What follows belongs to an exercise in optimizing a design on an open flow for small area; a production flow would make more cautious choices. RTL that was checked went through simulation tests only; none was proved equivalent to the original. The series may have gaps, and a smaller design here may also do less where the tests do not look. Only the layout flow was run in runs 2 to 5, 7, 8 and 10; the RTL was not checked for function there. The clock cells of runs 8 to 12 come from the design's own scripts or RTL, not from TritonCTS. No driver is modelled on the clock port, so clock power and skew are understated where the tree is cut down; a real chip needs a root buffer or a tree. Power and IR drop assume default switching activity.

--- flow/design.v ---
`timescale 1ns/1ps
module count24(
    input ck, reset,
    input up24,
    output reg [3:0] display3, display4
);
    reg [7:0] display3_next, display4_next;
    always @(posedge ck, posedge reset) begin
        if (reset) begin
            display4 <= 0;
            display3 <= 0;
        end
        else begin
            display4 <= display4_next;
            display3 <= display3_next;
        end
    end
    always @(up24, display3, display4) begin
        if (up24) begin
            if (display4 == 2 && display3 == 3) begin
                {display4_next, display3_next} = 8'd0;
            end
            else if (display3 == 9) begin
                display4_next = display4 + 1;
                display3_next = 4'd0;
            end
            else begin
                display4_next = display4;
                display3_next = display3 + 1;
            end
        end
        else begin
            display4_next = display4;
            display3_next = display3;
        end
    end
endmodule
`timescale 1ns/1ps
module count10(
    input ck, reset,
    input inc,
    output carry_out,
    output reg [3:0] count
);
    reg [3:0] count_next;
    always @(posedge ck, posedge reset) begin
        if (reset) count <= 0;
        else count <= count_next;
    end
    always @(count, inc) begin
        if (inc) begin
            if (count == 9) count_next = 0;
            else count_next = count + 1;
        end
        else begin
            count_next = count;
        end
    end
    assign carry_out = (count == 9 && inc) ? 1 : 0;
endmodule
module count6(
    input ck, reset,
    input inc,
    output carry_out,
    output reg [3:0] count
);
    reg [3:0] count_next;
    always @(posedge ck, posedge reset) begin
        if (reset) count <= 0;
        else count <= count_next;
    end
    always @(count, inc) begin
        if (inc) begin
            if (count == 5) count_next = 0;
            else count_next = count + 1;
        end
        else begin
            count_next = count;
        end
    end
    assign carry_out = (count == 5 && inc) ? 1 : 0;
endmodule
module count60(
    input ck, reset,
    input up60,
    output carry_to_hours,
    output [3:0] display0, display1
);
    wire carry_out;
    count10 u0(ck, reset, up60, carry_out, display0);
    count6  u1(ck, reset, carry_out, carry_to_hours, display1);
endmodule
`timescale 1ns/1ps
module count_ms(
    input ck, reset,
    input clear,
    output hit
);
    parameter [16:0] COUNT_MAX = 17'd10;
    reg [16:0] count, count_next;
    always @(posedge ck, posedge reset) begin
        if (reset) count <= 0;
        else count <= count_next;
    end
    always @(count, clear) begin
        if (count == COUNT_MAX || clear) count_next = 0;
        else count_next = count + 1;
    end
    assign hit = (count == COUNT_MAX) ? 1 : 0;
endmodule
module debounce_control(
    input ck, reset,
    input button, ms,
    output reg clear, button_deb
);
    parameter [1:0]
        IDLE = 0,
        PUSH = 1,
        STILL_PUSH = 2,
        NOT_PUSH = 3;
    reg [1:0] state, state_next;
    always @(posedge ck, posedge reset) begin
        if (reset) state <= IDLE;
        else state <= state_next;
    end
    always @(state, ms, button) begin
        case (state)
            IDLE: begin
                if (button) state_next = PUSH;
                else state_next = IDLE;
            end
            PUSH: begin
                if (ms) state_next = STILL_PUSH;
                else state_next = PUSH;
            end
            STILL_PUSH: begin
                if (button) state_next = STILL_PUSH;
                else state_next = NOT_PUSH;
            end
            NOT_PUSH: begin
                if (ms) state_next = IDLE;
                else state_next = NOT_PUSH;
            end
            default: state_next = IDLE;
        endcase
    end
    always @(state) begin
        case (state)
            IDLE: begin
                clear = 1;
                button_deb = 0;
            end
            PUSH: begin
                clear = 0;
                button_deb = 1;
            end
            STILL_PUSH: begin
                clear = 1;
                button_deb = 1;
            end
            NOT_PUSH: begin
                clear = 0;
                button_deb = 0;
            end
            default: begin
                clear = 0;
                button_deb = 0;
            end
        endcase
    end
endmodule
module debounce(
    input ck, reset,
    input button,
    output button_deb
);
    wire ms, clear;
    debounce_control u0(ck, reset, button, ms, clear, button_deb);
    count_ms u1(ck, reset, clear, ms);
endmodule
`timescale 1ns/1ps
module cnt_4(
    input ck, reset,
    input refresh,
    output reg [1:0] sel
    );
    reg [1:0] sel_next;
    always @(posedge ck, posedge reset) begin
        if (reset) sel <= 0;
        else sel <= sel_next;
    end
    always @(sel, refresh) begin
        if (refresh) sel_next = sel + 1;
        else sel_next = sel;
    end
endmodule
module dec2_4(
    input [1:0] sel,
    output reg [7:0] an
    );
    always @(sel) begin
        case (sel)
            3'h0: an = 8'b1111_1110;
            3'h1: an = 8'b1111_1101;
            3'h2: an = 8'b1111_1011;
            3'h3: an = 8'b1111_0111;
            default: an = 8'b1111_1111;
        endcase
    end
endmodule
module mux_4(
    input [3:0] seg0, seg1, seg2, seg3,
    input [1:0] sel,
    output reg [3:0] in_seg
    );
    always @(seg0, seg1, seg2, seg3, sel) begin
        case (sel)
            4'h0: in_seg = seg0;
            4'h1: in_seg = seg1;
            4'h2: in_seg = seg2;
            4'h3: in_seg = seg3;
            default: in_seg = 4'h0;
        endcase
    end
endmodule
module seven_segments(
	input [3:0] in_seg,
	output reg [6:0] c  
    );
	always @(in_seg) begin
		case (in_seg)
			4'h0: c = 7'b0000001;
			4'h1: c = 7'b1001111;
			4'h2: c = 7'b0010010;
			4'h3: c = 7'b0000110;
			4'h4: c = 7'b1001100;
			4'h5: c = 7'b0100100;
			4'h6: c = 7'b0100000;
			4'h7: c = 7'b0001111;
			4'h8: c = 7'b0000000;
			4'h9: c = 7'b0000100;
			4'hA: c = 7'b0001000;
			4'hB: c = 7'b1100000;
			4'hC: c = 7'b0110001;
			4'hD: c = 7'b1000010;
			4'hE: c = 7'b0110000;
			4'hF: c = 7'b0111000;
			default: c = 7'b1111111;
		endcase
	end
endmodule
module four_display(
    input ck, reset,
    input refresh,
    input [3:0] seg0, seg1, seg2, seg3,
    output [7:0] an,
    output [6:0] c
    );
    wire [1:0] sel;
    wire [3:0] in_seg;
    cnt_4 u1(ck, reset, refresh, sel);
    mux_4 u2(seg0, seg1, seg2, seg3, sel, in_seg);
    dec2_4 u3(sel, an);
    seven_segments u4(in_seg, c);
endmodule
`timescale 1ns/1ps
module half_seconds_enable(
    input ck, reset,
    input clear,
    output hit
);
    parameter [25:0] MAX_COUNT = 26'd5_000;
    reg [25:0] count, count_next;
    always @(posedge ck, posedge reset) begin
        if (reset) count <= 0;
        else count <= count_next;
    end
    always @(count, clear) begin
        if (count == MAX_COUNT || clear) count_next = 0;
        else count_next = count + 1;
    end
    assign hit = (count == MAX_COUNT) ? 1 : 0;
endmodule
`timescale 1ns/1ps
module minutes_enable(
    input ck, reset,
    output hit
);
    parameter [32:0] MAX_COUNT = 33'd600_000;
    reg [32:0] count, count_next;
    always @(posedge ck, posedge reset) begin
        if (reset) count <= 0;
        else count <= count_next;
    end
    always @(count) begin
        if (count == MAX_COUNT) count_next = 0;
        else count_next = count + 1;
    end
    assign hit = (count == MAX_COUNT) ? 1 : 0;
endmodule
`timescale 1ns/1ps
module refresh_enable(
    input ck, reset,
    output refresh
);
    reg [16:0] cnt, cnt_next;
    parameter [16:0] MAX_CNT = 17'd9;
    always @(posedge ck, posedge reset) begin
        if (reset) cnt <= 0;
        else cnt <= cnt_next;
    end
    always @(cnt) begin
        if (cnt == MAX_CNT) cnt_next = 0;
        else cnt_next = cnt + 1;
    end
    assign refresh = (cnt == MAX_CNT) ? 1 : 0;
endmodule
`timescale 1ns/1ps
module time_gen(
    input ck, reset,
    output sec, min, refresh
);
    wire clear = 0;
    half_seconds_enable u0(ck, reset, clear, sec);
    minutes_enable u1(ck, reset, min);
    refresh_enable u2(ck, reset, refresh);
endmodule
`timescale 1ns/1ps
module toggle(
    input ck, reset,
    input signal,
    output reg signal_tog
    );
    reg signal_tog_next;
    always @(posedge ck, posedge reset) begin
        if (reset) signal_tog <= 0;
        else signal_tog <= signal_tog_next;
    end
    always @(signal_tog, signal) begin
        if (signal) signal_tog_next = ~signal_tog;
        else signal_tog_next = signal_tog;
    end
endmodule
`timescale 1ns/1ps
module mode_control(
    input ck, reset,
    input mode,
    output reg clock_alarm
);
    parameter [1:0]
        IDLE_CLOCK = 0,
        ALARM = 1,
        IDLE_ALARM = 2,
        CLOCK = 3;
    reg [1:0] state, state_next;
    always @(posedge ck, posedge reset) begin
        if (reset) state <= IDLE_CLOCK;
        else state <= state_next;
    end
    always @(state, mode) begin
        case (state)
            IDLE_CLOCK: begin
                if (mode) state_next = ALARM;
                else state_next = IDLE_CLOCK;
            end
            ALARM: begin
                if (mode) state_next = ALARM;
                else state_next = IDLE_ALARM;
            end
            IDLE_ALARM: begin
                if (mode) state_next = CLOCK;
                else state_next = IDLE_ALARM;
            end
            CLOCK: begin
                if (mode) state_next = CLOCK;
                else state_next = IDLE_CLOCK;
            end
            default: state_next = IDLE_CLOCK;
        endcase
    end
    always @(state) begin
        case (state)
            IDLE_CLOCK: clock_alarm = 1;
            CLOCK:      clock_alarm = 1;
            IDLE_ALARM: clock_alarm = 0;
            ALARM:      clock_alarm = 0;
            default:    clock_alarm = 1;
        endcase
    end
endmodule
`timescale 1ns/1ps
module hh_control(
    input ck, reset,
    input hh,
    input clock_alarm, carry_from_minutes,
    output reg up_clock24, up_alarm24
);
    parameter [1:0]
        IDLE = 0,
        UP_CLOCK = 1,
        UP_ALARM = 2,
        WAIT = 3;
    reg [1:0] state, state_next;
    always @(posedge ck, posedge reset) begin
        if (reset) state <= IDLE;
        else state <= state_next;
    end
    always @(state, clock_alarm, hh) begin
        case (state)
            IDLE: begin
                if (hh && clock_alarm) state_next = UP_CLOCK;
                else if (hh && !clock_alarm) state_next = UP_ALARM;
                else state_next = IDLE;
            end
            UP_CLOCK: state_next = WAIT;
            UP_ALARM: state_next = WAIT;
            WAIT: begin
                if (hh) state_next = WAIT;
                else state_next = IDLE;
            end
            default: state_next = IDLE;
        endcase
    end
    always @(state, carry_from_minutes) begin
        case (state)
            IDLE: begin
                up_clock24 = carry_from_minutes;
                up_alarm24 = 0;
            end
            UP_CLOCK: begin
                up_clock24 = 1;
                up_alarm24 = 0;
            end
            UP_ALARM: begin
                up_clock24 = carry_from_minutes;
                up_alarm24 = 1;
            end
            WAIT: begin
                up_clock24 = carry_from_minutes;
                up_alarm24 = 0;
            end
            default: begin
                up_clock24 = carry_from_minutes;
                up_alarm24 = 0;
            end
        endcase
    end
endmodule
`timescale 1ns/1ps
module mm_control(
    input ck, reset,
    input mm,
    input clock_alarm, min,
    output reg up_clock60, up_alarm60
);
    reg clear;
    wire hit;
    half_seconds_enable u0(ck, reset, clear, hit);
    parameter [2:0]
        IDLE = 0,
        EN_MM = 1,
        WAIT_SEC = 2,
        AUTO1 = 3,
        INC_UP1 = 4,
        AUTO2 = 5,
        INC_UP2 = 6,
        STOP_AUTO = 7;
    reg [2:0] state, state_next;
    always @(posedge ck, posedge reset) begin
        if (reset) state <= IDLE;
        else state <= state_next;
    end
    always @(state, mm, hit) begin
        case (state)
            IDLE: begin
                if (mm) state_next = EN_MM;
                else state_next = IDLE;
            end
            EN_MM: begin
                state_next = WAIT_SEC;
            end
            WAIT_SEC: begin
                if (hit && mm) state_next = AUTO1;
                else if (!mm) state_next = IDLE;
                else state_next = WAIT_SEC;
            end
            AUTO1: begin
                if (!mm) state_next = AUTO2;
                else if (hit) state_next = INC_UP1;
                else state_next = AUTO1;
            end
            INC_UP1: begin
                state_next = AUTO1;
            end
            AUTO2: begin
                if (mm) state_next = STOP_AUTO;
                else if (hit) state_next = INC_UP2;
                else state_next = AUTO2;
            end
            INC_UP2: begin
                state_next = AUTO2;
            end
            STOP_AUTO: begin
                if (!mm) state_next = IDLE;
                else state_next = STOP_AUTO;
            end
            default: state_next = IDLE;
        endcase
    end
    always @(state, min, clock_alarm) begin
        case (state)
            IDLE: begin
                up_clock60 = min;
                up_alarm60 = 0;
                clear = 1'bx;
            end
            EN_MM: begin
                up_clock60 = clock_alarm | min;
                up_alarm60 = ~clock_alarm;
                clear = 1'b1;
            end
            WAIT_SEC: begin
                up_clock60 = min;
                up_alarm60 = 0;
                clear = 0;
            end
            AUTO1: begin
                up_clock60 = 0;
                up_alarm60 = 0;
                clear = 0;
            end
            INC_UP1: begin
                up_clock60 = clock_alarm;
                up_alarm60 = ~clock_alarm;
                clear = 0;
            end
            AUTO2: begin
                up_clock60 = 0;
                up_alarm60 = 0;
                clear = 0;
            end
            INC_UP2: begin
                up_clock60 = clock_alarm;
                up_alarm60 = ~clock_alarm;
                clear = 0;
            end
            STOP_AUTO: begin
                up_clock60 = min;
                up_alarm60 = 0;
                clear = 1'bx;
            end
            default: begin
                up_clock60 = min;
                up_alarm60 = 0;
                clear = 1'bx;
            end
        endcase
    end
endmodule
`timescale 1ns/1ps
module top(
    input ck, reset,
    input mode, hh, mm, switch,
    output alarm, mode0, mode1,
    output CA, CB, CC, CD, CE, CF, CG, DP,
    output [7:0] AN
    );
    wire mode_deb, hh_deb, mm_deb, switch_deb;
    debounce u0(ck, reset, mode, mode_deb);
    debounce u1(ck, reset, hh, hh_deb);
    debounce u2(ck, reset, mm, mm_deb);
    debounce u3(ck, reset, switch, switch_deb);
    wire clock_alarm;
    mode_control u4(ck, reset, mode_deb, clock_alarm);
    wire sec, min, refresh;
    time_gen u5(ck, reset, sec, min, refresh);
    wire up_clock60, up_alarm60, up_clock24, up_alarm24, carry, carry_null;
    mm_control u6(ck, reset, mm_deb, clock_alarm, min, up_clock60, up_alarm60);
    hh_control u7(ck, reset, hh_deb, clock_alarm, carry, up_clock24, up_alarm24);
    wire [3:0] h0, h1, h2, h3, a0, a1, a2, a3;
    count24 clock24(ck, reset, up_clock24, h2, h3);
    count60 clock60(ck, reset, up_clock60, carry, h0, h1);
    count24 alarm24(ck, reset, up_alarm24, a2, a3);
    count60 alarm60(ck, reset, up_alarm60, carry_null, a0, a1);
    wire [3:0] seg0, seg1, seg2, seg3;
    assign seg0 = (clock_alarm) ? h0 : a0;
    assign seg1 = (clock_alarm) ? h1 : a1;
    assign seg2 = (clock_alarm) ? h2 : a2;
    assign seg3 = (clock_alarm) ? h3 : a3;
    four_display u8(ck, reset, refresh, seg0, seg1, seg2, seg3, AN, {CA, CB, CC, CD, CE, CF, CG});
    wire sec_tog;
    toggle u9(ck, reset, sec, sec_tog);
    assign DP = (clock_alarm) ? ~(sec_tog & ~AN[2]) : AN[2];
    assign alarm = (switch_deb && ({h3, h2, h1, h0} == {a3, a2, a1, a0})) ? 1 : 0;
    assign mode0 = clock_alarm;
    assign mode1 = ~clock_alarm;
endmodule
--- flow/run.sh ---
#!/bin/bash
# synth_recipe.tcl (not shown) runs the flow's synth.tcl, then flattens the netlist and writes it again
# the make line also repeats each setting of config.mk as NAME=value (left out here)
make -C /OpenROAD-flow-scripts/flow DESIGN_CONFIG=/design/flow/config.mk WORK_HOME=/design/flow/orfs CLKGATE_MAP_FILE= SYNTH_SCRIPT=/design/flow/synth_recipe.tcl finish
--- flow/config.mk ---
export PLATFORM = sky130hd
export DESIGN_NAME = top
export DESIGN_NICKNAME = top
export VERILOG_FILES = /design/flow/design.v
export SDC_FILE = /design/flow/constraint.sdc
export NUM_CORES = 4
export LEC_CHECK = 0
export CAP_MARGIN = 20
export CORE_MARGIN = 2
export CORE_UTILIZATION = 40
export SLEW_MARGIN = 20
--- flow/constraint.sdc ---
create_clock -name core_clock -period 10.0 [get_ports {ck}]
set_input_delay 2.0000 -clock core_clock [delete_from_list [all_inputs] [get_ports {ck}]]
set_output_delay 2.0000 -clock core_clock [all_outputs]
set_load 0.01 [all_outputs]
### Signal wires by layer, run 1

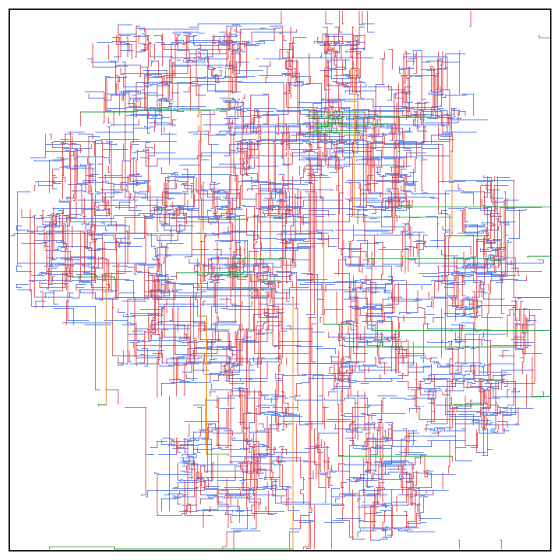
legend:
  met3:
    colour: green
    wire_length: 922 um
  met1:
    colour: blue
    wire_length: 11600 um
  met2:
    colour: red
    wire_length: 11100 um
  met4:
    colour: orange
    wire_length: 360 um
WL/cell: 14.4 um
final WL: 24.0 mm

### Routed clock nets over the placement, run 1

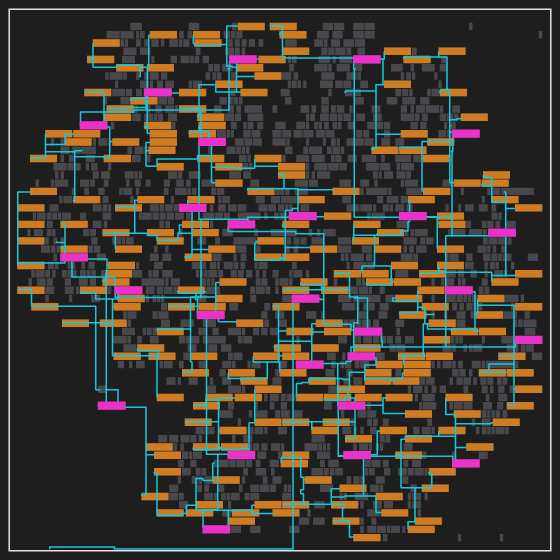
legend:
  cells driving clock nets:
    colour: magenta
    count: 26
  clock wires:
    colour: cyan
    length: 3210 um
  flip-flops:
    colour: orange
    count: 220
routed clock nets: 27
flops lie: spread over the die
clk latency of the worst-skew pair: 0.52 ns
P_clk: 0.951 mW
Clk pwr share: 0.320
clock skew: 0.00880 ns

### Supply network, run 1

Bar = 50 um. Pins as bars on the die edge.
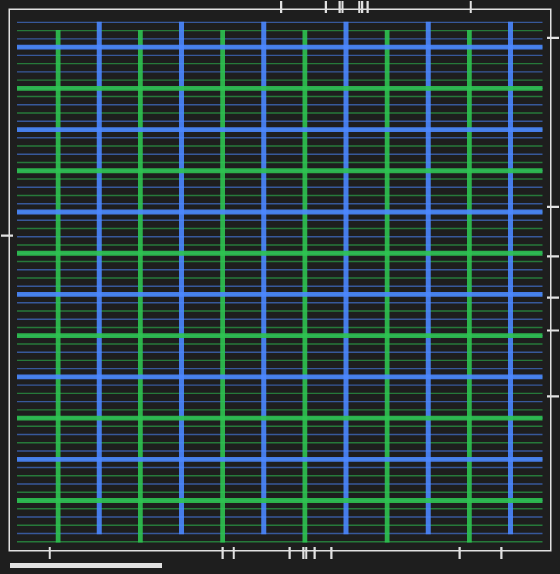
legend:
  VDD:
    colour: blue
  VSS:
    colour: green
met5 straps: 12
met4 straps: 12

### Placement by cell class, run 1

Bar = 50 um.
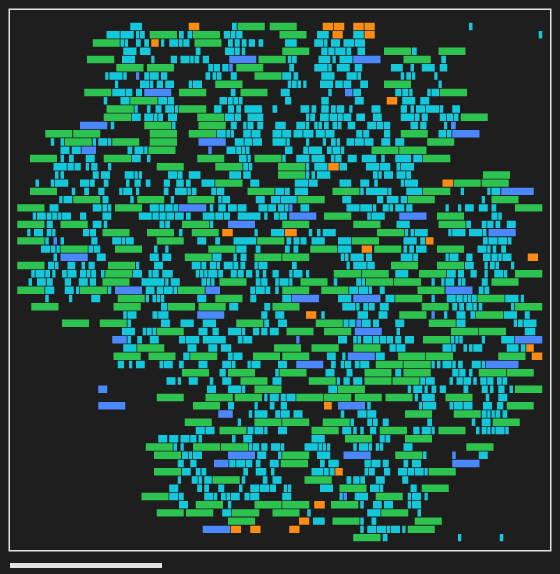
legend:
  all other logic:
    colour: cyan
    cells: 976
    share_of_their_area: 49%
  other buffers and delay cells:
    colour: orange
    cells: 26
    share_of_their_area: 1.9%
  clock drivers and dummy loads:
    colour: blue
    cells: 47
    share_of_their_area: 6.6%
  flip-flops:
    colour: green
    cells: 220
    share_of_their_area: 42%
core area: 29700 um^2
final core occ: 0.457

==> flow_summary.toml, run 1 <==
[place]
io_buffers = 20
dp_hpwl_mm = 16.3

[final_layout]
diodes = 0
nFillCells = 2779
area_growth_pct = 11.9
fin_cells = 1659

[sta]
rsz0062_at_grt = "false"
worst_pin_slew_ns = 1.04
finalSetupTns_ns = 0
timing.final.crit_share = 0.580
fmax_mhz = 172
setup_ws_ns = 4.20
timing.slew.headroom = 0.300
fin_crit_ns = 5.80
finalHoldWorstSlack_ns = 0.476

[worst_setup_path]
worstPathRequired_ns = 8.00
cp_max_fo = 19
cp_cell_sequence = "inv_1, ha_1, nand3_1, o21ai_1, xnor2_1, a211oi_1, clkdlybuf4s50_1"
critical_path.top_delay_family = "compound AO/OA/AOI/OAI gates"
cpPeakStageDelay_ns = 0.84
crit_path_end_kind = "output pin"
crit_buf_inv = 2

[synth]
async_flop_share = 1.00
synth_xor_area_frac = 0.123
synthSimpleGateAreaFrac = 0.232
syn_area_per_cell_um2 = 9.86
synth_top_family_by_area = "simple AND/OR/NAND/NOR gates"
synth_cell_types = 72
synth_edf_count = 0
synthFlopType = "dfrtp_1"

[die]
die_w_um = 178

[job]
drv_cap = 0

[global_route]
overflow = 0
antenna_found_initial = 0
grt_pass1_vias = 8435
grt.total_usage = 0.158
grt_pass1_wl_mm = 41.8

[status]
status = "finished clean"

[clock_tree]
post_cts_buffers = 0
root_buffer = "clkbuf_16"
cts_tree = "built"
cts_made_buffers = 26

[detailed_routing]
ant_nets = 0
routed-via-count = 8611
first_pass_iters = 5
## run 1: report_power, final
group / leakage (nW) / internal, mW / total, mW / switching (mW)
combinational: 2.43 / 0.406 / 0.900 / 0.494
sequential: 2.97 / 0.978 / 1.12 / 0.140
clock: 0.420 / 0.583 / 0.951 / 0.368
total: 5.82 / 1.97 / 2.97 / 1.00
## run 1: worst paths after layout
check / from / to / slack [ns] / cells after the start
setup / recovery: u4.state[0]$_DFF_PP0_ / CA / 4.20 / 7
min in group asynchronous: reset / u1.u1.count[0]$_DFF_PP0_ / 1.96 / 2
max in group asynchronous: reset / u6.u0.count[1]$_DFF_PP0_ / 6.83 / 3
hold / removal: u5.u2.cnt[16]$_DFF_PP0_ / u5.u2.cnt[16]$_DFF_PP0_ / 0.48 / 1
setup reg to reg: u4.state[0]$_DFF_PP0_ / clock24.display3[0]$_DFFE_PP0P_ / 7.34 / 7
hold reg to reg: u5.u2.cnt[16]$_DFF_PP0_ / u5.u2.cnt[16]$_DFF_PP0_ / 0.48 / 1
## run 1: worst register-to-register path, delay by kind of cell, from the launching register on
family / cells / cell delay (ns)
AOI/OAI and AO/OA: 1 / 0.48
muxes: 1 / 0.35
and+or+nand+nor: 2 / 0.32
buffers and inverters: 2 / 0.28
DFF: 1 / 0.38
adders and majority gates: 1 / 0.74
## run 1: layer usage
layer  GRT usage  routed length [um]  up-vias
met2       0.262               11100       88
met1       0.214               11600     4168
li1            -                   -     4331
met3      0.0286                 922       24
met5           0                   0        -
met4      0.0352                 359        0
## run 1: final cells by class
| class | count | area share |
|---|---|---|
| flip-flops and latches | 220 | 0.406 |
| multi-input cells | 904 | 0.456 |
| inverters | 72 | 0.0205 |
| clock inverters | 6 | 0.00636 |
| repair buffers | 26 | 0.0183 |
| well taps | 390 | 0.0359 |
| clock buffers | 41 | 0.0573 |
## run 1: cell usage after synthesis (all sizes together) (22+ instances only)
library cell  instances  area (um^2)
a21oi                24          131
clkbuf               22         82.6
dfrtp               220         5510
ha                   59          738
inv                  72          270
nand2                72          270
nand3                72          360
nand4                55          350
nor2                153          577
nor3                 23          120
nor4                 34          285
o21ai                44          231
xnor2               105          920
xor2                 65          569
## run 1: registers in the layout (all words and copies together) (netlist names), 17 cells and up
register     count
u0.u1.count     17
u1.u1.count     17
u2.u1.count     17
u3.u1.count     17
u5.u0.count     26
u5.u1.count     33
u5.u2.cnt       17
u6.u0.count     26
## Run 2: files that changed since run 1, shown whole
==> flow/design.v <==
`timescale 1ns/1ps
module deb(
    input ck, reset,
    input button,
    output reg d,
    output p0, p1           
);
    reg [3:0] c;
    wire hold = (c == 4'd0);
    always @(posedge ck, posedge reset) begin
        if (reset) begin
            d <= 1'b0;
            c <= 4'd0;
        end else begin
            if (hold) begin
                if (button != d) begin
                    d <= button;
                    c <= 4'd11;
                end
            end else
                c <= c - 4'd1;
        end
    end
    assign p0 = d & c[3] & c[1] & c[0];
    assign p1 = d & c[3] & c[1] & ~c[0];
endmodule
module lfsr #(parameter W = 4, parameter K = 0, parameter XN = 0, parameter [W-1:0] E = 0, parameter [W-1:0] X = 0) (
    input ck, reset,
    input clear,
    output hit
);
    reg [W-1:0] q;
    assign hit = (q == E);
    wire fb = q[W-1] ^ q[K] ^ XN[0] ^ hit;
    always @(posedge ck, posedge reset)
        if (reset) q <= X;
        else if (clear) q <= X;
        else q <= {q[W-2:0], fb};
endmodule
module top(
    input ck, reset,
    input mode, hh, mm, switch,
    output alarm, mode0, mode1,
    output CA, CB, CC, CD, CE, CF, CG, DP,
    output [7:0] AN
    );
    wire mode_d, mode_p0, mode_p1;
    wire hh_d, hh_p0, hh_p1;
    wire mm_d, mm_p0, mm_p1;
    wire sw_d, sw_p0, sw_p1;
    deb u0(ck, reset, mode, mode_d, mode_p0, mode_p1);
    deb u1(ck, reset, hh, hh_d, hh_p0, hh_p1);
    deb u2(ck, reset, mm, mm_d, mm_p0, mm_p1);
    deb u3(ck, reset, switch, sw_d, sw_p0, sw_p1);
    reg ca;
    always @(posedge ck, posedge reset)
        if (reset) ca <= 1'b1;
        else if (mode_p0) ca <= ~ca;
    wire sec, min, refresh, hit;
    lfsr #(13, 9, 0, 13'h23, 13'h47) t_hs(ck, reset, 1'b0, sec);
    lfsr #(20, 0, 1, 20'h58b0a, 20'hb1614) t_mn(ck, reset, 1'b0, min);
    lfsr #(4, 2, 1, 4'hc, 4'h8) t_rf(ck, reset, 1'b0, refresh);
    lfsr #(13, 9, 0, 13'h23, 13'h47) t_mt(ck, reset, mm_p1, hit);
    localparam IDLE = 3'b000, WAIT = 3'b001, A1 = 3'b100, I1 = 3'b101, A2 = 3'b110, I2 = 3'b111;
    reg [2:0] s;
    always @(posedge ck, posedge reset)
        if (reset) s <= IDLE;
        else case (s)
            IDLE: if (mm_p0) s <= WAIT;
            WAIT: if (!mm_d) s <= IDLE;
                  else if (hit && !mm_p1) s <= A1;
            A1:   if (!mm_d) s <= A2;
                  else if (hit) s <= I1;
            I1:   s <= A1;
            A2:   if (mm_d) s <= IDLE;
                  else if (hit) s <= I2;
            I2:   s <= A2;
            default: s <= IDLE;
        endcase
    wire inc = s[0] & (s[2] | mm_p1);
    wire up_clock60 = (inc & ca) | (min & ~s[2]);
    wire up_alarm60 = inc & ~ca;
    wire ca_prev = ca ^ mode_p1;
    wire up_alarm24 = hh_p1 & ~ca_prev;
    reg [3:0] h0, h2, a0, a2;
    reg [2:0] h1, a1;
    reg [1:0] h3, a3;
    wire c0 = up_clock60 & (h0 == 4'd9);
    wire carry = c0 & (h1 == 3'd5);
    wire up_clock24 = carry | (hh_p1 & ca_prev);
    wire ac0 = up_alarm60 & (a0 == 4'd9);
    always @(posedge ck, posedge reset)
        if (reset) begin
            h0 <= 0; h1 <= 0; h2 <= 0; h3 <= 0;
            a0 <= 0; a1 <= 0; a2 <= 0; a3 <= 0;
        end else begin
            if (up_clock60) h0 <= (h0 == 4'd9) ? 4'd0 : h0 + 4'd1;
            if (c0) h1 <= (h1 == 3'd5) ? 3'd0 : h1 + 3'd1;
            if (up_clock24) begin
                if (h3 == 2'd2 && h2 == 4'd3) begin h3 <= 0; h2 <= 0; end
                else if (h2 == 4'd9) begin h3 <= h3 + 2'd1; h2 <= 0; end
                else h2 <= h2 + 4'd1;
            end
            if (up_alarm60) a0 <= (a0 == 4'd9) ? 4'd0 : a0 + 4'd1;
            if (ac0) a1 <= (a1 == 3'd5) ? 3'd0 : a1 + 3'd1;
            if (up_alarm24) begin
                if (a3 == 2'd2 && a2 == 4'd3) begin a3 <= 0; a2 <= 0; end
                else if (a2 == 4'd9) begin a3 <= a3 + 2'd1; a2 <= 0; end
                else a2 <= a2 + 4'd1;
            end
        end
    reg [1:0] sel;
    always @(posedge ck, posedge reset)
        if (reset) sel <= 0;
        else if (refresh) sel <= sel + 2'd1;
    reg [3:0] dig;
    always @(*)
        case (sel)
            2'd0: dig = ca ? h0 : a0;
            2'd1: dig = ca ? {1'b0, h1} : {1'b0, a1};
            2'd2: dig = ca ? h2 : a2;
            default: dig = ca ? {2'b0, h3} : {2'b0, a3};
        endcase
    reg [6:0] c;
    always @(*)
        case (dig)
            4'h0: c = 7'b0000001;
            4'h1: c = 7'b1001111;
            4'h2: c = 7'b0010010;
            4'h3: c = 7'b0000110;
            4'h4: c = 7'b1001100;
            4'h5: c = 7'b0100100;
            4'h6: c = 7'b0100000;
            4'h7: c = 7'b0001111;
            4'h8: c = 7'b0000000;
            4'h9: c = 7'b0000100;
            default: c = 7'b0000000;
        endcase
    assign {CA, CB, CC, CD, CE, CF, CG} = c;
    assign AN = {4'b1111, ~(4'b0001 << sel)};
    reg sec_tog;
    always @(posedge ck, posedge reset)
        if (reset) sec_tog <= 1'b0;
        else if (sec) sec_tog <= ~sec_tog;
    assign DP = ~((sel == 2'd2) & (~ca | sec_tog));
    assign alarm = sw_d & ({h3, h2, h1, h0} == {a3, a2, a1, a0});
    assign mode0 = ca;
    assign mode1 = ~ca;
endmodule
==> run 2 against run 1 <==
Compared with the run above: sequential cell count decreased by 117; synthesized area decreased by 61%; clock power decreased by 64%; non-clock buffer count decreased by 5; design area decreased by 60%; highest routed layer unchanged; final cell count decreased by 64%; hold slack got worse by 0.11 ns; sequential share of layout area increased by 7.5 points.
==> flow_summary.toml, run 2 <==
[global_route]
overflow = 0
grt_pass1_wl_mm = 14.7
grt_pass1_vias = 3042
antenna_found_initial = 0

[worst_setup_path]
cp_cell_sequence = "inv_1, ha_1, a222oi_1, mux4_2, inv_1, ha_1, nor2b_1, a21oi_1, o22ai_1, clkdlybuf4s50_1"
critical_path.top_delay_family = "buffers and inverters"
worstPathRequired_ns = 8.00
r2r_end = "h2[3]$_DFFE_PP0P_"
r2r-start = "u2.c[0]$_DFFE_PP0P_"
crit_path_end_kind = "output pin"
cp-startpoint = "sel[0]$_DFFE_PP0P_"
endpoint = "CE"
ff2ff_setup_slack_ns = 7.74

[job]
drv_cap = 0

[synth]
synthFlopType = "dfrtp_1"
async_flop_share = 1.00
netlist_top_cells_count = "85 x dfrtp_1, 34 x inv_1, 31 x nor2_1, 24 x xnor2_1, 21 x nand2_1"
synth_top_area_share = 0.444
synth_edf_count = 0
synth_top_area_cell = "dfrtp_1"
syn_area_per_cell_um2 = 11.2

[sta]
setup_ws_ns = 4.80
fmax_mhz = 192
finalHoldWorstSlack_ns = 0.364
timing.slew.headroom = 0.491
finalSetupTns_ns = 0
rsz0062_at_grt = "false"
finClkSkew_ns = 0.0107

[clock_tree]
post_cts_buffers = 0
root_buffer = "clkbuf_16"
cts_tree = "built"

[detailed_routing]
first_pass_iters = 4
ant_nets = 0
routed-via-count = 3113

[power]
comb_power_share = 0.263
power.switching_mw = 0.444
switching_share = 0.330
seq_power_share = 0.479

[final_layout]
fin_cells = 598
diodes = 0
final_core_util = 0.468
largest-register = "t_mn.q"
area_growth_pct = 13.0
largest_reg_flops = 20

[status]
status = "finished clean"

[place]
dp_hpwl_mm = 6.06

[die]
die_w_um = 113
coreArea_um2 = 11600
==> run 2: changes by cell type after synthesis, moves of 17 or more <==
cell     delta
dfrtp_1   -135
o21ai_0    -17
inv_1      -38
nand3_1    -64
nor2_1    -121
xnor2_1    -81
xor2_1     -56
nand2_1    -51
nand4_1    -46
and3_1     -17
ha_1       -44
nor4_1     -20
dfstp_2    +18
==> run 2: cells by family after synthesis <==
logic type	count (synthesis)	share of synthesized area
buf+inv	47	0.0426
simple gates	138	0.163
other cells	1	0.000783
fa+ha+maj	15	0.0392
flops	103	0.543
xor+xnor	33	0.0604
compound gates	71	0.101
mux	20	0.0496
==> run 2: power groups by stage <==
stage | clock (mW) | combinational [mW] | sequential (mW)
6_report | 0.347 | 0.354 | 0.643
5_1_grt | 0.375 | 0.406 | 0.661
3_3_place_gp | 0 | 0.349 | 0.647
4_1_cts | 0.360 | 0.360 | 0.642
2_1_floorplan | 0 | 0.306 | 0.595
3_5_place_dp | 0 | 0.359 | 0.648
==> run 2: how the worst min path moves through the flow <==
stage	start	endpoint	slack [ns]
floorplan	t_hs.q[4]$_DFF_PP0_	t_hs.q[5]$_DFF_PP0_	0.35
global placement	t_hs.q[5]$_DFF_PP0_	t_hs.q[6]$_DFF_PP1_	0.35
detailed placement	t_hs.q[5]$_DFF_PP0_	t_hs.q[6]$_DFF_PP1_	0.35
CTS	t_mn.q[16]$_DFF_PP1_	t_mn.q[17]$_DFF_PP1_	0.37
global route	t_mn.q[16]$_DFF_PP1_	t_mn.q[17]$_DFF_PP1_	0.37
finish	t_mn.q[16]$_DFF_PP1_	t_mn.q[17]$_DFF_PP1_	0.36
==> run 2: routing by layer <==
layer / up-vias / global-route usage / part of all wire
met2: 42 / 0.211 / 0.45
li1: 1528 / - / -
met5: - / 0 / 0
met3: 15 / 0.0303 / 0.027
met1: 1528 / 0.203 / 0.51
met4: 0 / 0.0537 / 0.019
==> run 2: layout make-up <==
type | count | area share
Tap cell | 143 | 0.0331
Clock buffer | 11 | 0.0430
Timing Repair Buffer | 21 | 0.0384
Multi-Input combinational cell | 281 | 0.369
Sequential cell | 103 | 0.481
Inverter | 34 | 0.0241
Clock inverter | 5 | 0.0118
==> run 2: worst reg2reg max path, cell delays in order (launching register included) <==
cell,delay (ns)
dfrtp_1,0.44
nand4b_2,0.40
a21bo_1,0.33
a2bb2o_4,0.30
a21oi_4,0.11
o31a_1,0.30
a221o_1,0.26
### Signal wires by layer, run 2

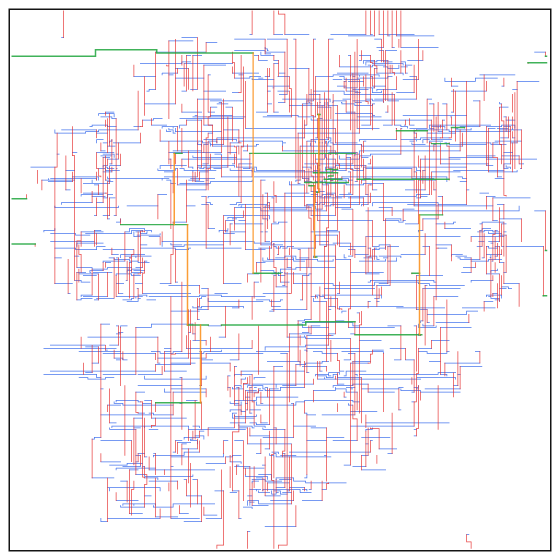
legend:
  met1:
    colour: blue
    wire_length: 4220 um
  met2:
    colour: red
    wire_length: 3760 um
  met3:
    colour: green
    wire_length: 227 um
  met4:
    colour: orange
    wire_length: 155 um
final WL: 8.36 mm
WL/cell: 14.0 um
gr usage total: 0.141

### The clock network, run 2

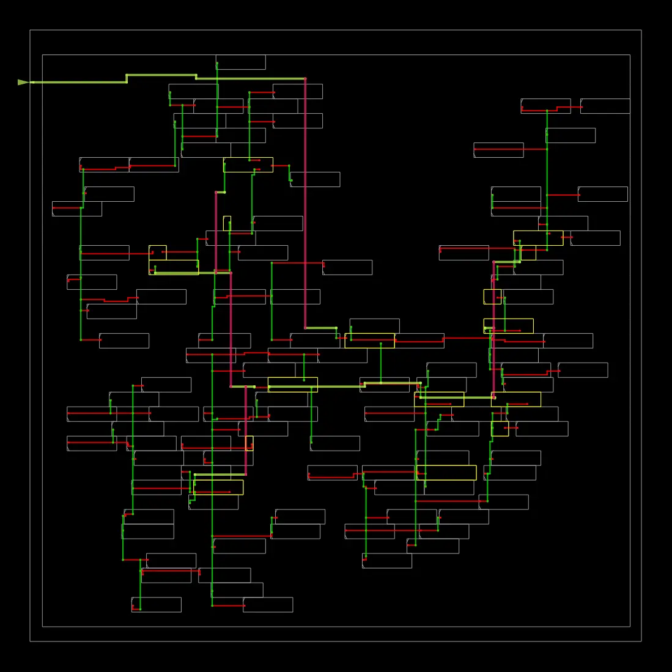
P_clk: 0.347 mW
clk latency of the worst-skew pair: 0.34 ns
clkbuf count: 11
Num CTS Buffers: 9

==> run 3: a larger rewrite; changed files in full <==
==> flow/design.v <==
`timescale 1ns/1ps
module deb #(parameter ASYNC = 0) (
    input ck, reset,
    input button,
    output reg d,
    output p0, p1           
);
    localparam [3:0] P = 4'b1010;
    reg [3:0] s;
    wire [3:0] c = s ^ P;
    wire hold = (c == 4'd0);
    wire go = hold & (button ^ d);
    wire g = (~c[3] & ~c[2] & (c[1] | c[0])) | (c[3] & c[2] & ~c[1]);
    wire [3:0] nc = {c[2:0], g | go};
    always @(posedge ck)
        s <= reset ? P : (nc ^ P);
    if (ASYNC) begin : g_async
        always @(posedge ck, posedge reset)
            if (reset) d <= 1'b0;
            else d <= d ^ go;
    end else begin : g_sync
        always @(posedge ck)
            d <= ~reset & (d ^ go);
    end
    assign p0 = d & c[0] & ~c[1] & ~c[2] & ~c[3];
    assign p1 = d & c[0] & c[1] & ~c[2];
endmodule
module lfsr #(parameter W = 4, parameter K = 0, parameter XN = 0,
              parameter [W-1:0] E = 0, parameter [W-1:0] X = 0) (
    input ck,
    input load,
    output hit
);
    localparam [W-1:0] P = {(W+1)/2{2'b10}};
    reg [W-1:0] s;
    wire [W-1:0] q = s ^ P;
    assign hit = (q == E);
    wire fb = q[W-1] ^ q[K] ^ XN[0] ^ hit;
    always @(posedge ck)
        s <= load ? (X ^ P) : ({q[W-2:0], fb} ^ P);
endmodule
module top(
    input ck, reset,
    input mode, hh, mm, switch,
    output alarm, mode0, mode1,
    output CA, CB, CC, CD, CE, CF, CG, DP,
    output [7:0] AN
    );
    wire mode_d, mode_p0, mode_p1;
    wire hh_d, hh_p0, hh_p1;
    wire mm_d, mm_p0, mm_p1;
    wire sw_d, sw_p0, sw_p1;
    deb #(0) u0(ck, reset, mode, mode_d, mode_p0, mode_p1);
    deb #(0) u1(ck, reset, hh, hh_d, hh_p0, hh_p1);
    deb #(0) u2(ck, reset, mm, mm_d, mm_p0, mm_p1);
    deb #(1) u3(ck, reset, switch, sw_d, sw_p0, sw_p1);
    reg ca;
    always @(posedge ck, posedge reset)
        if (reset) ca <= 1'b1;
        else ca <= ca ^ mode_p0;
    wire sec, min, refresh, hit;
    lfsr #(13, 9, 0, 13'h23, 13'h47) t_hs(ck, reset, sec);
    lfsr #(20, 0, 1, 20'h58b0a, 20'hb1614) t_mn(ck, reset, min);
    lfsr #(4, 2, 1, 4'hc, 4'h8) t_rf(ck, reset, refresh);
    lfsr #(13, 9, 0, 13'h23, 13'h47) t_mt(ck, mm_p1, hit);
    localparam IDLE = 3'b000, WAIT = 3'b001, A1 = 3'b100, I1 = 3'b101, A2 = 3'b110, I2 = 3'b111;
    reg [2:0] s;
    reg [2:0] s_next;
    always @(*)
        case (s)
            IDLE: s_next = mm_p0 ? WAIT : IDLE;
            WAIT: s_next = !mm_d ? IDLE : (hit && !mm_p1) ? A1 : WAIT;
            A1:   s_next = !mm_d ? A2 : hit ? I1 : A1;
            I1:   s_next = A1;
            A2:   s_next = mm_d ? IDLE : hit ? I2 : A2;
            I2:   s_next = A2;
            default: s_next = IDLE;
        endcase
    always @(posedge ck)
        s <= reset ? IDLE : s_next;
    wire inc = s[0] & (s[2] | mm_p1);
    wire up_clock60 = (inc & ca) | (min & ~s[2]);
    wire up_alarm60 = inc & ~ca;
    wire ca_prev = ca ^ mode_p1;
    wire up_alarm24 = hh_p1 & ~ca_prev;
    reg [3:0] h0, h2, a0, a2;
    reg [2:0] h1, a1;
    reg [1:0] h3, a3;
    wire c0 = up_clock60 & h0[3] & h0[0];
    wire carry = c0 & h1[2] & h1[0];
    wire up_clock24 = carry | (hh_p1 & ca_prev);
    wire ac0 = up_alarm60 & a0[3] & a0[0];
    wire hw = h3[1] & h2[1] & h2[0];            
    wire aw = a3[1] & a2[1] & a2[0];
    always @(posedge ck, posedge reset)
        if (reset) begin
            h0 <= 0; h1 <= 0; h2 <= 0; h3 <= 0;
            a0 <= 0; a1 <= 0; a2 <= 0; a3 <= 0;
        end else begin
            h0 <= h0 ^ ({4{up_clock60}} & {h0[0] & (h0[1] & h0[2] | h0[3]), h0[0] & h0[1], h0[0] & ~h0[3], 1'b1});
            h1 <= h1 ^ ({3{c0}} & {h1[0] & (h1[1] | h1[2]), h1[0] & ~h1[2], 1'b1});
            h2 <= hw ? (up_clock24 ? 4'd0 : h2) : h2 ^ ({4{up_clock24}} & {h2[0] & (h2[1] & h2[2] | h2[3]), h2[0] & h2[1], h2[0] & ~h2[3], 1'b1});
            h3 <= hw ? (up_clock24 ? 2'd0 : h3) : h3 ^ ({2{up_clock24 & h2[3] & h2[0]}} & {h3[0], 1'b1});
            a0 <= a0 ^ ({4{up_alarm60}} & {a0[0] & (a0[1] & a0[2] | a0[3]), a0[0] & a0[1], a0[0] & ~a0[3], 1'b1});
            a1 <= a1 ^ ({3{ac0}} & {a1[0] & (a1[1] | a1[2]), a1[0] & ~a1[2], 1'b1});
            a2 <= aw ? (up_alarm24 ? 4'd0 : a2) : a2 ^ ({4{up_alarm24}} & {a2[0] & (a2[1] & a2[2] | a2[3]), a2[0] & a2[1], a2[0] & ~a2[3], 1'b1});
            a3 <= aw ? (up_alarm24 ? 2'd0 : a3) : a3 ^ ({2{up_alarm24 & a2[3] & a2[0]}} & {a3[0], 1'b1});
        end
    reg [1:0] sel;
    always @(posedge ck, posedge reset)
        if (reset) sel <= 0;
        else sel <= sel ^ {refresh & sel[0], refresh};
    reg [3:0] dig;
    always @(*)
        case (sel)
            2'd0: dig = ca ? h0 : a0;
            2'd1: dig = ca ? {1'b0, h1} : {1'b0, a1};
            2'd2: dig = ca ? h2 : a2;
            default: dig = ca ? {2'b0, h3} : {2'b0, a3};
        endcase
    reg [6:0] c;
    always @(*)
        case (dig)
            4'h0: c = 7'b0000001;
            4'h1: c = 7'b1001111;
            4'h2: c = 7'b0010010;
            4'h3: c = 7'b0000110;
            4'h4: c = 7'b1001100;
            4'h5: c = 7'b0100100;
            4'h6: c = 7'b0100000;
            4'h7: c = 7'b0001111;
            4'h8: c = 7'b0000000;
            4'h9: c = 7'b0000100;
            default: c = 7'b0000000;
        endcase
    assign {CA, CB, CC, CD, CE, CF, CG} = c;
    assign AN = {4'b1111, ~(4'b0001 << sel)};
    reg sec_tog;
    always @(posedge ck, posedge reset)
        if (reset) sec_tog <= 1'b0;
        else sec_tog <= sec_tog ^ sec;
    assign DP = ~((sel == 2'd2) & (~ca | sec_tog));
    assign alarm = sw_d & ({h3, h2, h1, h0} == {a3, a2, a1, a0});
    assign mode0 = ca;
    assign mode1 = ~ca;
endmodule
==> run 3 against run 2 <==
Compared with the run above: still clean on timing, DRC and antenna; critical endpoint unchanged; first-iteration DRC count down 63%; register-to-register slack worse by 0.13 ns; critical path type unchanged; combinational power is 29% lower; largest power group unchanged; core utilization down 1.1 points.
==> flow_summary.toml, run 3 <==
[die]
coreArea_um2 = 10400
die_w_um = 108
ioPinCount = 25

[synth]
synth_edf_count = 0
ys_ff_latch = 103
synth_compound_area_frac = 0.0763
syn_area_per_cell_um2 = 9.89
synthMuxAreaShare = 0.0514
synth_xor_area_frac = 0.0752
synthSimpleGateAreaFrac = 0.216
synthFlopType = "dfxtp_1"
synth_top_area_cell = "dfxtp_1"
synth_top_family_by_area = "simple AND/OR/NAND/NOR gates"
async_flop_share = 0.301
synth_top_area_share = 0.334
synth-adder-area-share = 0.0261
netlist_top_cells_count = "72 x dfxtp_1, 65 x nand2_1, 51 x nor2_1, 30 x dfrtp_1, 21 x xnor2_1"

[worst_setup_path]
critical_path_class = "reg2out"
crit_path_end_kind = "output pin"
cp_cell_sequence = "nor2b_1, inv_1, o22ai_1, a211oi_1, inv_1, ha_1, nor2_1, nor2_1, a21oi_1, clkdlybuf4s50_1"
r2r_end = "h3[0]$_DFFE_PP0P_"
worstPathRequired_ns = 8.00
ff2ff_setup_slack_ns = 7.61
cpMaxStageDelayCell = "dfrtp_1"
r2r-start = "u2.s[2]$_SDFF_PP0_"

[detailed_routing]
ant_nets = 0
first_pass_iters = 4
routed_wl_mm = 8.02

[global_route]
overflow = 0
antenna_found_initial = 0
grt_pass1_wl_mm = 13.9
grt_pass1_vias = 2867

[sta]
timing.slew.headroom = 0.520
rsz0062_at_grt = "false"
finalHoldWorstSlack_ns = 0.380
fin_crit_ns = 5.14
finClkSkew_ns = 0.00977
finalSetupTns_ns = 0
fmax_mhz = 195

[final_layout]
diodes = 0
fin_cells = 588
reg_top3 = "t_mn.s (20), t_hs.s (13), t_mt.s (13)"
area_growth_pct = 10.5

[status]
status = "finished clean"

[clock_tree]
root_buffer = "clkbuf_8"
cts_made_buffers = 9
cts_tree = "built"
cts.clk_slew.worst_paths_ns = 0.09
insertion_delay_ns = 0.36
htree_levels = 3
post_cts_buffers = 0

[min_path]
worstHoldEndpoint = "t_rf.s[1]$_SDFF_PP1_"
holdCritPathClass = "reg2reg"

[place]
dp_hpwl_mm = 5.74
io_buffers = 20

[job]
drv_cap = 0
-- run 3: layout make-up --
class	count	area, um^2	share of cell area
timing repair buffer	22	215	0.0452
inverter	12	45.0	0.00946
clock buffer	12	165	0.0347
multi-input combinational	300	1930	0.406
clock inverter	3	16.3	0.00342
tap	136	170	0.0357
sequential	103	2220	0.466
-- run 3: metrics by stage --
stage	worst slack, ns	cell area (um^2)	utilization
after CTS	4.82	4760	0.457
final	4.86	4760	0.457
after global placement	5.36	4580	0.440
after floorplan	5.90	4320	-
after detailed placement	5.22	4580	0.440
after global routing	4.47	4760	0.457
-- run 3: worst max-delay path: cells and delay by family, from the launching register on --
kind | cells | cell delay (ns)
AOI/OAI and AO/OA | 3 | 0.71
DFF | 1 | 0.69
and+or+nand+nor | 3 | 0.34
buffers and inverters | 3 | 0.83
adders and majority gates | 1 | 0.23
-- run 3: cell families (layout without fill, tap and decap cells) --
| group | after synthesis | after routing |
|---|---|---|
| buffers and inverters | 36 | 49 |
| other | 1 | 4 |
| adders and majority gates | 9 | 9 |
| AOI/OAI and AO/OA | 47 | 47 |
| DFF | 103 | 103 |
| xor gates and xnor gates | 37 | 37 |
| and+or+nand+nor | 185 | 185 |
| muxes | 18 | 18 |
-- run 3: how the worst max path moves through the flow --
stage	start	to	slack, ns
4_1_cts	sel[0]$_DFF_PP0_	CE	4.82
5_1_grt	sel[0]$_DFF_PP0_	CE	4.47
2_1_floorplan	ca$_DFF_PP1_	CE	5.90
3_3_place_gp	sel[0]$_DFF_PP0_	CE	5.36
6_report	sel[0]$_DFF_PP0_	CE	4.86
3_5_place_dp	sel[0]$_DFF_PP0_	CE	5.22
-- run 3: layer usage --
| layer | routed length (um) | global-route usage |
|---|---|---|
| met3 | 209 | 0.0327 |
| met5 | 0 | 0 |
| met2 | 3580 | 0.235 |
| met4 | 135 | 0.0522 |
| met1 | 4090 | 0.212 |
-- run 3: report_power, final --
group | switching (mW) | internal [mW] | leakage (nW)
Combinational | 0.113 | 0.138 | 0.969
Clock | 0.133 | 0.109 | 0.0986
Sequential | 0.0645 | 0.469 | 1.02
### Signal wires by layer, run 3

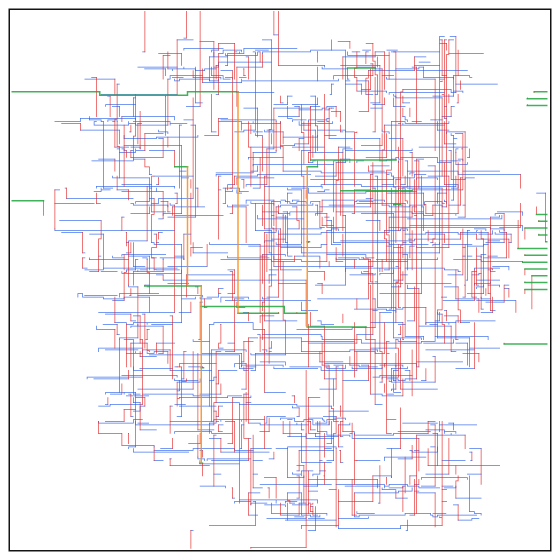
legend:
  met2:
    colour: red
    wire_length: 3580 um
  met1:
    colour: blue
    wire_length: 4090 um
  met3:
    colour: green
    wire_length: 210 um
  met4:
    colour: orange
    wire_length: 135 um
detailed-route via count: 2906
gr usage total: 0.152
WL/cell: 13.6 um

### Placement by cell class, run 3

Bar = 20 um.
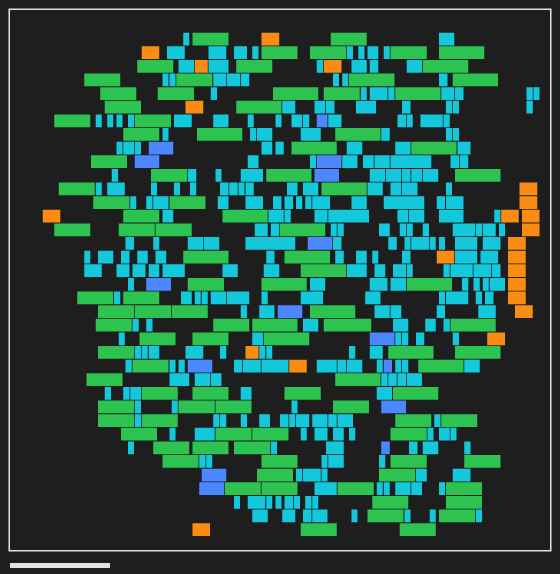
legend:
  clock drivers and dummy loads:
    colour: blue
    cells: 15
    share_of_their_area: 4.0%
  flip-flops:
    colour: green
    cells: 103
    share_of_their_area: 48%
  other buffers and delay cells:
    colour: orange
    cells: 22
    share_of_their_area: 4.7%
  all other logic:
    colour: cyan
    cells: 312
    share_of_their_area: 43%

==> run 4: changes to the inputs <==
--- a/flow/config.mk
+++ b/flow/config.mk
@@ -8,4 +8,6 @@
 export CAP_MARGIN = 20
 export CORE_MARGIN = 2
 export CORE_UTILIZATION = 40
+export CTS_CLUSTER_DIAMETER = 200
+export CTS_CLUSTER_SIZE = 50
 export SLEW_MARGIN = 20
==> run 4 against run 3 <==
Compared with the run above: via count is the same; register-to-register slack hardly changed; combinational power is essentially flat; sequential share of layout area did not move; synthesized area unchanged; sequential cell count did not move; final cell count is the same; critical path type unchanged; largest power group unchanged.
==> flow_summary.toml, run 4 <==
[global_route]
grt.total_usage = 0.152
overflow = 0
antenna_found_initial = 0
grt_pass1_vias = 2867

[sta]
fmax_mhz = 195
finalSetupTns_ns = 0
rsz0062_at_grt = "false"
timing.slew.headroom = 0.520
finalHoldWorstSlack_ns = 0.380
setup_ws_ns = 4.86

[clock_tree]
cts_made_buffers = 9
root_buffer = "clkbuf_8"
insertion_delay_ns = 0.36
post_cts_buffers = 0
cts_tree = "built"

[die]
ioPinCount = 25
coreArea_um2 = 10400

[synth]
synth_top_area_cell = "dfxtp_1"
synth_top_area_share = 0.334
synthFlopType = "dfxtp_1"
synth_edf_count = 0
syn_area_per_cell_um2 = 9.89
ys_ff_latch = 103

[worst_setup_path]
ff2ff_setup_slack_ns = 7.61
worstPathRequired_ns = 8.00
critical_path_class = "reg2out"

[place]
io_buffers = 20
dpl_cell_area_um2 = 4580
dp_slack_ns = 5.22

[detailed_routing]
routed_wl_mm = 8.02
wire_per_inst_um = 13.6
routed-via-count = 2906
ant_nets = 0

[final_layout]
fin_cells = 588
diodes = 0
seq_area_um2 = 2220

[job]
drv_cap = 0

[min_path]
holdCritPathClass = "reg2reg"

[status]
status = "finished clean"
## run 4: cell counts in the layout (fill, tap and decap cells not counted)
Identical to the previous run, type by type.
## run 4: cell families after synthesis
family / Yosys count / share of synthesized area
AOI/OAI and AO/OA: 47 / 0.0763
xor gates and xnor gates: 37 / 0.0752
adders and majority gates: 9 / 0.0261
buffers and inverters: 36 / 0.0398
DFF: 103 / 0.515
muxes: 18 / 0.0514
other: 1 / 0.000870
and+or+nand+nor: 185 / 0.216
## run 4: layout make-up
type / instances / area share
tap: 136 / 0.0357
timing repair buffer: 22 / 0.0452
clock buffer: 12 / 0.0347
multi-input combinational: 300 / 0.406
inverter: 12 / 0.00946
sequential: 103 / 0.466
clock inverter: 3 / 0.00342
## run 4: power by group
part           switching (mW)  internal, mW
Clock                   0.133         0.109
Sequential             0.0645         0.469
Combinational           0.113         0.138
Total                   0.311         0.716
## run 4: metal layers
metal	up-vias	GRT usage	wire [um]	part of all wire
li1	1484	-	-	-
met1	1376	0.212	4090	0.51
met2	34	0.235	3580	0.45
met3	12	0.0327	209	0.026
met4	0	0.0522	135	0.017
met5	-	0	0	0
## run 4: path summary, 6_finish.rpt
path                                      start                    to  cells after the start
max                            sel[0]$_DFF_PP0_                    CE                     10
min                        t_rf.s[0]$_SDFF_PP0_  t_rf.s[1]$_SDFF_PP1_                      1
max reg2reg                  u2.s[2]$_SDFF_PP0_     h3[0]$_DFFE_PP0P_                      9
min reg2reg                t_rf.s[0]$_SDFF_PP0_  t_rf.s[1]$_SDFF_PP1_                      1
max in group asynchronous                 reset          ca$_DFF_PP1_                      4
min in group asynchronous                 reset       h0[0]$_DFF_PP0_                      4
## run 4: worst max-delay path: stages, from the launching register on
cell and delay (ns):
dfrtp_1 0.69, nor2b_1 0.19, inv_1 0.12, o22ai_1 0.08
a211oi_1 0.48, inv_1 0.16, ha_1 0.23, nor2_1 0.10
nor2_1 0.05, a21oi_1 0.15, clkdlybuf4s50_1 0.55
### Supply network, run 4

Bar = 20 um. Pins as bars on the die edge.
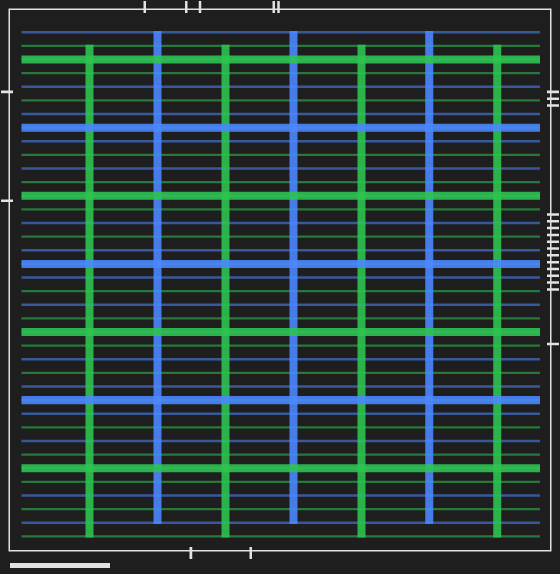
legend:
  VDD:
    colour: blue
  VSS:
    colour: green
signal pins: 25
met4 straps: 7
met1 rails: 38
rows: 37
met5 straps: 7

### Routed clock nets over the placement, run 4

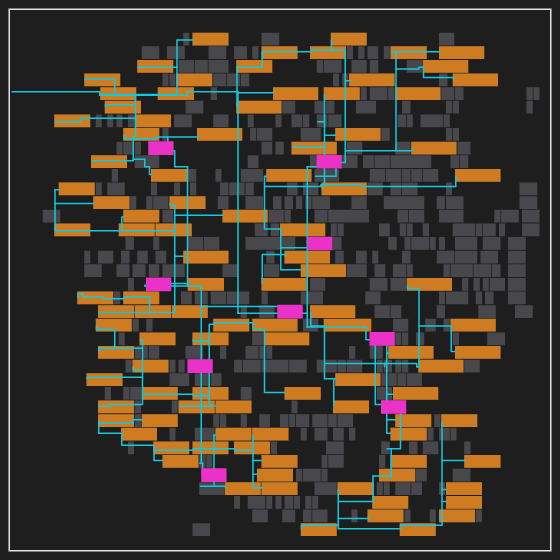
legend:
  flip-flops:
    colour: orange
    count: 103
  cells driving clock nets:
    colour: magenta
    count: 9
  clock wires:
    colour: cyan
    length: 1170 um
routed clock nets: 10
flops lie: spread over the die

==> run 5: changes to the inputs <==
==> flow/flow/run.sh (new file) <==
#!/bin/bash
# Layout flow: the standard layout (standard.sh), with smaller port
# buffers, a clock tree without dummy loads, and power recovery (downsizing
# of cells off the critical paths) after global routing.
set -euo pipefail
export BUFFER_PORTS_ARGS="-buffer_cell sky130_fd_sc_hd__buf_1"
export CTS_ARGS="-sink_clustering_enable -repair_clock_nets -dont_use_dummy_load"
export RECOVER_POWER=100
bash standard.sh finish > standard_flow.log 2>&1
==> flow/standard.sh (new file) <==
#!/bin/bash
# synth_recipe.tcl (not shown) runs the flow's synth.tcl, then flattens the netlist and writes it again
# the make line also repeats each setting of config.mk as NAME=value (left out here)
make -C /OpenROAD-flow-scripts/flow DESIGN_CONFIG=/design/flow/config.mk WORK_HOME=/design/flow/orfs CLKGATE_MAP_FILE= SYNTH_SCRIPT=/design/flow/synth_recipe.tcl "${@:-finish}"
--- a/flow/config.mk
+++ b/flow/config.mk
@@ -8,6 +8,4 @@
 export CAP_MARGIN = 20
 export CORE_MARGIN = 2
 export CORE_UTILIZATION = 40
-export CTS_CLUSTER_DIAMETER = 200
-export CTS_CLUSTER_SIZE = 50
 export SLEW_MARGIN = 20
removed: flow/run.sh
==> run 5 against run 4 <==
Compared with the run above: now fails the layout checks on max-capacitance violations, max-slew violations; register-to-register slack got worse by 0.48 ns; die area did not move; sequential share of layout area rose by 2.3 points; clock skew rose by 0.011 ns; non-clock buffer count did not move; hold slack got worse by 0.0086 ns; sequential cell count did not move; final cell count fell by 1.0%; synthesized area did not move; design area fell by 4.7%; via count rose by 0.24%.
==> flow_summary.toml, run 5 <==
[status]
status = "complete, but fails checks"
failed_checks = "max-capacitance violations, max-slew violations"

[sta]
finalHoldWorstSlack_ns = 0.372
maxSlewViolCount = 46
setup_ws_ns = 5.03
fmax_mhz = 201
rsz0062_at_grt = "false"
timing.slew.headroom = -0.511

[clock_tree]
cts_tree = "built"
cts_made_buffers = 9
post_cts_buffers = 0

[die]
coreArea_um2 = 10400
ioPinCount = 25

[place]
dp_slack_ns = 5.65
dpl_cell_area_um2 = 4460

[synth]
synth_top_area_share = 0.334
synth_top_area_cell = "dfxtp_1"
ys_ff_latch = 103

[global_route]
overflow = 0
antenna_found_initial = 0
grtUsageMet2 = 0.233
grt_pass1_vias = 2874

[worst_setup_path]
cp_cell_sequence = "buf_1, clkbuf_1, inv_1, clkbuf_1, and3_1"
critical_path_class = "in2reg"

[final_layout]
seq_area_um2 = 2220
diodes = 0

[job]
drv_cap = 1
-- run 5: cells by family after synthesis --
group	Yosys count	share of synthesized area
xor+xnor	37	0.0752
compound gates	47	0.0763
other cells	1	0.000870
mux	18	0.0514
flops	103	0.515
fa+ha+maj	9	0.0261
buf+inv	36	0.0398
simple gates	185	0.216
-- run 5: cell type report --
class | instances | area share
sequential | 103 | 0.489
multi-input combinational | 300 | 0.418
tap | 136 | 0.0375
clock buffer | 9 | 0.0273
timing repair buffer | 22 | 0.0182
inverter | 12 | 0.00993
-- run 5: layer usage --
| layer | up-vias | wire [um] |
|---|---|---|
| li1 | 1477 | - |
| met5 | - | 0 |
| met2 | 43 | 3440 |
| met3 | 6 | 271 |
| met1 | 1387 | 3900 |
| met4 | 0 | 70 |
-- run 5: worst paths after layout --
| path | endpoint | start | cells past startpoint |
|---|---|---|---|
| setup reg to reg | h3[0]$_DFFE_PP0P_ | ca$_DFF_PP1_ | 9 |
| max in group asynchronous | a2[3]$_DFFE_PP0P_ | reset | 4 |
| setup / recovery | s[1]$_SDFF_PP0_ | reset | 5 |
| hold reg to reg | t_hs.s[11]$_SDFF_PP1_ | t_hs.s[10]$_SDFF_PP0_ | 1 |
| hold / removal | t_hs.s[11]$_SDFF_PP1_ | t_hs.s[10]$_SDFF_PP0_ | 1 |
| min in group asynchronous | a0[1]$_DFF_PP0_ | reset | 4 |
-- run 5: power by group --
group	leakage [nW]	internal [mW]	switching, mW
sequential	1.02	0.468	0.0627
clock	0.0647	0.0811	0.121
combinational	0.900	0.0920	0.112
total	1.98	0.641	0.295
-- run 5: worst max-delay path, delay by kind of cell --
kind          cells  cell delay (ns)
buf+inv           4             2.90
simple gates      1             0.34
### The clock network, run 5

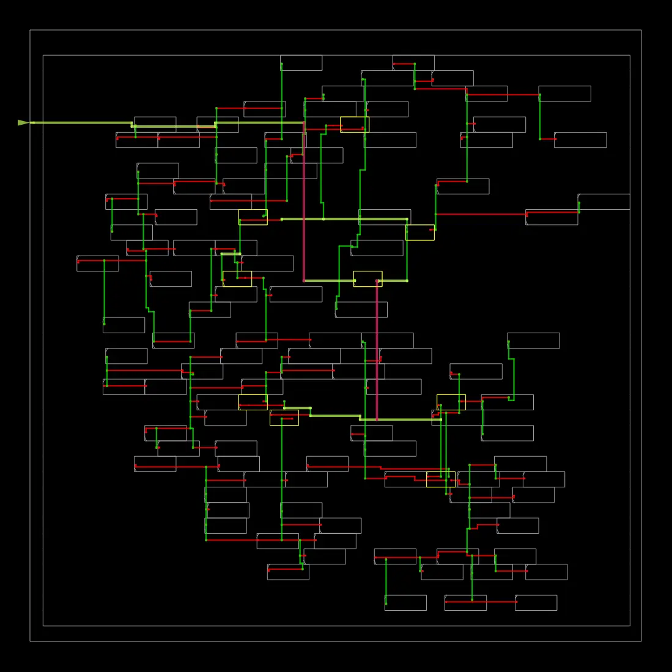
clkbuf count: 9
clk latency of the worst-skew pair: 0.35 ns
Seq cells: 103
clk sink count: 103

### Signal wires by layer, run 5

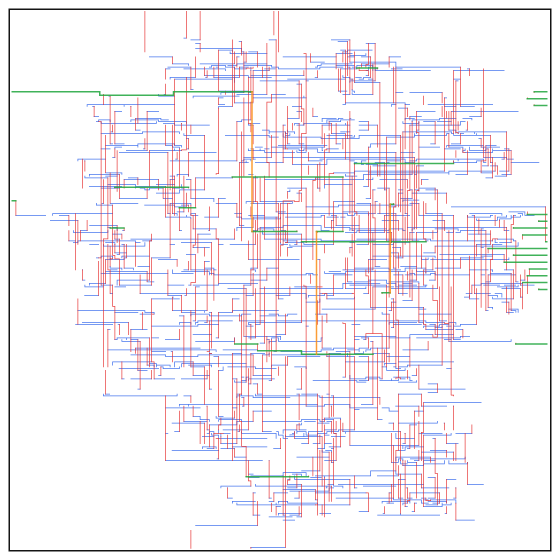
legend:
  met4:
    colour: orange
    wire_length: 70.0 um
  met2:
    colour: red
    wire_length: 3440 um
  met1:
    colour: blue
    wire_length: 3900 um
  met3:
    colour: green
    wire_length: 272 um
detailed-route via count: 2913
final WL: 7.68 mm
gr usage total: 0.147
WL/cell: 13.2 um

==> run 6: changes to the inputs <==
--- a/flow/design.v
+++ b/flow/design.v
@@ -131,7 +131,12 @@
             4'h7: c = 7'b0001111;
             4'h8: c = 7'b0000000;
             4'h9: c = 7'b0000100;
-            default: c = 7'b0000000;
+            4'hA: c = 7'b0010000;
+            4'hB: c = 7'b0000110;
+            4'hC: c = 7'b0000100;
+            4'hD: c = 7'b0100100;
+            4'hE: c = 7'b0100000;
+            default: c = 7'b0001111;
         endcase
     assign {CA, CB, CC, CD, CE, CF, CG} = c;
     assign AN = {4'b1111, ~(4'b0001 << sel)};
==> flow/flow/run.sh (replaced) <==
#!/bin/bash
# Layout flow: the standard layout (standard.sh) with three changes:
#  1. after the standard synthesis, the combinational logic is mapped again
#     for area (flow/area.abc); the flip-flops are kept exactly as the
#     standard synthesis made them (same instances, names and cells);
#  2. the port buffers are buf_1 cells;
#  3. the clock tree is built without dummy loads.
# Each tool's output goes to a log file of its own in this folder.
set -euo pipefail
export BUFFER_PORTS_ARGS="-buffer_cell sky130_fd_sc_hd__buf_1"
export CTS_ARGS="-sink_clustering_enable -repair_clock_nets -dont_use_dummy_load"
R="orfs/results/${FLOW_PLATFORM}/top/base"
LIB="${FLOW_HOME}/platforms/${FLOW_PLATFORM}/lib/sky130_fd_sc_hd__tt_025C_1v80.lib"
YOSYS="$(command -v yosys || echo "${FLOW_HOME}/../tools/install/yosys/bin/yosys")"

bash standard.sh synth > standard_synth.log 2>&1

cp "$R/1_2_yosys.v" "$R/1_2_yosys_standard.v"
DU="-dont_use sky130_fd_sc_hd__probe_p_8 -dont_use sky130_fd_sc_hd__probec_p_8 -dont_use sky130_fd_sc_hd__lpflow_*"
"$YOSYS" -p "read_liberty -ignore_miss_func $LIB; blackbox sky130_fd_sc_hd__df*; \
  read_verilog $R/1_2_yosys_standard.v; hierarchy -top $FLOW_TOP; flatten; opt_clean; \
  abc -liberty $LIB $DU -script flow/area.abc; opt_clean -purge; splitnets; opt_clean -purge; \
  hilomap -singleton -hicell sky130_fd_sc_hd__conb_1 HI -locell sky130_fd_sc_hd__conb_1 LO; \
  insbuf -buf sky130_fd_sc_hd__buf_4 A X; \
  read_liberty -lib -overwrite -ignore_miss_func $LIB; hierarchy -top $FLOW_TOP; \
  check -assert -mapped; tee -o resynth_stat.txt stat -liberty $LIB; \
  write_verilog -noattr -nohex -nodec $R/1_2_yosys.v" > resynth.log 2>&1

bash standard.sh finish > standard_finish.log 2>&1
==> flow/flow/area.abc (new file) <==
strash
dc2
dch -f
amap
strash
dc2
dch -f
amap
topo
==> run 6 against run 5 <==
Compared with the run above: now clean on timing, DRC and antenna; global-route usage is 1.9 points higher; power fell by 3.7%; design area is 5.4% lower; largest cell class unchanged; wire length up 5.0%.
==> flow_summary.toml, run 6 <==
[detailed_routing]
dr_wl_met2_mm = 3.70
wl_met3_um = 485
routed-via-count = 3171
top_layer_used = "met4"
met1_length_mm = 3.77

[sta]
rsz0062_at_grt = "false"
finalHoldWorstSlack_ns = 0.384
fmax_mhz = 197
maxSlewViolCount = 0

[global_route]
grt_pass1_vias = 2969
antenna_found_initial = 0
overflow = 0

[clock_tree]
cts_tree = "built"
post_cts_buffers = 0
cts_made_buffers = 9
cts_sinks = 103

[die]
coreArea_um2 = 9640
ioPinCount = 25

[final_layout]
diodes = 0

[job]
drv_cap = 0

[power]
intPower_mw = 0.616
comb_power_share = 0.210
seq_power_share = 0.565
power.switching_mw = 0.286
switching_share = 0.317

[worst_setup_path]
critical_path_class = "reg2out"

[status]
status = "finished clean"
[run 6: cell count changes in the layout (fill, tap and decap cells not counted), sizes merged, moves of 9 or more]
cell | previous run | this run
ha | 9 | 0
xor2 | 16 | 0
xnor2 | 21 | 0
inv | 12 | 1
o22ai | 2 | 20
a21oi | 5 | 24
clkinv | 0 | 58
mux2i | 12 | 0
nor2 | 51 | 84
[run 6: layer usage]
metal,global-route usage,vias up
met3,0.0563,11
li1,-,1620
met2,0.265,70
met5,0,-
met1,0.213,1470
met4,0.0536,0
[run 6: cell type report]
class,instances,area [um^2],share of cell area
sequential,103,2220,0.517
tap,133,166,0.0388
clock buffer,9,124,0.0288
multi-input combinational,296,1470,0.341
timing repair buffer,23,97.6,0.0227
inverter,59,221,0.0516
[run 6: power by group through the flow]
stage | Combinational, mW | Sequential (mW) | Clock, mW
after floorplan | 0.136 | 0.508 | 0
after global placement | 0.185 | 0.517 | 0
after detailed placement | 0.190 | 0.518 | 0
after CTS | 0.191 | 0.510 | 0.214
after global routing | 0.217 | 0.518 | 0.230
final | 0.189 | 0.510 | 0.204
[run 6: critical path: stages, from the launching register on]
cell       delay (ns)
dfrtp_1          0.39
clkinv_1         0.13
nor2_1           0.33
clkinv_1         0.23
o22ai_1          0.19
a2111oi_0        0.09
a31oi_1          0.37
nor2_1           0.12
a2111oi_0        0.52
o21bai_1         0.19
buf_1            0.16
[run 6: worst paths after layout]
path,slack (ns),endpoint,depth (start not counted)
setup / recovery,4.93,CD,10
hold / removal,0.38,t_mt.s[9]$_SDFF_PP1_,1
setup reg to reg,6.48,h2[3]$_DFFE_PP0P_,15
hold reg to reg,0.38,t_mt.s[9]$_SDFF_PP1_,1
max in group asynchronous,7.45,a2[3]$_DFFE_PP0P_,4
min in group asynchronous,2.05,h0[2]$_DFF_PP0_,4
[run 6: stage by stage]
stage                     cell area (um^2)  worst slack, ns  std cells  power [mW]
after floorplan                       3940             5.37        462       0.644
after CTS                             4290             4.93        623       0.914
final                                 4290             4.93        623       0.902
after global routing                  4290             4.67        623       0.965
after global placement                4170             5.53        614       0.702
after detailed placement              4170             5.33        614       0.708
### Routed clock nets over the placement, run 6

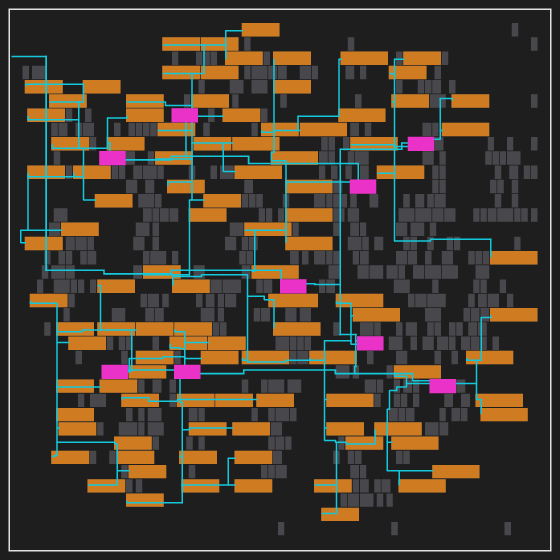
legend:
  flip-flops:
    colour: orange
    count: 103
  cells driving clock nets:
    colour: magenta
    count: 9
  clock wires:
    colour: cyan
    length: 1200 um
flops lie: spread over the die
clock skew: 0.0313 ns
Clk pwr share: 0.226
clk latency of the worst-skew pair: 0.37 ns
P_clk: 0.204 mW

### The clock network, run 6

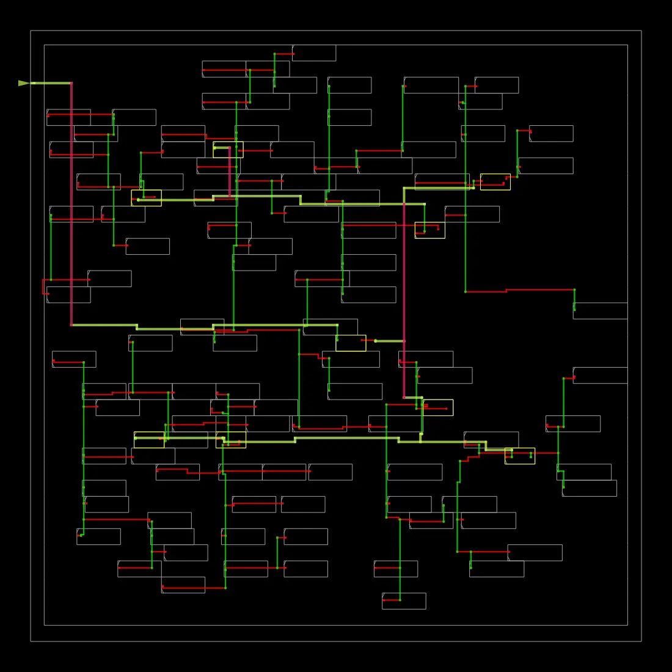

==> run 7: changes to the inputs <==
--- a/flow/design.v
+++ b/flow/design.v
@@ -93,11 +93,13 @@
     wire hw = h3[1] & h2[1] & h2[0];            
     wire aw = a3[1] & a2[1] & a2[0];
     always @(posedge ck, posedge reset)
+        if (reset) h0 <= 0;
+        else h0 <= h0 ^ ({4{up_clock60}} & {h0[0] & (h0[1] & h0[2] | h0[3]), h0[0] & h0[1], h0[0] & ~h0[3], 1'b1});
+    always @(posedge ck)
         if (reset) begin
-            h0 <= 0; h1 <= 0; h2 <= 0; h3 <= 0;
+            h1 <= 0; h2 <= 0; h3 <= 0;
             a0 <= 0; a1 <= 0; a2 <= 0; a3 <= 0;
         end else begin
-            h0 <= h0 ^ ({4{up_clock60}} & {h0[0] & (h0[1] & h0[2] | h0[3]), h0[0] & h0[1], h0[0] & ~h0[3], 1'b1});
             h1 <= h1 ^ ({3{c0}} & {h1[0] & (h1[1] | h1[2]), h1[0] & ~h1[2], 1'b1});
             h2 <= hw ? (up_clock24 ? 4'd0 : h2) : h2 ^ ({4{up_clock24}} & {h2[0] & (h2[1] & h2[2] | h2[3]), h2[0] & h2[1], h2[0] & ~h2[3], 1'b1});
             h3 <= hw ? (up_clock24 ? 2'd0 : h3) : h3 ^ ({2{up_clock24 & h2[3] & h2[0]}} & {h3[0], 1'b1});
@@ -141,9 +143,8 @@
     assign {CA, CB, CC, CD, CE, CF, CG} = c;
     assign AN = {4'b1111, ~(4'b0001 << sel)};
     reg sec_tog;
-    always @(posedge ck, posedge reset)
-        if (reset) sec_tog <= 1'b0;
-        else sec_tog <= sec_tog ^ sec;
+    always @(posedge ck)
+        sec_tog <= ~reset & (sec_tog ^ sec);
     assign DP = ~((sel == 2'd2) & (~ca | sec_tog));
     assign alarm = sw_d & ({h3, h2, h1, h0} == {a3, a2, a1, a0});
     assign mode0 = ca;
==> run 7 against run 6 <==
Compared with the run above: final cell count grew 1.3%; non-clock buffer count shrank 1; register-to-register slack gained 0.13 ns; clock power is essentially flat; power shrank 2.8%; design area shrank 1.3%; via count grew 2.1%; critical endpoint unchanged.
==> flow_summary.toml, run 7 <==
[worst_setup_path]
critical_path.top_delay_family = "compound AO/OA/AOI/OAI gates"
cp_cell_sequence = "clkinv_1, a2111oi_0, a21oi_1, a2111oi_0, a21o_1, buf_1"
cp_max_fo = 12
crit_buf_inv = 2
cpMaxStageDelayCell = "dfstp_2"
critical_path_class = "reg2out"
ff2ff_setup_slack_ns = 6.61
crit_top_cell = "a2111oi_0"
crit_path_end_kind = "output pin"
r2r_cells = 15
r2r_end = "h2[2]$_SDFFE_PP0P_"
cp-start-kind = "flop"
cpPeakStageDelay_ns = 0.64

[global_route]
antenna_found_initial = 0
grt_pass1_wl_mm = 13.7
overflow = 0
grt_pass1_vias = 3039
grt_max_degree = 40

[die]
start_util = 0.416
dieArea_um2 = 10500
ioPinCount = 25
die_w_um = 102
coreArea_um2 = 9330

[detailed_routing]
vias_per_cell = 5.13
ant_nets = 0
routed_wl_mm = 7.90
wire_per_inst_um = 12.5
routed-via-count = 3237

[final_layout]
final_cell_mix = "95 x dfxtp_1, 94 x nor2_1, 62 x clkinv_1, 57 x nand2_1, 22 x a21oi_1"
reg_top3 = "t_mn.s (20), t_hs.s (13), t_mt.s (13)"
diodes = 0
final_area_um2 = 4240
largest-register = "t_mn.s"
mostFrequentLayoutCell = "dfxtp_1"

[clock_tree]
cts_tree = "built"
ctsResizeCount = 0
cts_sinks = 103
cts_made_buffers = 9
insertion_delay_ns = 0.37
post_cts_buffers = 0

[place]
io_buffers = 20
dp_slack_ns = 5.45
dpl_cell_area_um2 = 4110
dp_hpwl_mm = 5.73

[power]
power.density_nw_per_um2 = 207
p_total_mw = 0.877
p_leak_nw = 1.55

[synth]
netlist_area_um2 = 3880
ys_warn_count = 6

[sta]
fmax_mhz = 203
maxSlewViolCount = 0
hold_violations = 0
setup_ws_ns = 5.08
fin_crit_ns = 4.92
rsz0062_at_grt = "false"

[status]
status = "finished clean"

[min_path]
whs_path_depth = 1
worstHoldEndpoint = "t_mn.s[3]$_SDFF_PP1_"

[job]
drv_cap = 0
run 7: through the flow:
| step | instances | hold WS (ns) |
|---|---|---|
| final | 631 | 0.379 |
| after global routing | 631 | 0.395 |
| after CTS | 631 | 0.384 |
| after detailed placement | 622 | 0.375 |
| after global placement | 622 | 0.369 |
| after floorplan | 475 | 0.361 |
run 7: where the power goes:
group | total [mW] | switching [mW] | internal [mW] | leakage [nW]
Clock | 0.202 | 0.121 | 0.0810 | 0.0647
Sequential | 0.495 | 0.0323 | 0.462 | 0.886
Combinational | 0.181 | 0.117 | 0.0636 | 0.604
Total | 0.877 | 0.270 | 0.607 | 1.55
run 7: layer usage:
layer,up-vias,wire [um],global-route usage
li1,1667,-,-
met4,0,117,0.0585
met5,-,0,0
met3,13,487,0.0542
met1,1474,3800,0.209
met2,83,3500,0.265
run 7: cell type report:
cell class | count | area, um^2
Sequential cell | 103 | 2100
Fill cell | 951 | 5090
Multi-Input combinational cell | 306 | 1530
Timing Repair Buffer | 22 | 91.3
Inverter | 62 | 233
Tap cell | 129 | 161
Clock buffer | 9 | 124
run 7: worst max-delay path by stage:
stage	slack, ns	from	end	cells past startpoint
3_3_place_gp	5.57	ca$_DFF_PP1_	CD	6
5_1_grt	4.92	sel[0]$_DFF_PP0_	CD	9
6_report	5.08	ca$_DFF_PP1_	CD	6
2_1_floorplan	5.61	ca$_DFF_PP1_	CD	5
3_5_place_dp	5.45	ca$_DFF_PP1_	CD	6
4_1_cts	5.08	ca$_DFF_PP1_	CD	6
### The clock network, run 7

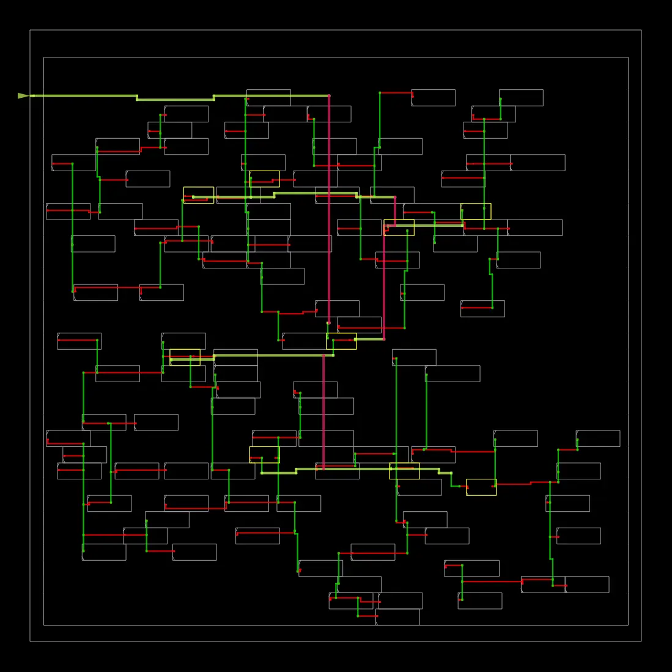
P_clk: 0.202 mW
clock skew: 0.0259 ns

### Supply network, run 7

Bar = 20 um. Pins as bars on the die edge.
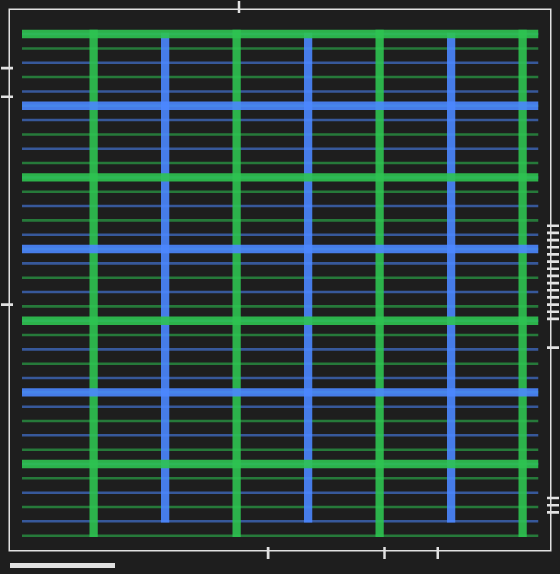
legend:
  VSS:
    colour: green
  VDD:
    colour: blue
met4 straps: 7
signal pins: 25
rows: 35

==> run 8: changes to the inputs <==
--- a/flow/flow/run.sh
+++ b/flow/flow/run.sh
@@ -4,11 +4,15 @@
 #     for area (flow/area.abc); the flip-flops are kept exactly as the
 #     standard synthesis made them (same instances, names and cells);
 #  2. the port buffers are buf_1 cells;
-#  3. the clock tree is built without dummy loads.
+#  3. the clock tree is built by flow/manual_cts.tcl: four clkbuf_16 driven
+#     by the clock port, each driving the flip-flops of a quarter of the die.
 # Each tool's output goes to a log file of its own in this folder.
 set -euo pipefail
 export BUFFER_PORTS_ARGS="-buffer_cell sky130_fd_sc_hd__buf_1"
-export CTS_ARGS="-sink_clustering_enable -repair_clock_nets -dont_use_dummy_load"
+export PRE_CTS_TCL="$PWD/flow/manual_cts.tcl"
+export MCTS_ROOT=none
+export MCTS_LEAVES=4
+export MCTS_LEAF=sky130_fd_sc_hd__clkbuf_16
 R="orfs/results/${FLOW_PLATFORM}/top/base"
 LIB="${FLOW_HOME}/platforms/${FLOW_PLATFORM}/lib/sky130_fd_sc_hd__tt_025C_1v80.lib"
 YOSYS="$(command -v yosys || echo "${FLOW_HOME}/../tools/install/yosys/bin/yosys")"
==> flow/flow/manual_cts.tcl (new file) <==
# Replaces clock_tree_synthesis: the clock port drives one root clock buffer
# (MCTS_ROOT, or none) which drives MCTS_LEAVES leaf clock buffers (MCTS_LEAF), each driving the flip-flops nearest to it
# (or, with NB = 0, the root drives every flip-flop).
proc clock_tree_synthesis {args} {
  set block [ord::get_db_block]
  set db [ord::get_db]
  set clk [$block findNet ck]
  set rootm ""
  if {$::env(MCTS_ROOT) ne "none"} { set rootm [$db findMaster $::env(MCTS_ROOT)] }
  set sinks [$clk getITerms]
  set xs 0; set ys 0; set n 0
  foreach it $sinks {
    set loc [[$it getInst] getLocation]
    set xs [expr {$xs + [lindex $loc 0]}]; set ys [expr {$ys + [lindex $loc 1]}]; incr n
  }
  set cx [expr {int($xs / $n)}]; set cy [expr {int($ys / $n)}]
  if {$rootm eq "NULL" || $rootm eq ""} {
    set rnet $clk
  } else {
    set root [odb::dbInst_create $block $rootm clkbuf_root]
    set rnet [odb::dbNet_create $block clknet_root]
    $rnet setSigType CLOCK
    [$root findITerm A] connect $clk
    [$root findITerm X] connect $rnet
    $root setLocation $cx $cy
    $root setPlacementStatus PLACED
  }
  set nb $::env(MCTS_LEAVES)
  if {$nb == 0} {
    foreach it $sinks { $it disconnect; $it connect $rnet }
    return
  }
  # split sinks into a grid of nb groups: columns by x, then rows by y
  set lst {}
  foreach it $sinks { set loc [[$it getInst] getLocation]; lappend lst [list [lindex $loc 0] [lindex $loc 1] $it] }
  set lst [lsort -integer -index 0 $lst]
  set ncol [expr {int(ceil(sqrt($nb)))}]
  set nrow [expr {int(ceil(double($nb) / $ncol))}]
  set groups {}
  set percol [expr {int(ceil(double([llength $lst]) / $ncol))}]
  for {set c 0} {$c < $ncol} {incr c} {
    set col [lsort -integer -index 1 [lrange $lst [expr {$c*$percol}] [expr {($c+1)*$percol - 1}]]]
    set per [expr {int(ceil(double([llength $col]) / $nrow))}]
    for {set r 0} {$r < $nrow} {incr r} {
      lappend groups [lrange $col [expr {$r*$per}] [expr {($r+1)*$per - 1}]]
    }
  }
  set nb [llength $groups]
  set leafm [$db findMaster $::env(MCTS_LEAF)]
  for {set g 0} {$g < $nb} {incr g} {
    set grp [lindex $groups $g]
    if {[llength $grp] == 0} continue
    set xs 0; set ys 0
    foreach e $grp { set xs [expr {$xs + [lindex $e 0]}]; set ys [expr {$ys + [lindex $e 1]}] }
    set lx [expr {int($xs / [llength $grp])}]; set ly [expr {int($ys / [llength $grp])}]
    set b [odb::dbInst_create $block $leafm clkbuf_leaf_$g]
    set nn [odb::dbNet_create $block clknet_leaf_$g]
    $nn setSigType CLOCK
    [$b findITerm A] connect $rnet
    [$b findITerm X] connect $nn
    $b setLocation $lx $ly
    $b setPlacementStatus PLACED
    foreach e $grp { set it [lindex $e 2]; $it disconnect; $it connect $nn }
  }
}
==> run 8 against run 7 <==
Compared with the run above: global-route usage shrank 1.3 points; critical path depth did not move; design area fell by 0.56%; register-to-register slack barely moved; sequential power barely moved; combinational power barely moved; core utilization fell by 0.25 points; first-iteration DRC count fell by 8.8%; wire length fell by 1.3%; clock power decreased by 14%; clock skew decreased by 0.015 ns; worst setup slack gained 0.19 ns; critical path type unchanged; critical endpoint unchanged; highest routed layer unchanged.
==> flow_summary.toml, run 8 <==
[sta]
rsz0062_at_grt = "false"
finClkSkew_ns = 0.0106
fin_crit_ns = 4.73

[power]
p_leak_nw = 1.54
p_total_mw = 0.849

[clock_tree]
ctsResizeCount = 0
post_cts_buffers = 0

[global_route]
overflow = 0
antenna_found_initial = 0
grt_max_degree = 40

[status]
status = "finished clean"

[final_layout]
mostFrequentLayoutCell = "dfxtp_1"
reg_top3 = "t_mn.s (20), t_hs.s (13), t_mt.s (13)"
final_area_um2 = 4210
diodes = 0

[place]
dpl_cell_area_um2 = 4110
dp_hpwl_mm = 5.73
io_buffers = 20

[die]
ioPinCount = 25
dieArea_um2 = 10500
die_w_um = 102

[worst_setup_path]
r2r_cells = 15
r2r_end = "h2[2]$_SDFFE_PP0P_"
cp_max_fo = 12
cp-start-kind = "flop"

[synth]
netlist_area_um2 = 3880

[min_path]
whs_path_depth = 1
run 8: stage by stage:
stage          worst slack [ns]   util
3_5_place_dp               5.45  0.441
6_report                   5.27  0.452
4_1_cts                    5.46  0.452
5_1_grt                    5.12  0.452
3_3_place_gp               5.57  0.441
2_1_floorplan              5.61      -
run 8: layout make-up:
type / instances / area (um^2) / share of cell area
inverter: 62 / 233 / 0.0552
sequential: 103 / 2100 / 0.499
multi-input combinational: 306 / 1530 / 0.362
timing repair buffer: 22 / 91.3 / 0.0217
buffer: 4 / 100 / 0.0238
tap: 129 / 161 / 0.0383
run 8: how the worst max path moves through the flow:
stage | from | to | slack (ns) | cells past startpoint
3_5_place_dp | ca$_DFF_PP1_ | CD | 5.45 | 6
6_report | ca$_DFF_PP1_ | CD | 5.27 | 6
3_3_place_gp | ca$_DFF_PP1_ | CD | 5.57 | 6
4_1_cts | ca$_DFF_PP1_ | CD | 5.46 | 6
5_1_grt | sel[0]$_DFF_PP0_ | CD | 5.12 | 9
2_1_floorplan | ca$_DFF_PP1_ | CD | 5.61 | 5
run 8: critical path, cell delays in order, from the launching register on:
cell	delay (ns)
dfstp_2	0.64
clkinv_1	0.35
a2111oi_0	0.48
a21oi_1	0.17
a2111oi_0	0.64
a21o_1	0.15
buf_1	0.15
run 8: metal layers:
layer  global-route usage  vias to the layer above  share of wire  wire length, um
met5                    0                        -              0                0
met4               0.0318                        0          0.018              139
met3               0.0115                       10          0.051              401
met2                0.259                       86           0.44             3410
met1                0.215                     1446           0.49             3850
li1                     -                     1658              -                -
run 8: where the power goes:
part	switching, mW	internal (mW)	total (mW)	leakage [nW]
Sequential	0.0323	0.462	0.495	0.886
Combinational	0.117	0.0636	0.181	0.604
Clock	0.0993	0.0736	0.173	0.0493
### Routed clock nets over the placement, run 8

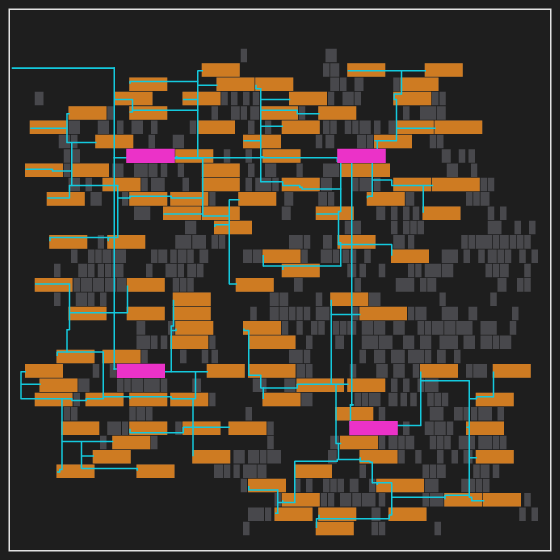
legend:
  flip-flops:
    colour: orange
    count: 103
  cells driving clock nets:
    colour: magenta
    count: 4
  clock wires:
    colour: cyan
    length: 983 um
routed clock nets: 5

### Signal wires by layer, run 8

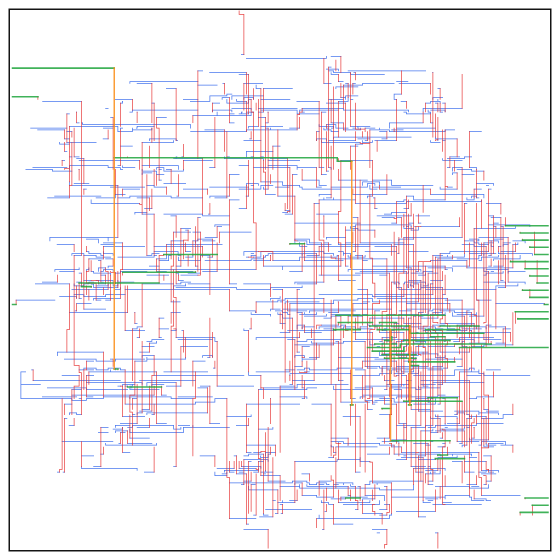
legend:
  met3:
    colour: green
    wire_length: 401 um
  met1:
    colour: blue
    wire_length: 3850 um
  met2:
    colour: red
    wire_length: 3410 um
  met4:
    colour: orange
    wire_length: 139 um
gr usage total: 0.153
detailed-route via count: 3200
WL/cell: 12.5 um
final WL: 7.80 mm

==> run 9: changes to the inputs <==
--- a/flow/design.v
+++ b/flow/design.v
@@ -112,14 +112,15 @@
     always @(posedge ck, posedge reset)
         if (reset) sel <= 0;
         else sel <= sel ^ {refresh & sel[0], refresh};
-    reg [3:0] dig;
+    reg [3:0] hd, ad;
     always @(*)
         case (sel)
-            2'd0: dig = ca ? h0 : a0;
-            2'd1: dig = ca ? {1'b0, h1} : {1'b0, a1};
-            2'd2: dig = ca ? h2 : a2;
-            default: dig = ca ? {2'b0, h3} : {2'b0, a3};
+            2'd0: begin hd = h0; ad = a0; end
+            2'd1: begin hd = {1'b0, h1}; ad = {1'b0, a1}; end
+            2'd2: begin hd = h2; ad = a2; end
+            default: begin hd = {2'b0, h3}; ad = {2'b0, a3}; end
         endcase
+    wire [3:0] dig = ca ? hd : ad;
     reg [6:0] c;
     always @(*)
         case (dig)
==> run 9 against run 8 <==
Compared with the run above: first-iteration DRC count up 54%; power up 1.5%; hold slack worse by 0.0040 ns; wire length up 1.1%; critical endpoint unchanged; largest power group unchanged.
==> flow_summary.toml, run 9 <==
[status]
status = "finished clean"

[die]
dieArea_um2 = 10500
ioPinCount = 25
die_w_um = 102

[worst_setup_path]
r2r_cells = 12
cp_cell_sequence = "clkinv_1, nor2_1, a222oi_1, a21oi_1, clkinv_1, a2111oi_0, a21o_1, buf_1"
r2r_end = "h3[1]$_SDFFE_PP0P_"
cpPeakStageDelay_ns = 0.61
critical_path.top_delay_family = "compound AO/OA/AOI/OAI gates"
cpMaxStageDelayCell = "a2111oi_0"
cp-start-kind = "flop"
endpoint = "CD"
crit_top_cell = "clkinv_1"
arrival_ns = 2.67
crit_cells = 8
crit_buf_inv = 3
cp-startpoint = "sel[1]$_DFF_PP0_"

[global_route]
overflow = 0
antenna_found_initial = 0
grt_pass1_wl_mm = 13.4
grt.total_usage = 0.153

[final_layout]
mostFrequentLayoutCell = "dfxtp_1"
diodes = 0
reg_top3 = "t_mn.s (20), t_hs.s (13), t_mt.s (13)"

[clock_tree]
ctsResizeCount = 0
post_cts_buffers = 0

[power]
p_leak_nw = 1.52
clockPowerShare = 0.202
intPower_mw = 0.602
p_total_mw = 0.861
seq_power_share = 0.579
switching_share = 0.301
power.switching_mw = 0.259
top_power_group = "sequential cells"
powerClk_mw = 0.174

[sta]
rsz0062_at_grt = "false"
timing.final.crit_share = 0.467
fin_crit_ns = 4.67

[place]
io_buffers = 20
dp_hpwl_mm = 5.73

[detailed_routing]
routed_wl_mm = 7.89
vias_per_cell = 5.07
wire_per_inst_um = 12.7
routed-via-count = 3150

[synth]
netlist_area_um2 = 3870
==> run 9: changes by cell type in the layout (fill, tap and decap cells not counted), moves of 3 or more <==
cell | previous run | this run
nor2_1 | 94 | 85
o21ai_0 | 14 | 20
nor3_1 | 19 | 24
o22ai_1 | 21 | 17
nor4_1 | 4 | 7
o221ai_1 | 0 | 3
or2_0 | 7 | 4
==> run 9: metrics by stage <==
step           area, um^2  std cells  hold WS, ns  utilization  worst slack [ns]
2_1_floorplan        3880        470        0.361            -              5.70
3_3_place_gp         4100        617        0.368        0.440              5.49
3_5_place_dp         4100        617        0.369        0.440              5.47
4_1_cts              4200        621        0.369        0.451              5.46
5_1_grt              4200        621        0.398        0.451              5.03
6_report             4200        621        0.389        0.451              5.33
==> run 9: final cells by class <==
| class | instances | area (um^2) |
|---|---|---|
| well taps | 129 | 161 |
| flip-flops and latches | 103 | 2100 |
| fillers | 925 | 5120 |
| multi-input cells | 302 | 1520 |
| inverters | 61 | 229 |
| plain buffers | 4 | 100 |
| repair buffers | 22 | 91.3 |
==> run 9: how the worst min path moves through the flow <==
stage | startpoint | end | slack [ns] | cells past startpoint
global route | t_hs.s[1]$_SDFF_PP0_ | t_hs.s[2]$_SDFF_PP1_ | 0.40 | 1
CTS | t_hs.s[1]$_SDFF_PP0_ | t_hs.s[2]$_SDFF_PP1_ | 0.37 | 1
detailed placement | t_hs.s[1]$_SDFF_PP0_ | t_hs.s[2]$_SDFF_PP1_ | 0.37 | 1
finish | t_hs.s[1]$_SDFF_PP0_ | t_hs.s[2]$_SDFF_PP1_ | 0.39 | 1
global placement | t_hs.s[10]$_SDFF_PP0_ | t_hs.s[11]$_SDFF_PP1_ | 0.37 | 1
floorplan | t_mn.s[9]$_SDFF_PP0_ | t_mn.s[10]$_SDFF_PP1_ | 0.36 | 1
==> run 9: metal layers <==
metal,track usage,share of wire,vias to the layer above,routed length [um]
met1,0.221,0.50,1433,3910
met5,0,0,-,0
met2,0.254,0.45,55,3560
met4,0.0215,0.012,0,97
met3,0.0157,0.041,6,323
li1,-,-,1656,-
### Supply network, run 9

Bar = 20 um. Pins as bars on the die edge.
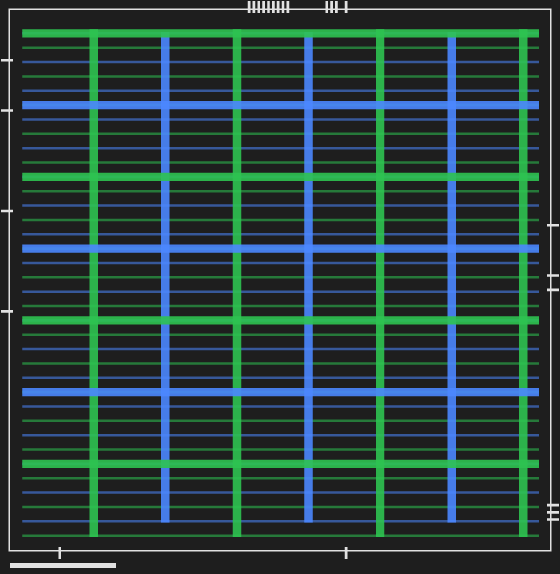
legend:
  VSS:
    colour: green
  VDD:
    colour: blue
met5 straps: 7
met4 straps: 7
rows: 35

### The clock network, run 9

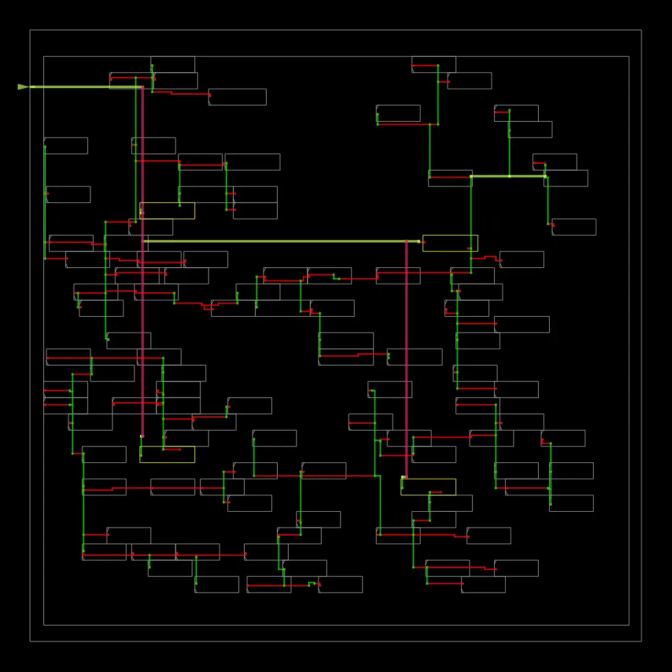
clock skew: 0.00815 ns
clk latency of the worst-skew pair: 0.16 ns

==> run 10: changes to the inputs <==
--- a/flow/design.v
+++ b/flow/design.v
@@ -63,7 +63,7 @@
     lfsr #(20, 0, 1, 20'h58b0a, 20'hb1614) t_mn(ck, reset, min);
     lfsr #(4, 2, 1, 4'hc, 4'h8) t_rf(ck, reset, refresh);
     lfsr #(13, 9, 0, 13'h23, 13'h47) t_mt(ck, mm_p1, hit);
-    localparam IDLE = 3'b000, WAIT = 3'b001, A1 = 3'b100, I1 = 3'b101, A2 = 3'b110, I2 = 3'b111;
+    localparam IDLE = 3'b000, WAIT = 3'b001, A1 = 3'b011, I1 = 3'b111, A2 = 3'b010, I2 = 3'b110;
     reg [2:0] s;
     reg [2:0] s_next;
     always @(*)
@@ -78,8 +78,9 @@
         endcase
     always @(posedge ck)
         s <= reset ? IDLE : s_next;
-    wire inc = s[0] & (s[2] | mm_p1);
-    wire up_clock60 = (inc & ca) | (min & ~s[2]);
+    wire autom = (s == A1) | (s == I1) | (s == A2) | (s == I2);
+    wire inc = (s == I1) | (s == I2) | ((s == WAIT) & mm_p1);
+    wire up_clock60 = (inc & ca) | (min & ~autom);
     wire up_alarm60 = inc & ~ca;
     wire ca_prev = ca ^ mode_p1;
     wire up_alarm24 = hh_p1 & ~ca_prev;
--- a/flow/config.mk
+++ b/flow/config.mk
@@ -7,5 +7,5 @@
 export LEC_CHECK = 0
 export CAP_MARGIN = 20
 export CORE_MARGIN = 2
-export CORE_UTILIZATION = 40
+export CORE_UTILIZATION = 65
 export SLEW_MARGIN = 20
==> run 10 against run 9 <==
Compared with the run above: power is 1.4% lower; design area is 1.8% lower; sequential power about the same.
==> flow_summary.toml, run 10 <==
[status]
status = "finished clean"

[die]
ioPinCount = 25
die_w_um = 81.1
dieArea_um2 = 6570
coreArea_um2 = 5820

[detailed_routing]
routed-via-count = 3251
vias_per_cell = 5.77
wire_per_inst_um = 13.5
routed_wl_mm = 7.62

[sta]
timing.final.crit_share = 0.487
rsz0062_at_grt = "false"
finalSetupTns_ns = 0
finClkSkew_ns = 0.0148
finalHoldWorstSlack_ns = 0.389
fin_crit_ns = 4.87

[global_route]
overflow = 0
antenna_found_initial = 0
grt_pass1_wl_mm = 12.5
grt.total_usage = 0.232

[min_path]
whs_path_depth = 1
worstHoldStart = "t_mt.s[8]$_SDFF_PP0_"
worstHoldEndpoint = "t_mt.s[9]$_SDFF_PP1_"

[place]
dp.cells = 559
io_buffers = 20
dp_hpwl_mm = 5.58
gp_congestion = 0.995

[power]
seq_power_share = 0.588
power.switching_mw = 0.250
p_leak_nw = 1.54
intPower_mw = 0.600
switching_share = 0.294
clockPowerShare = 0.200

[final_layout]
fin_nets = 496
mostFrequentLayoutCell = "dfxtp_1"
diodes = 0
fin_cells = 563

[worst_setup_path]
arrival_ns = 2.87
cp_max_fo = 6
r2r_end = "h3[1]$_SDFFE_PP0P_"
r2r_cells = 16
cp-start-kind = "flop"
cp-startpoint = "sel[1]$_DFF_PP0_"

[clock_tree]
ctsResizeCount = 0
post_cts_buffers = 0

[synth]
netlist_area_um2 = 3860
run 10: cell type report:
| class | count | area, um^2 |
|---|---|---|
| well taps | 75 | 93.8 |
| inverters | 56 | 210 |
| multi-input cells | 303 | 1530 |
| repair buffers | 22 | 91.3 |
| plain buffers | 4 | 100 |
| flip-flops and latches | 103 | 2100 |
| fillers | 490 | 1690 |
run 10: metrics by stage:
step                utilization  power (mW)  worst slack [ns]
floorplan                     -       0.626              5.49
global placement          0.692       0.680              5.64
detailed placement        0.692       0.687              5.39
CTS                       0.709       0.823              5.38
global route              0.709       0.897              4.83
finish                    0.709       0.849              5.13
run 10: power groups by stage:
stage,Sequential [mW],Combinational (mW),Clock [mW]
final,0.500,0.179,0.170
after global routing,0.507,0.203,0.187
after CTS,0.509,0.179,0.135
after detailed placement,0.508,0.179,0
after global placement,0.507,0.173,0
after floorplan,0.498,0.127,0
run 10: how the worst max path moves through the flow:
| stage | endpoint |
|---|---|
| after floorplan | CD |
| after global placement | CD |
| after detailed placement | CD |
| after CTS | CD |
| after global routing | CD |
| final | CD |
run 10: worst max-delay path, cell delays in order, from the launching register on:
cell,delay [ns]
dfrtp_1,0.45
clkinv_1,0.13
nor2_1,0.36
clkinv_1,0.20
o22ai_1,0.15
nor4_1,0.08
a31oi_1,0.27
clkinv_1,0.17
a2111oi_0,0.61
a21o_1,0.14
buf_1,0.14
run 10: metal layers:
| layer | vias to the layer above | wire length (um) | track usage |
|---|---|---|---|
| met5 | - | 0 | 0 |
| met3 | 15 | 357 | 0.0156 |
| li1 | 1642 | - | - |
| met1 | 1506 | 3680 | 0.326 |
| met4 | 0 | 111 | 0.0407 |
| met2 | 88 | 3480 | 0.399 |
### Placement by cell class, run 10

Bar = 20 um.
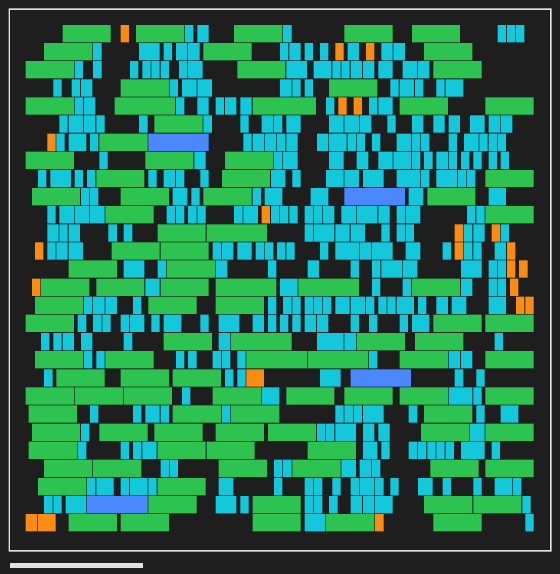
legend:
  other buffers and delay cells:
    colour: orange
    cells: 22
    share_of_their_area: 2.3%
  cells driving clock nets:
    colour: blue
    cells: 4
    share_of_their_area: 2.5%
  all other logic:
    colour: cyan
    cells: 359
    share_of_their_area: 43%
  flip-flops:
    colour: green
    cells: 103
    share_of_their_area: 52%

### Signal wires by layer, run 10

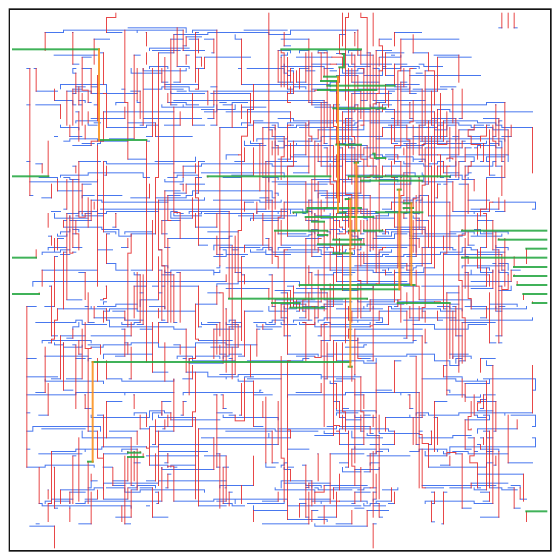
legend:
  met1:
    colour: blue
    wire_length: 3680 um
  met2:
    colour: red
    wire_length: 3480 um
  met3:
    colour: green
    wire_length: 357 um
  met4:
    colour: orange
    wire_length: 112 um

==> run 11: changes to the inputs <==
--- a/flow/design.v
+++ b/flow/design.v
@@ -59,10 +59,10 @@
         if (reset) ca <= 1'b1;
         else ca <= ca ^ mode_p0;
     wire sec, min, refresh, hit;
-    lfsr #(13, 9, 0, 13'h23, 13'h47) t_hs(ck, reset, sec);
-    lfsr #(20, 0, 1, 20'h58b0a, 20'hb1614) t_mn(ck, reset, min);
+    lfsr #(13, 8, 1, 13'h1d7, 13'h3af) t_hs(ck, reset, sec);
+    lfsr #(20, 0, 0, 20'ha74f5, 20'h4e9eb) t_mn(ck, reset, min);
     lfsr #(4, 2, 1, 4'hc, 4'h8) t_rf(ck, reset, refresh);
-    lfsr #(13, 9, 0, 13'h23, 13'h47) t_mt(ck, mm_p1, hit);
+    lfsr #(13, 8, 1, 13'h1d7, 13'h3af) t_mt(ck, mm_p1, hit);
     localparam IDLE = 3'b000, WAIT = 3'b001, A1 = 3'b011, I1 = 3'b111, A2 = 3'b010, I2 = 3'b110;
     reg [2:0] s;
     reg [2:0] s_next;
@@ -102,12 +102,12 @@
             a0 <= 0; a1 <= 0; a2 <= 0; a3 <= 0;
         end else begin
             h1 <= h1 ^ ({3{c0}} & {h1[0] & (h1[1] | h1[2]), h1[0] & ~h1[2], 1'b1});
-            h2 <= hw ? (up_clock24 ? 4'd0 : h2) : h2 ^ ({4{up_clock24}} & {h2[0] & (h2[1] & h2[2] | h2[3]), h2[0] & h2[1], h2[0] & ~h2[3], 1'b1});
-            h3 <= hw ? (up_clock24 ? 2'd0 : h3) : h3 ^ ({2{up_clock24 & h2[3] & h2[0]}} & {h3[0], 1'b1});
+            h2 <= h2 ^ ({4{up_clock24}} & {h2[0] & (h2[1] & h2[2] | h2[3]), h2[0] & h2[1] & ~h3[1], h2[0] & ~h2[3], 1'b1});
+            h3 <= h3 ^ ({2{up_clock24}} & {h2[3] & h2[0] & h3[0] | hw, h2[3] & h2[0]});
             a0 <= a0 ^ ({4{up_alarm60}} & {a0[0] & (a0[1] & a0[2] | a0[3]), a0[0] & a0[1], a0[0] & ~a0[3], 1'b1});
             a1 <= a1 ^ ({3{ac0}} & {a1[0] & (a1[1] | a1[2]), a1[0] & ~a1[2], 1'b1});
-            a2 <= aw ? (up_alarm24 ? 4'd0 : a2) : a2 ^ ({4{up_alarm24}} & {a2[0] & (a2[1] & a2[2] | a2[3]), a2[0] & a2[1], a2[0] & ~a2[3], 1'b1});
-            a3 <= aw ? (up_alarm24 ? 2'd0 : a3) : a3 ^ ({2{up_alarm24 & a2[3] & a2[0]}} & {a3[0], 1'b1});
+            a2 <= a2 ^ ({4{up_alarm24}} & {a2[0] & (a2[1] & a2[2] | a2[3]), a2[0] & a2[1] & ~a3[1], a2[0] & ~a2[3], 1'b1});
+            a3 <= a3 ^ ({2{up_alarm24}} & {a2[3] & a2[0] & a3[0] | aw, a2[3] & a2[0]});
         end
     reg [1:0] sel;
     always @(posedge ck, posedge reset)
--- a/flow/flow/run.sh
+++ b/flow/flow/run.sh
@@ -3,12 +3,14 @@
 #  1. after the standard synthesis, the combinational logic is mapped again
 #     for area (flow/area.abc); the flip-flops are kept exactly as the
 #     standard synthesis made them (same instances, names and cells);
-#  2. the port buffers are buf_1 cells;
+#  2. the port buffers are buf_1 cells, and one tie cell drives all the
+#     constant outputs;
 #  3. the clock tree is built by flow/manual_cts.tcl: four clkbuf_16 driven
 #     by the clock port, each driving the flip-flops of a quarter of the die.
 # Each tool's output goes to a log file of its own in this folder.
 set -euo pipefail
 export BUFFER_PORTS_ARGS="-buffer_cell sky130_fd_sc_hd__buf_1"
+export SKIP_REPAIR_TIE_FANOUT=1
 export PRE_CTS_TCL="$PWD/flow/manual_cts.tcl"
 export MCTS_ROOT=none
 export MCTS_LEAVES=4
--- a/flow/config.mk
+++ b/flow/config.mk
@@ -7,5 +7,5 @@
 export LEC_CHECK = 0
 export CAP_MARGIN = 20
 export CORE_MARGIN = 2
-export CORE_UTILIZATION = 65
+export CORE_UTILIZATION = 70
 export SLEW_MARGIN = 20
==> run 11 against run 10 <==
Compared with the run above: clock power about the same; via count about the same; synthesized area decreased by 0.97%; design area decreased by 1.3%; worst setup slack improved by 0.23 ns; power increased by 0.72%; wire length increased by 3.3%; critical path depth increased by 1; global-route usage increased by 3.7 points; sequential power about the same; highest routed layer unchanged; largest power group unchanged; clock skew decreased by 0.0023 ns.
==> flow_summary.toml, run 11 <==
[place]
io_buffers = 20
dp.cells = 550
dp_slack_ns = 5.69
dp_hpwl_mm = 5.83

[clock_tree]
post_cts_buffers = 0
ctsResizeCount = 0

[detailed_routing]
wire_per_inst_um = 14.2
dr_wl_met2_mm = 3.77
wl_met3_um = 470
met1_length_mm = 3.45
routed_wl_mm = 7.87
top_layer_used = "met4"
vias_per_cell = 5.87
routed-via-count = 3252

[global_route]
grt_pass1_wl_mm = 13.6
grt_pass1_vias = 3138
overflow = 0
antenna_found_initial = 0
grt.total_usage = 0.268

[sta]
maxSlewViolCount = 0
finalSetupTns_ns = 0
timing.final.crit_share = 0.464
finClkSkew_ns = 0.0125
setup_ws_ns = 5.36
worst_pin_slew_ns = 0.534
fin_crit_ns = 4.64
rsz0062_at_grt = "false"

[final_layout]
diodes = 0
nFillCells = 361
fin_nets = 492
mostFrequentLayoutCell = "nor2_1"
fin_cells = 554

[die]
dieArea_um2 = 6070
coreArea_um2 = 5170
ioPinCount = 25
die_w_um = 77.9
die_height_um = 77.9

[power]
p_leak_nw = 1.49
p_total_mw = 0.855

[status]
status = "finished clean"

[worst_setup_path]
r2r_end = "h2[2]$_SDFF_PP0_"
arrival_ns = 2.64
cp-start-kind = "flop"
r2r_cells = 14

[min_path]
worstHoldEndpoint = "t_mn.s[17]$_SDFF_PP1_"
worstHoldStart = "t_mn.s[16]$_SDFF_PP0_"

[synth]
netlist_area_um2 = 3820
==> run 11: how the worst max path moves through the flow <==
stage                                start  to  slack (ns)
final                     sel[1]$_DFF_PP0_  CD        5.36
after global routing      sel[1]$_DFF_PP0_  CD        5.17
after CTS                 sel[1]$_DFF_PP0_  CD        5.69
after detailed placement  sel[1]$_DFF_PP0_  CD        5.69
after global placement    sel[1]$_DFF_PP0_  CD        5.85
after floorplan           sel[1]$_DFF_PP0_  CD        5.82
==> run 11: report_power, final <==
group          switching [mW]  internal [mW]
sequential             0.0382          0.463
clock                  0.0956         0.0734
combinational           0.121         0.0636
total                   0.255          0.600
==> run 11: final cells by class <==
class                           count  area [um^2]  share of cell area
Sequential cell                   103         2100               0.517
Multi-Input combinational cell    300         1480               0.364
Inverter                           55          206              0.0507
Buffer                              4          100              0.0246
Timing Repair Buffer               22         91.3              0.0224
Tap cell                           70         87.6              0.0215
==> run 11: through the flow <==
step | hold WS, ns | area (um^2)
3_3_place_gp | 0.366 | 3970
4_1_cts | 0.371 | 4070
5_1_grt | 0.412 | 4070
2_1_floorplan | 0.361 | 3820
6_report | 0.390 | 4070
3_5_place_dp | 0.370 | 3970
==> run 11: worst max-delay path: stages (launching register included) <==
cell and delay (ns):
dfrtp_1 0.44, clkinv_1 0.13, nor2_1 0.22, clkinv_1 0.23
o22ai_1 0.20, a2111oi_0 0.09, a31oi_1 0.36, a22oi_1 0.15
nor3_1 0.31, nor2_1 0.09, nor2_1 0.10, buf_1 0.16
==> run 11: layer usage <==
metal  global-route usage  up-vias
met1                0.343     1475
met3               0.0302       26
met4               0.0589        0
li1                     -     1630
met5                    0        -
met2                0.488      121
### Placement by cell class, run 11

Bar = 20 um.
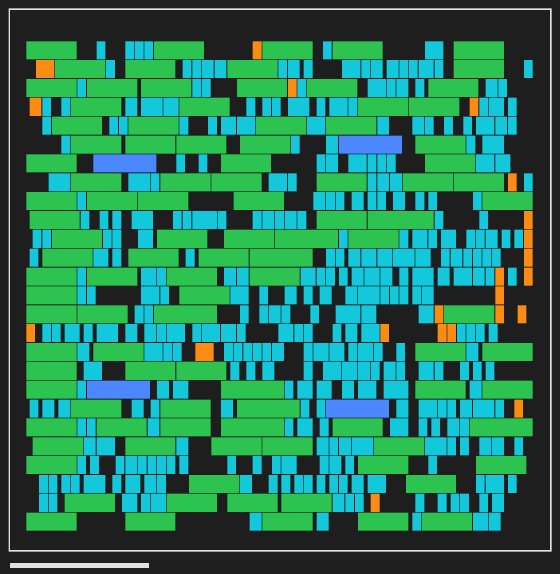
legend:
  other buffers and delay cells:
    colour: orange
    cells: 22
    share_of_their_area: 2.3%
  flip-flops:
    colour: green
    cells: 103
    share_of_their_area: 53%
  cells driving clock nets:
    colour: blue
    cells: 4
    share_of_their_area: 2.5%
  all other logic:
    colour: cyan
    cells: 355
    share_of_their_area: 42%
Design Area, Final: 4070 um^2
Seq/total area: 0.517
Cell Rows: 26

### Supply network, run 11

Bar = 20 um. Pins as bars on the die edge.
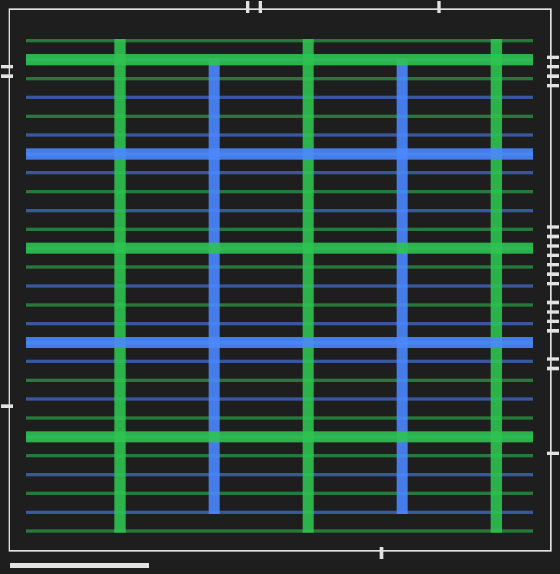
legend:
  VDD:
    colour: blue
  VSS:
    colour: green
met5 straps: 5
signal pins: 25
rows: 26
met1 rails: 27

==> run 12: changes to the inputs <==
--- a/flow/config.mk
+++ b/flow/config.mk
@@ -7,5 +7,5 @@
 export LEC_CHECK = 0
 export CAP_MARGIN = 20
 export CORE_MARGIN = 2
-export CORE_UTILIZATION = 70
+export CORE_UTILIZATION = 40
 export SLEW_MARGIN = 20
==> run 12 against run 11 <==
Compared with the run above: first-iteration DRC count decreased by 47%; still clean; highest routed layer unchanged; sequential share of layout area decreased by 0.92 points; power increased by 0.29%.
==> flow_summary.toml, run 12 <==
[worst_setup_path]
cpMaxStageDelayCell = "dfrtp_1"
arrival_ns = 2.61
cpPeakStageDelay_ns = 0.44

[place]
dpl_cell_area_um2 = 4040
dp_hpwl_mm = 5.94
io_buffers = 20

[global_route]
met1_usage = 0.219
grt.total_usage = 0.157

[die]
coreArea_um2 = 9240
die_height_um = 102

[detailed_routing]
vias_per_cell = 5.14

[power]
p_total_mw = 0.858
p_leak_nw = 1.49

[final_layout]
fin_nets = 492
mostFrequentLayoutCell = "nor2_1"
seq_area_um2 = 2100
final_area_um2 = 4140
multiInputGateArea_um2 = 1480
diodes = 0

[sta]
timing.final.crit_share = 0.461
worst_pin_slew_ns = 0.561
finalHoldWorstSlack_ns = 0.386
fin_crit_ns = 4.61
finalSetupTns_ns = 0
rsz0062_at_grt = "false"

[status]
status = "finished clean"

[clock_tree]
ctsResizeCount = 0
post_cts_buffers = 0
-- run 12: cell counts in the layout (fill, tap and decap cells not counted) --
No cell type changed its count.
-- run 12: stage by stage --
| stage | cells | util |
|---|---|---|
| after detailed placement | 609 | 0.438 |
| after CTS | 613 | 0.448 |
| after floorplan | 462 | - |
| after global routing | 613 | 0.448 |
| after global placement | 609 | 0.438 |
| final | 613 | 0.448 |
-- run 12: worst register-to-register path: cells and delay by family (launching register included) --
kind                   cells  cell delay (ns)
buffers and inverters      3             0.41
flip-flops                 1             0.32
AO/OA/AOI/OAI              3             0.60
AND/OR/NAND/NOR            8             1.94
-- run 12: area by class of cell --
cell class | count | share of cell area
Multi-Input combinational cell | 300 | 0.357
Timing Repair Buffer | 22 | 0.0220
Tap cell | 129 | 0.0389
Sequential cell | 103 | 0.508
Inverter | 55 | 0.0498
Buffer | 4 | 0.0242
-- run 12: path summary, 6_finish.rpt --
path / start / endpoint
worst min-delay path: t_rf.s[0]$_SDFF_PP0_ / t_rf.s[1]$_SDFF_PP1_
worst min register to register: t_rf.s[0]$_SDFF_PP0_ / t_rf.s[1]$_SDFF_PP1_
min in group asynchronous: reset / h0[0]$_DFF_PP0_
max in group asynchronous: reset / ca$_DFF_PP1_
worst max-delay path: sel[1]$_DFF_PP0_ / CF
worst max register to register: t_mn.s[16]$_SDFF_PP0_ / h2[2]$_SDFF_PP0_
-- run 12: per-layer routing --
layer,up-vias,part of all wire
met4,0,0.030
met1,1428,0.49
met5,-,0
met2,78,0.44
li1,1628,-
met3,19,0.044
-- run 12: report_power, final --
group	internal (mW)	total (mW)	switching [mW]
Clock	0.0736	0.173	0.0999
Sequential	0.463	0.501	0.0374
Combinational	0.0636	0.184	0.120
Total	0.600	0.858	0.257
### Placement by cell class, run 12

Bar = 20 um.
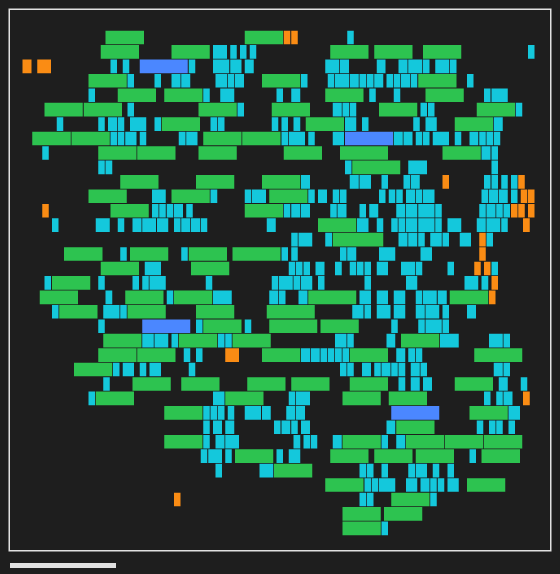
legend:
  flip-flops:
    colour: green
    cells: 103
    share_of_their_area: 53%
  all other logic:
    colour: cyan
    cells: 355
    share_of_their_area: 42%
  cells driving clock nets:
    colour: blue
    cells: 4
    share_of_their_area: 2.5%
  other buffers and delay cells:
    colour: orange
    cells: 22
    share_of_their_area: 2.3%

### The clock network, run 12

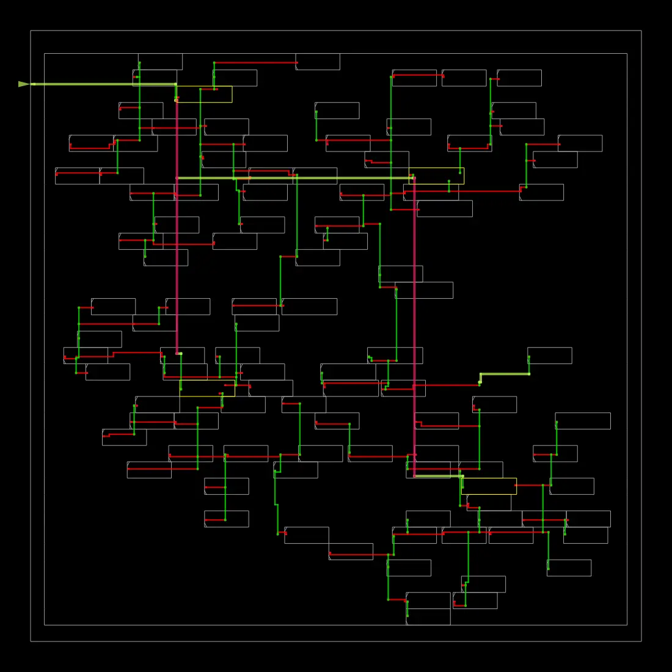
clock skew: 0.00760 ns
P_clk: 0.173 mW


==> layout pictures side by side <==
Supply network.
Bar = 20 um. Pins as bars on the die edge.
image #1
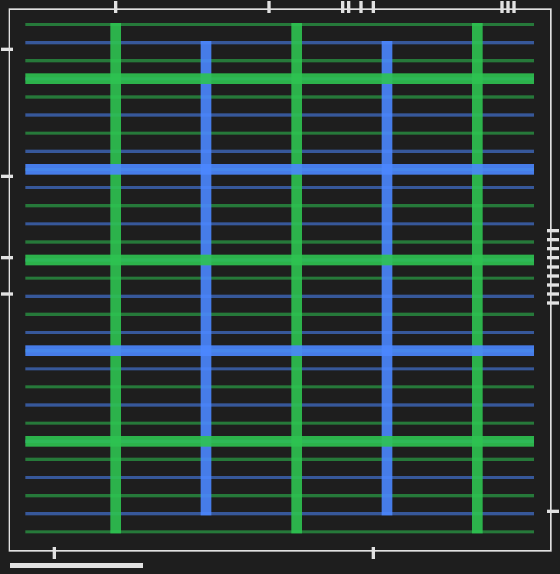
image #2
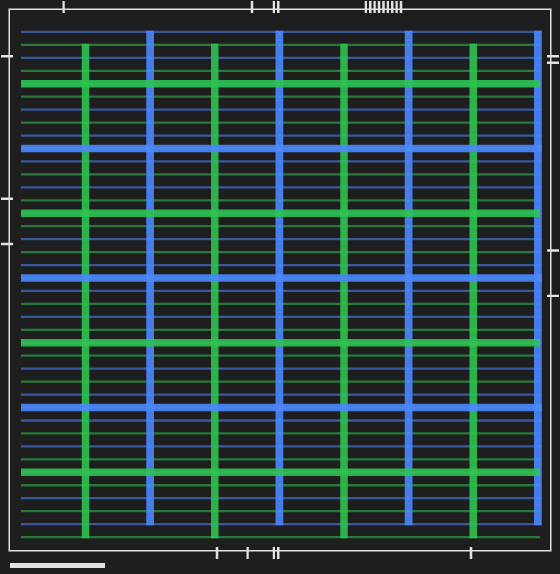
Of these, largest die: image #2
Run 10 is image #1.
Run 2 is image #2.


==> layout pictures side by side <==
Routed clock nets over the placement.
shot_01.png
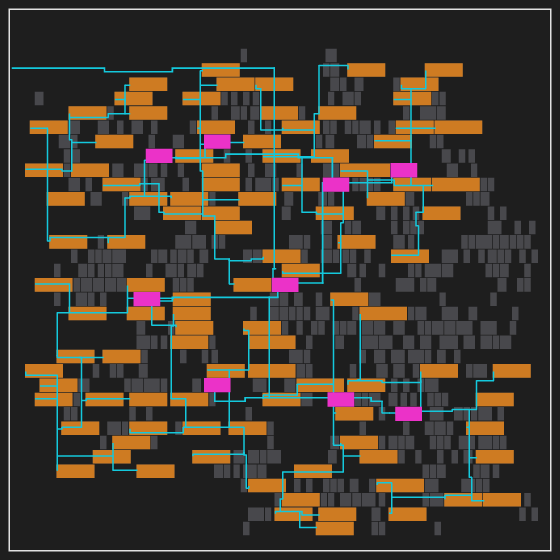
shot_02.png
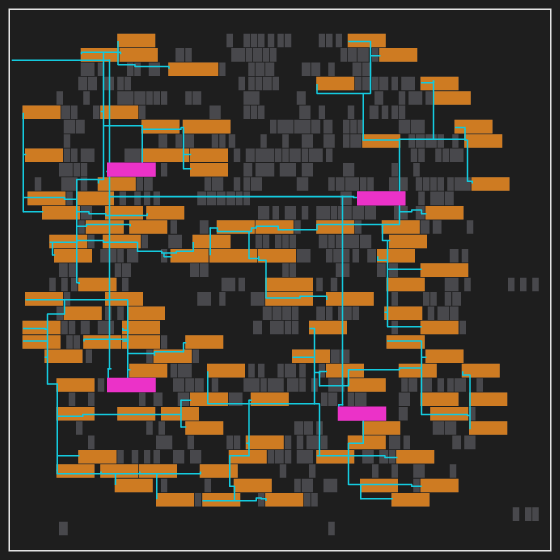
shot_03.png
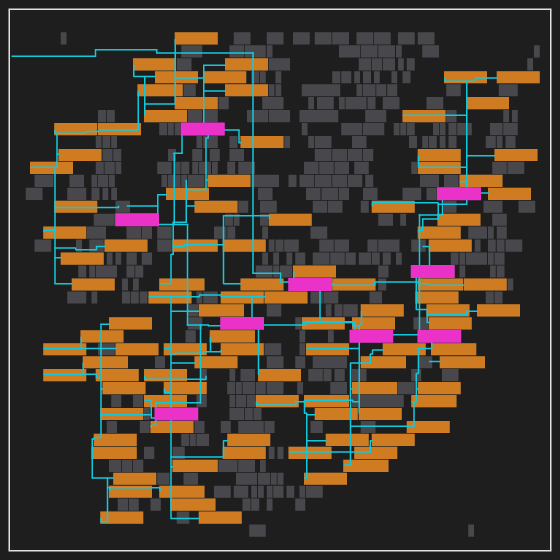
shot_04.png
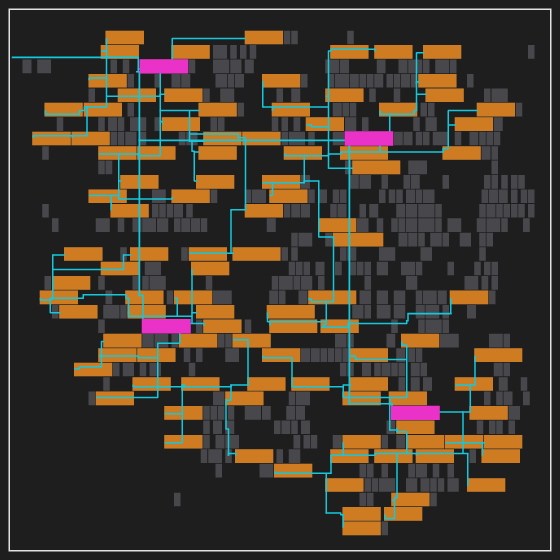
shot_05.png
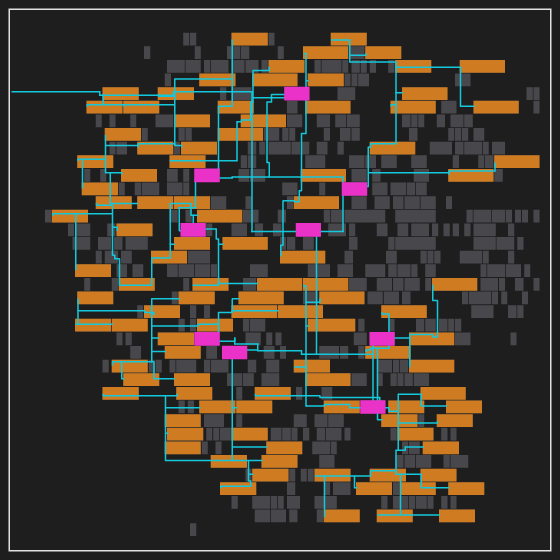
shot_06.png
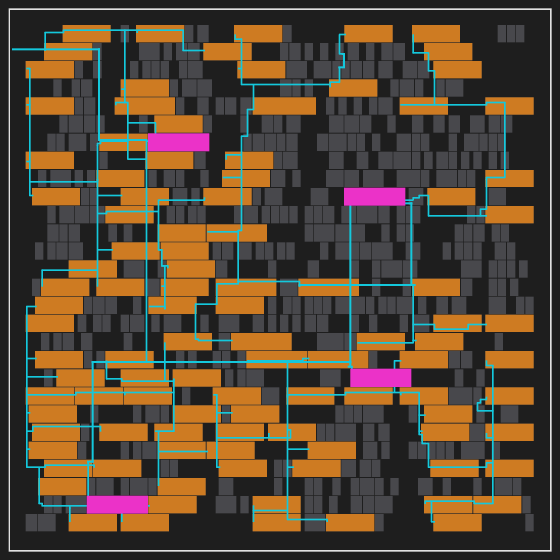
run 10 -> shot_06.png
run 5 -> shot_05.png
run 7 -> shot_01.png
run 2 -> shot_03.png
run 12 -> shot_04.png
run 9 -> shot_02.png

Key to shot_05.png:
legend:
  clock wires:
    colour: cyan
    length: 1140 um
  cells driving clock nets:
    colour: magenta
    count: 9
  flip-flops:
    colour: orange
    count: 103
routed clock nets: 10

[what the ideal ports hide]
How much do the figures lean on ideal ports? The routed layouts below were timed once more, with nothing changed but the port constraints.
Step 1 (the two cells are an assumption about what drives the block):
set clk [get_ports {ck}]
set_driving_cell -lib_cell sky130_fd_sc_hd__clkbuf_16 $clk
set_driving_cell -lib_cell sky130_fd_sc_hd__buf_2 [delete_from_list [all_inputs] $clk]
Step 2, shift: input delay + t, output delay - t, t = (earliest + latest rising clock arrival at the registers) / 2. This alone moves slack from input paths to output paths.
a / b / c = ideal / step 1 / step 2; a / b = the first two.
run	t (ns)	setup WS [ns]	latest minus earliest clock arrival (ns)	worst data-port slew with drivers (ns)	cell pins on the clock port's net
run 1	0.562	4.198 / 4.155 / 4.717	0.011 / 0.011	0.05	1
run 2	0.376	4.798 / 4.760 / 5.135	0.011 / 0.011	0.03	1
run 3	0.386	4.865 / 4.832 / 5.218	0.010 / 0.010	0.03	1
run 4	0.386	4.865 / 4.832 / 5.218	0.010 / 0.010	0.03	1
run 5	0.374	5.032 / 5.040 / 4.666	0.021 / 0.021	0.03	1
run 6	0.389	4.934 / 4.902 / 5.290	0.032 / 0.031	0.03	1
run 7	0.386	5.078 / 5.048 / 5.434	0.026 / 0.026	0.03	1
run 8	0.234	5.268 / 5.191 / 5.426	0.010 / 0.011	0.03	4
run 9	0.233	5.327 / 5.249 / 5.482	0.009 / 0.009	0.03	4
run 10	0.230	5.127 / 5.053 / 5.283	0.016 / 0.016	0.03	4
run 11	0.228	5.356 / 5.283 / 5.511	0.013 / 0.014	0.03	4
run 12	0.235	5.387 / 5.308 / 5.544	0.008 / 0.007	0.03	4
For run 5, which loses most, drivers alone change the setup slack by +0.008 ns; drivers and shift together by -0.366 ns.
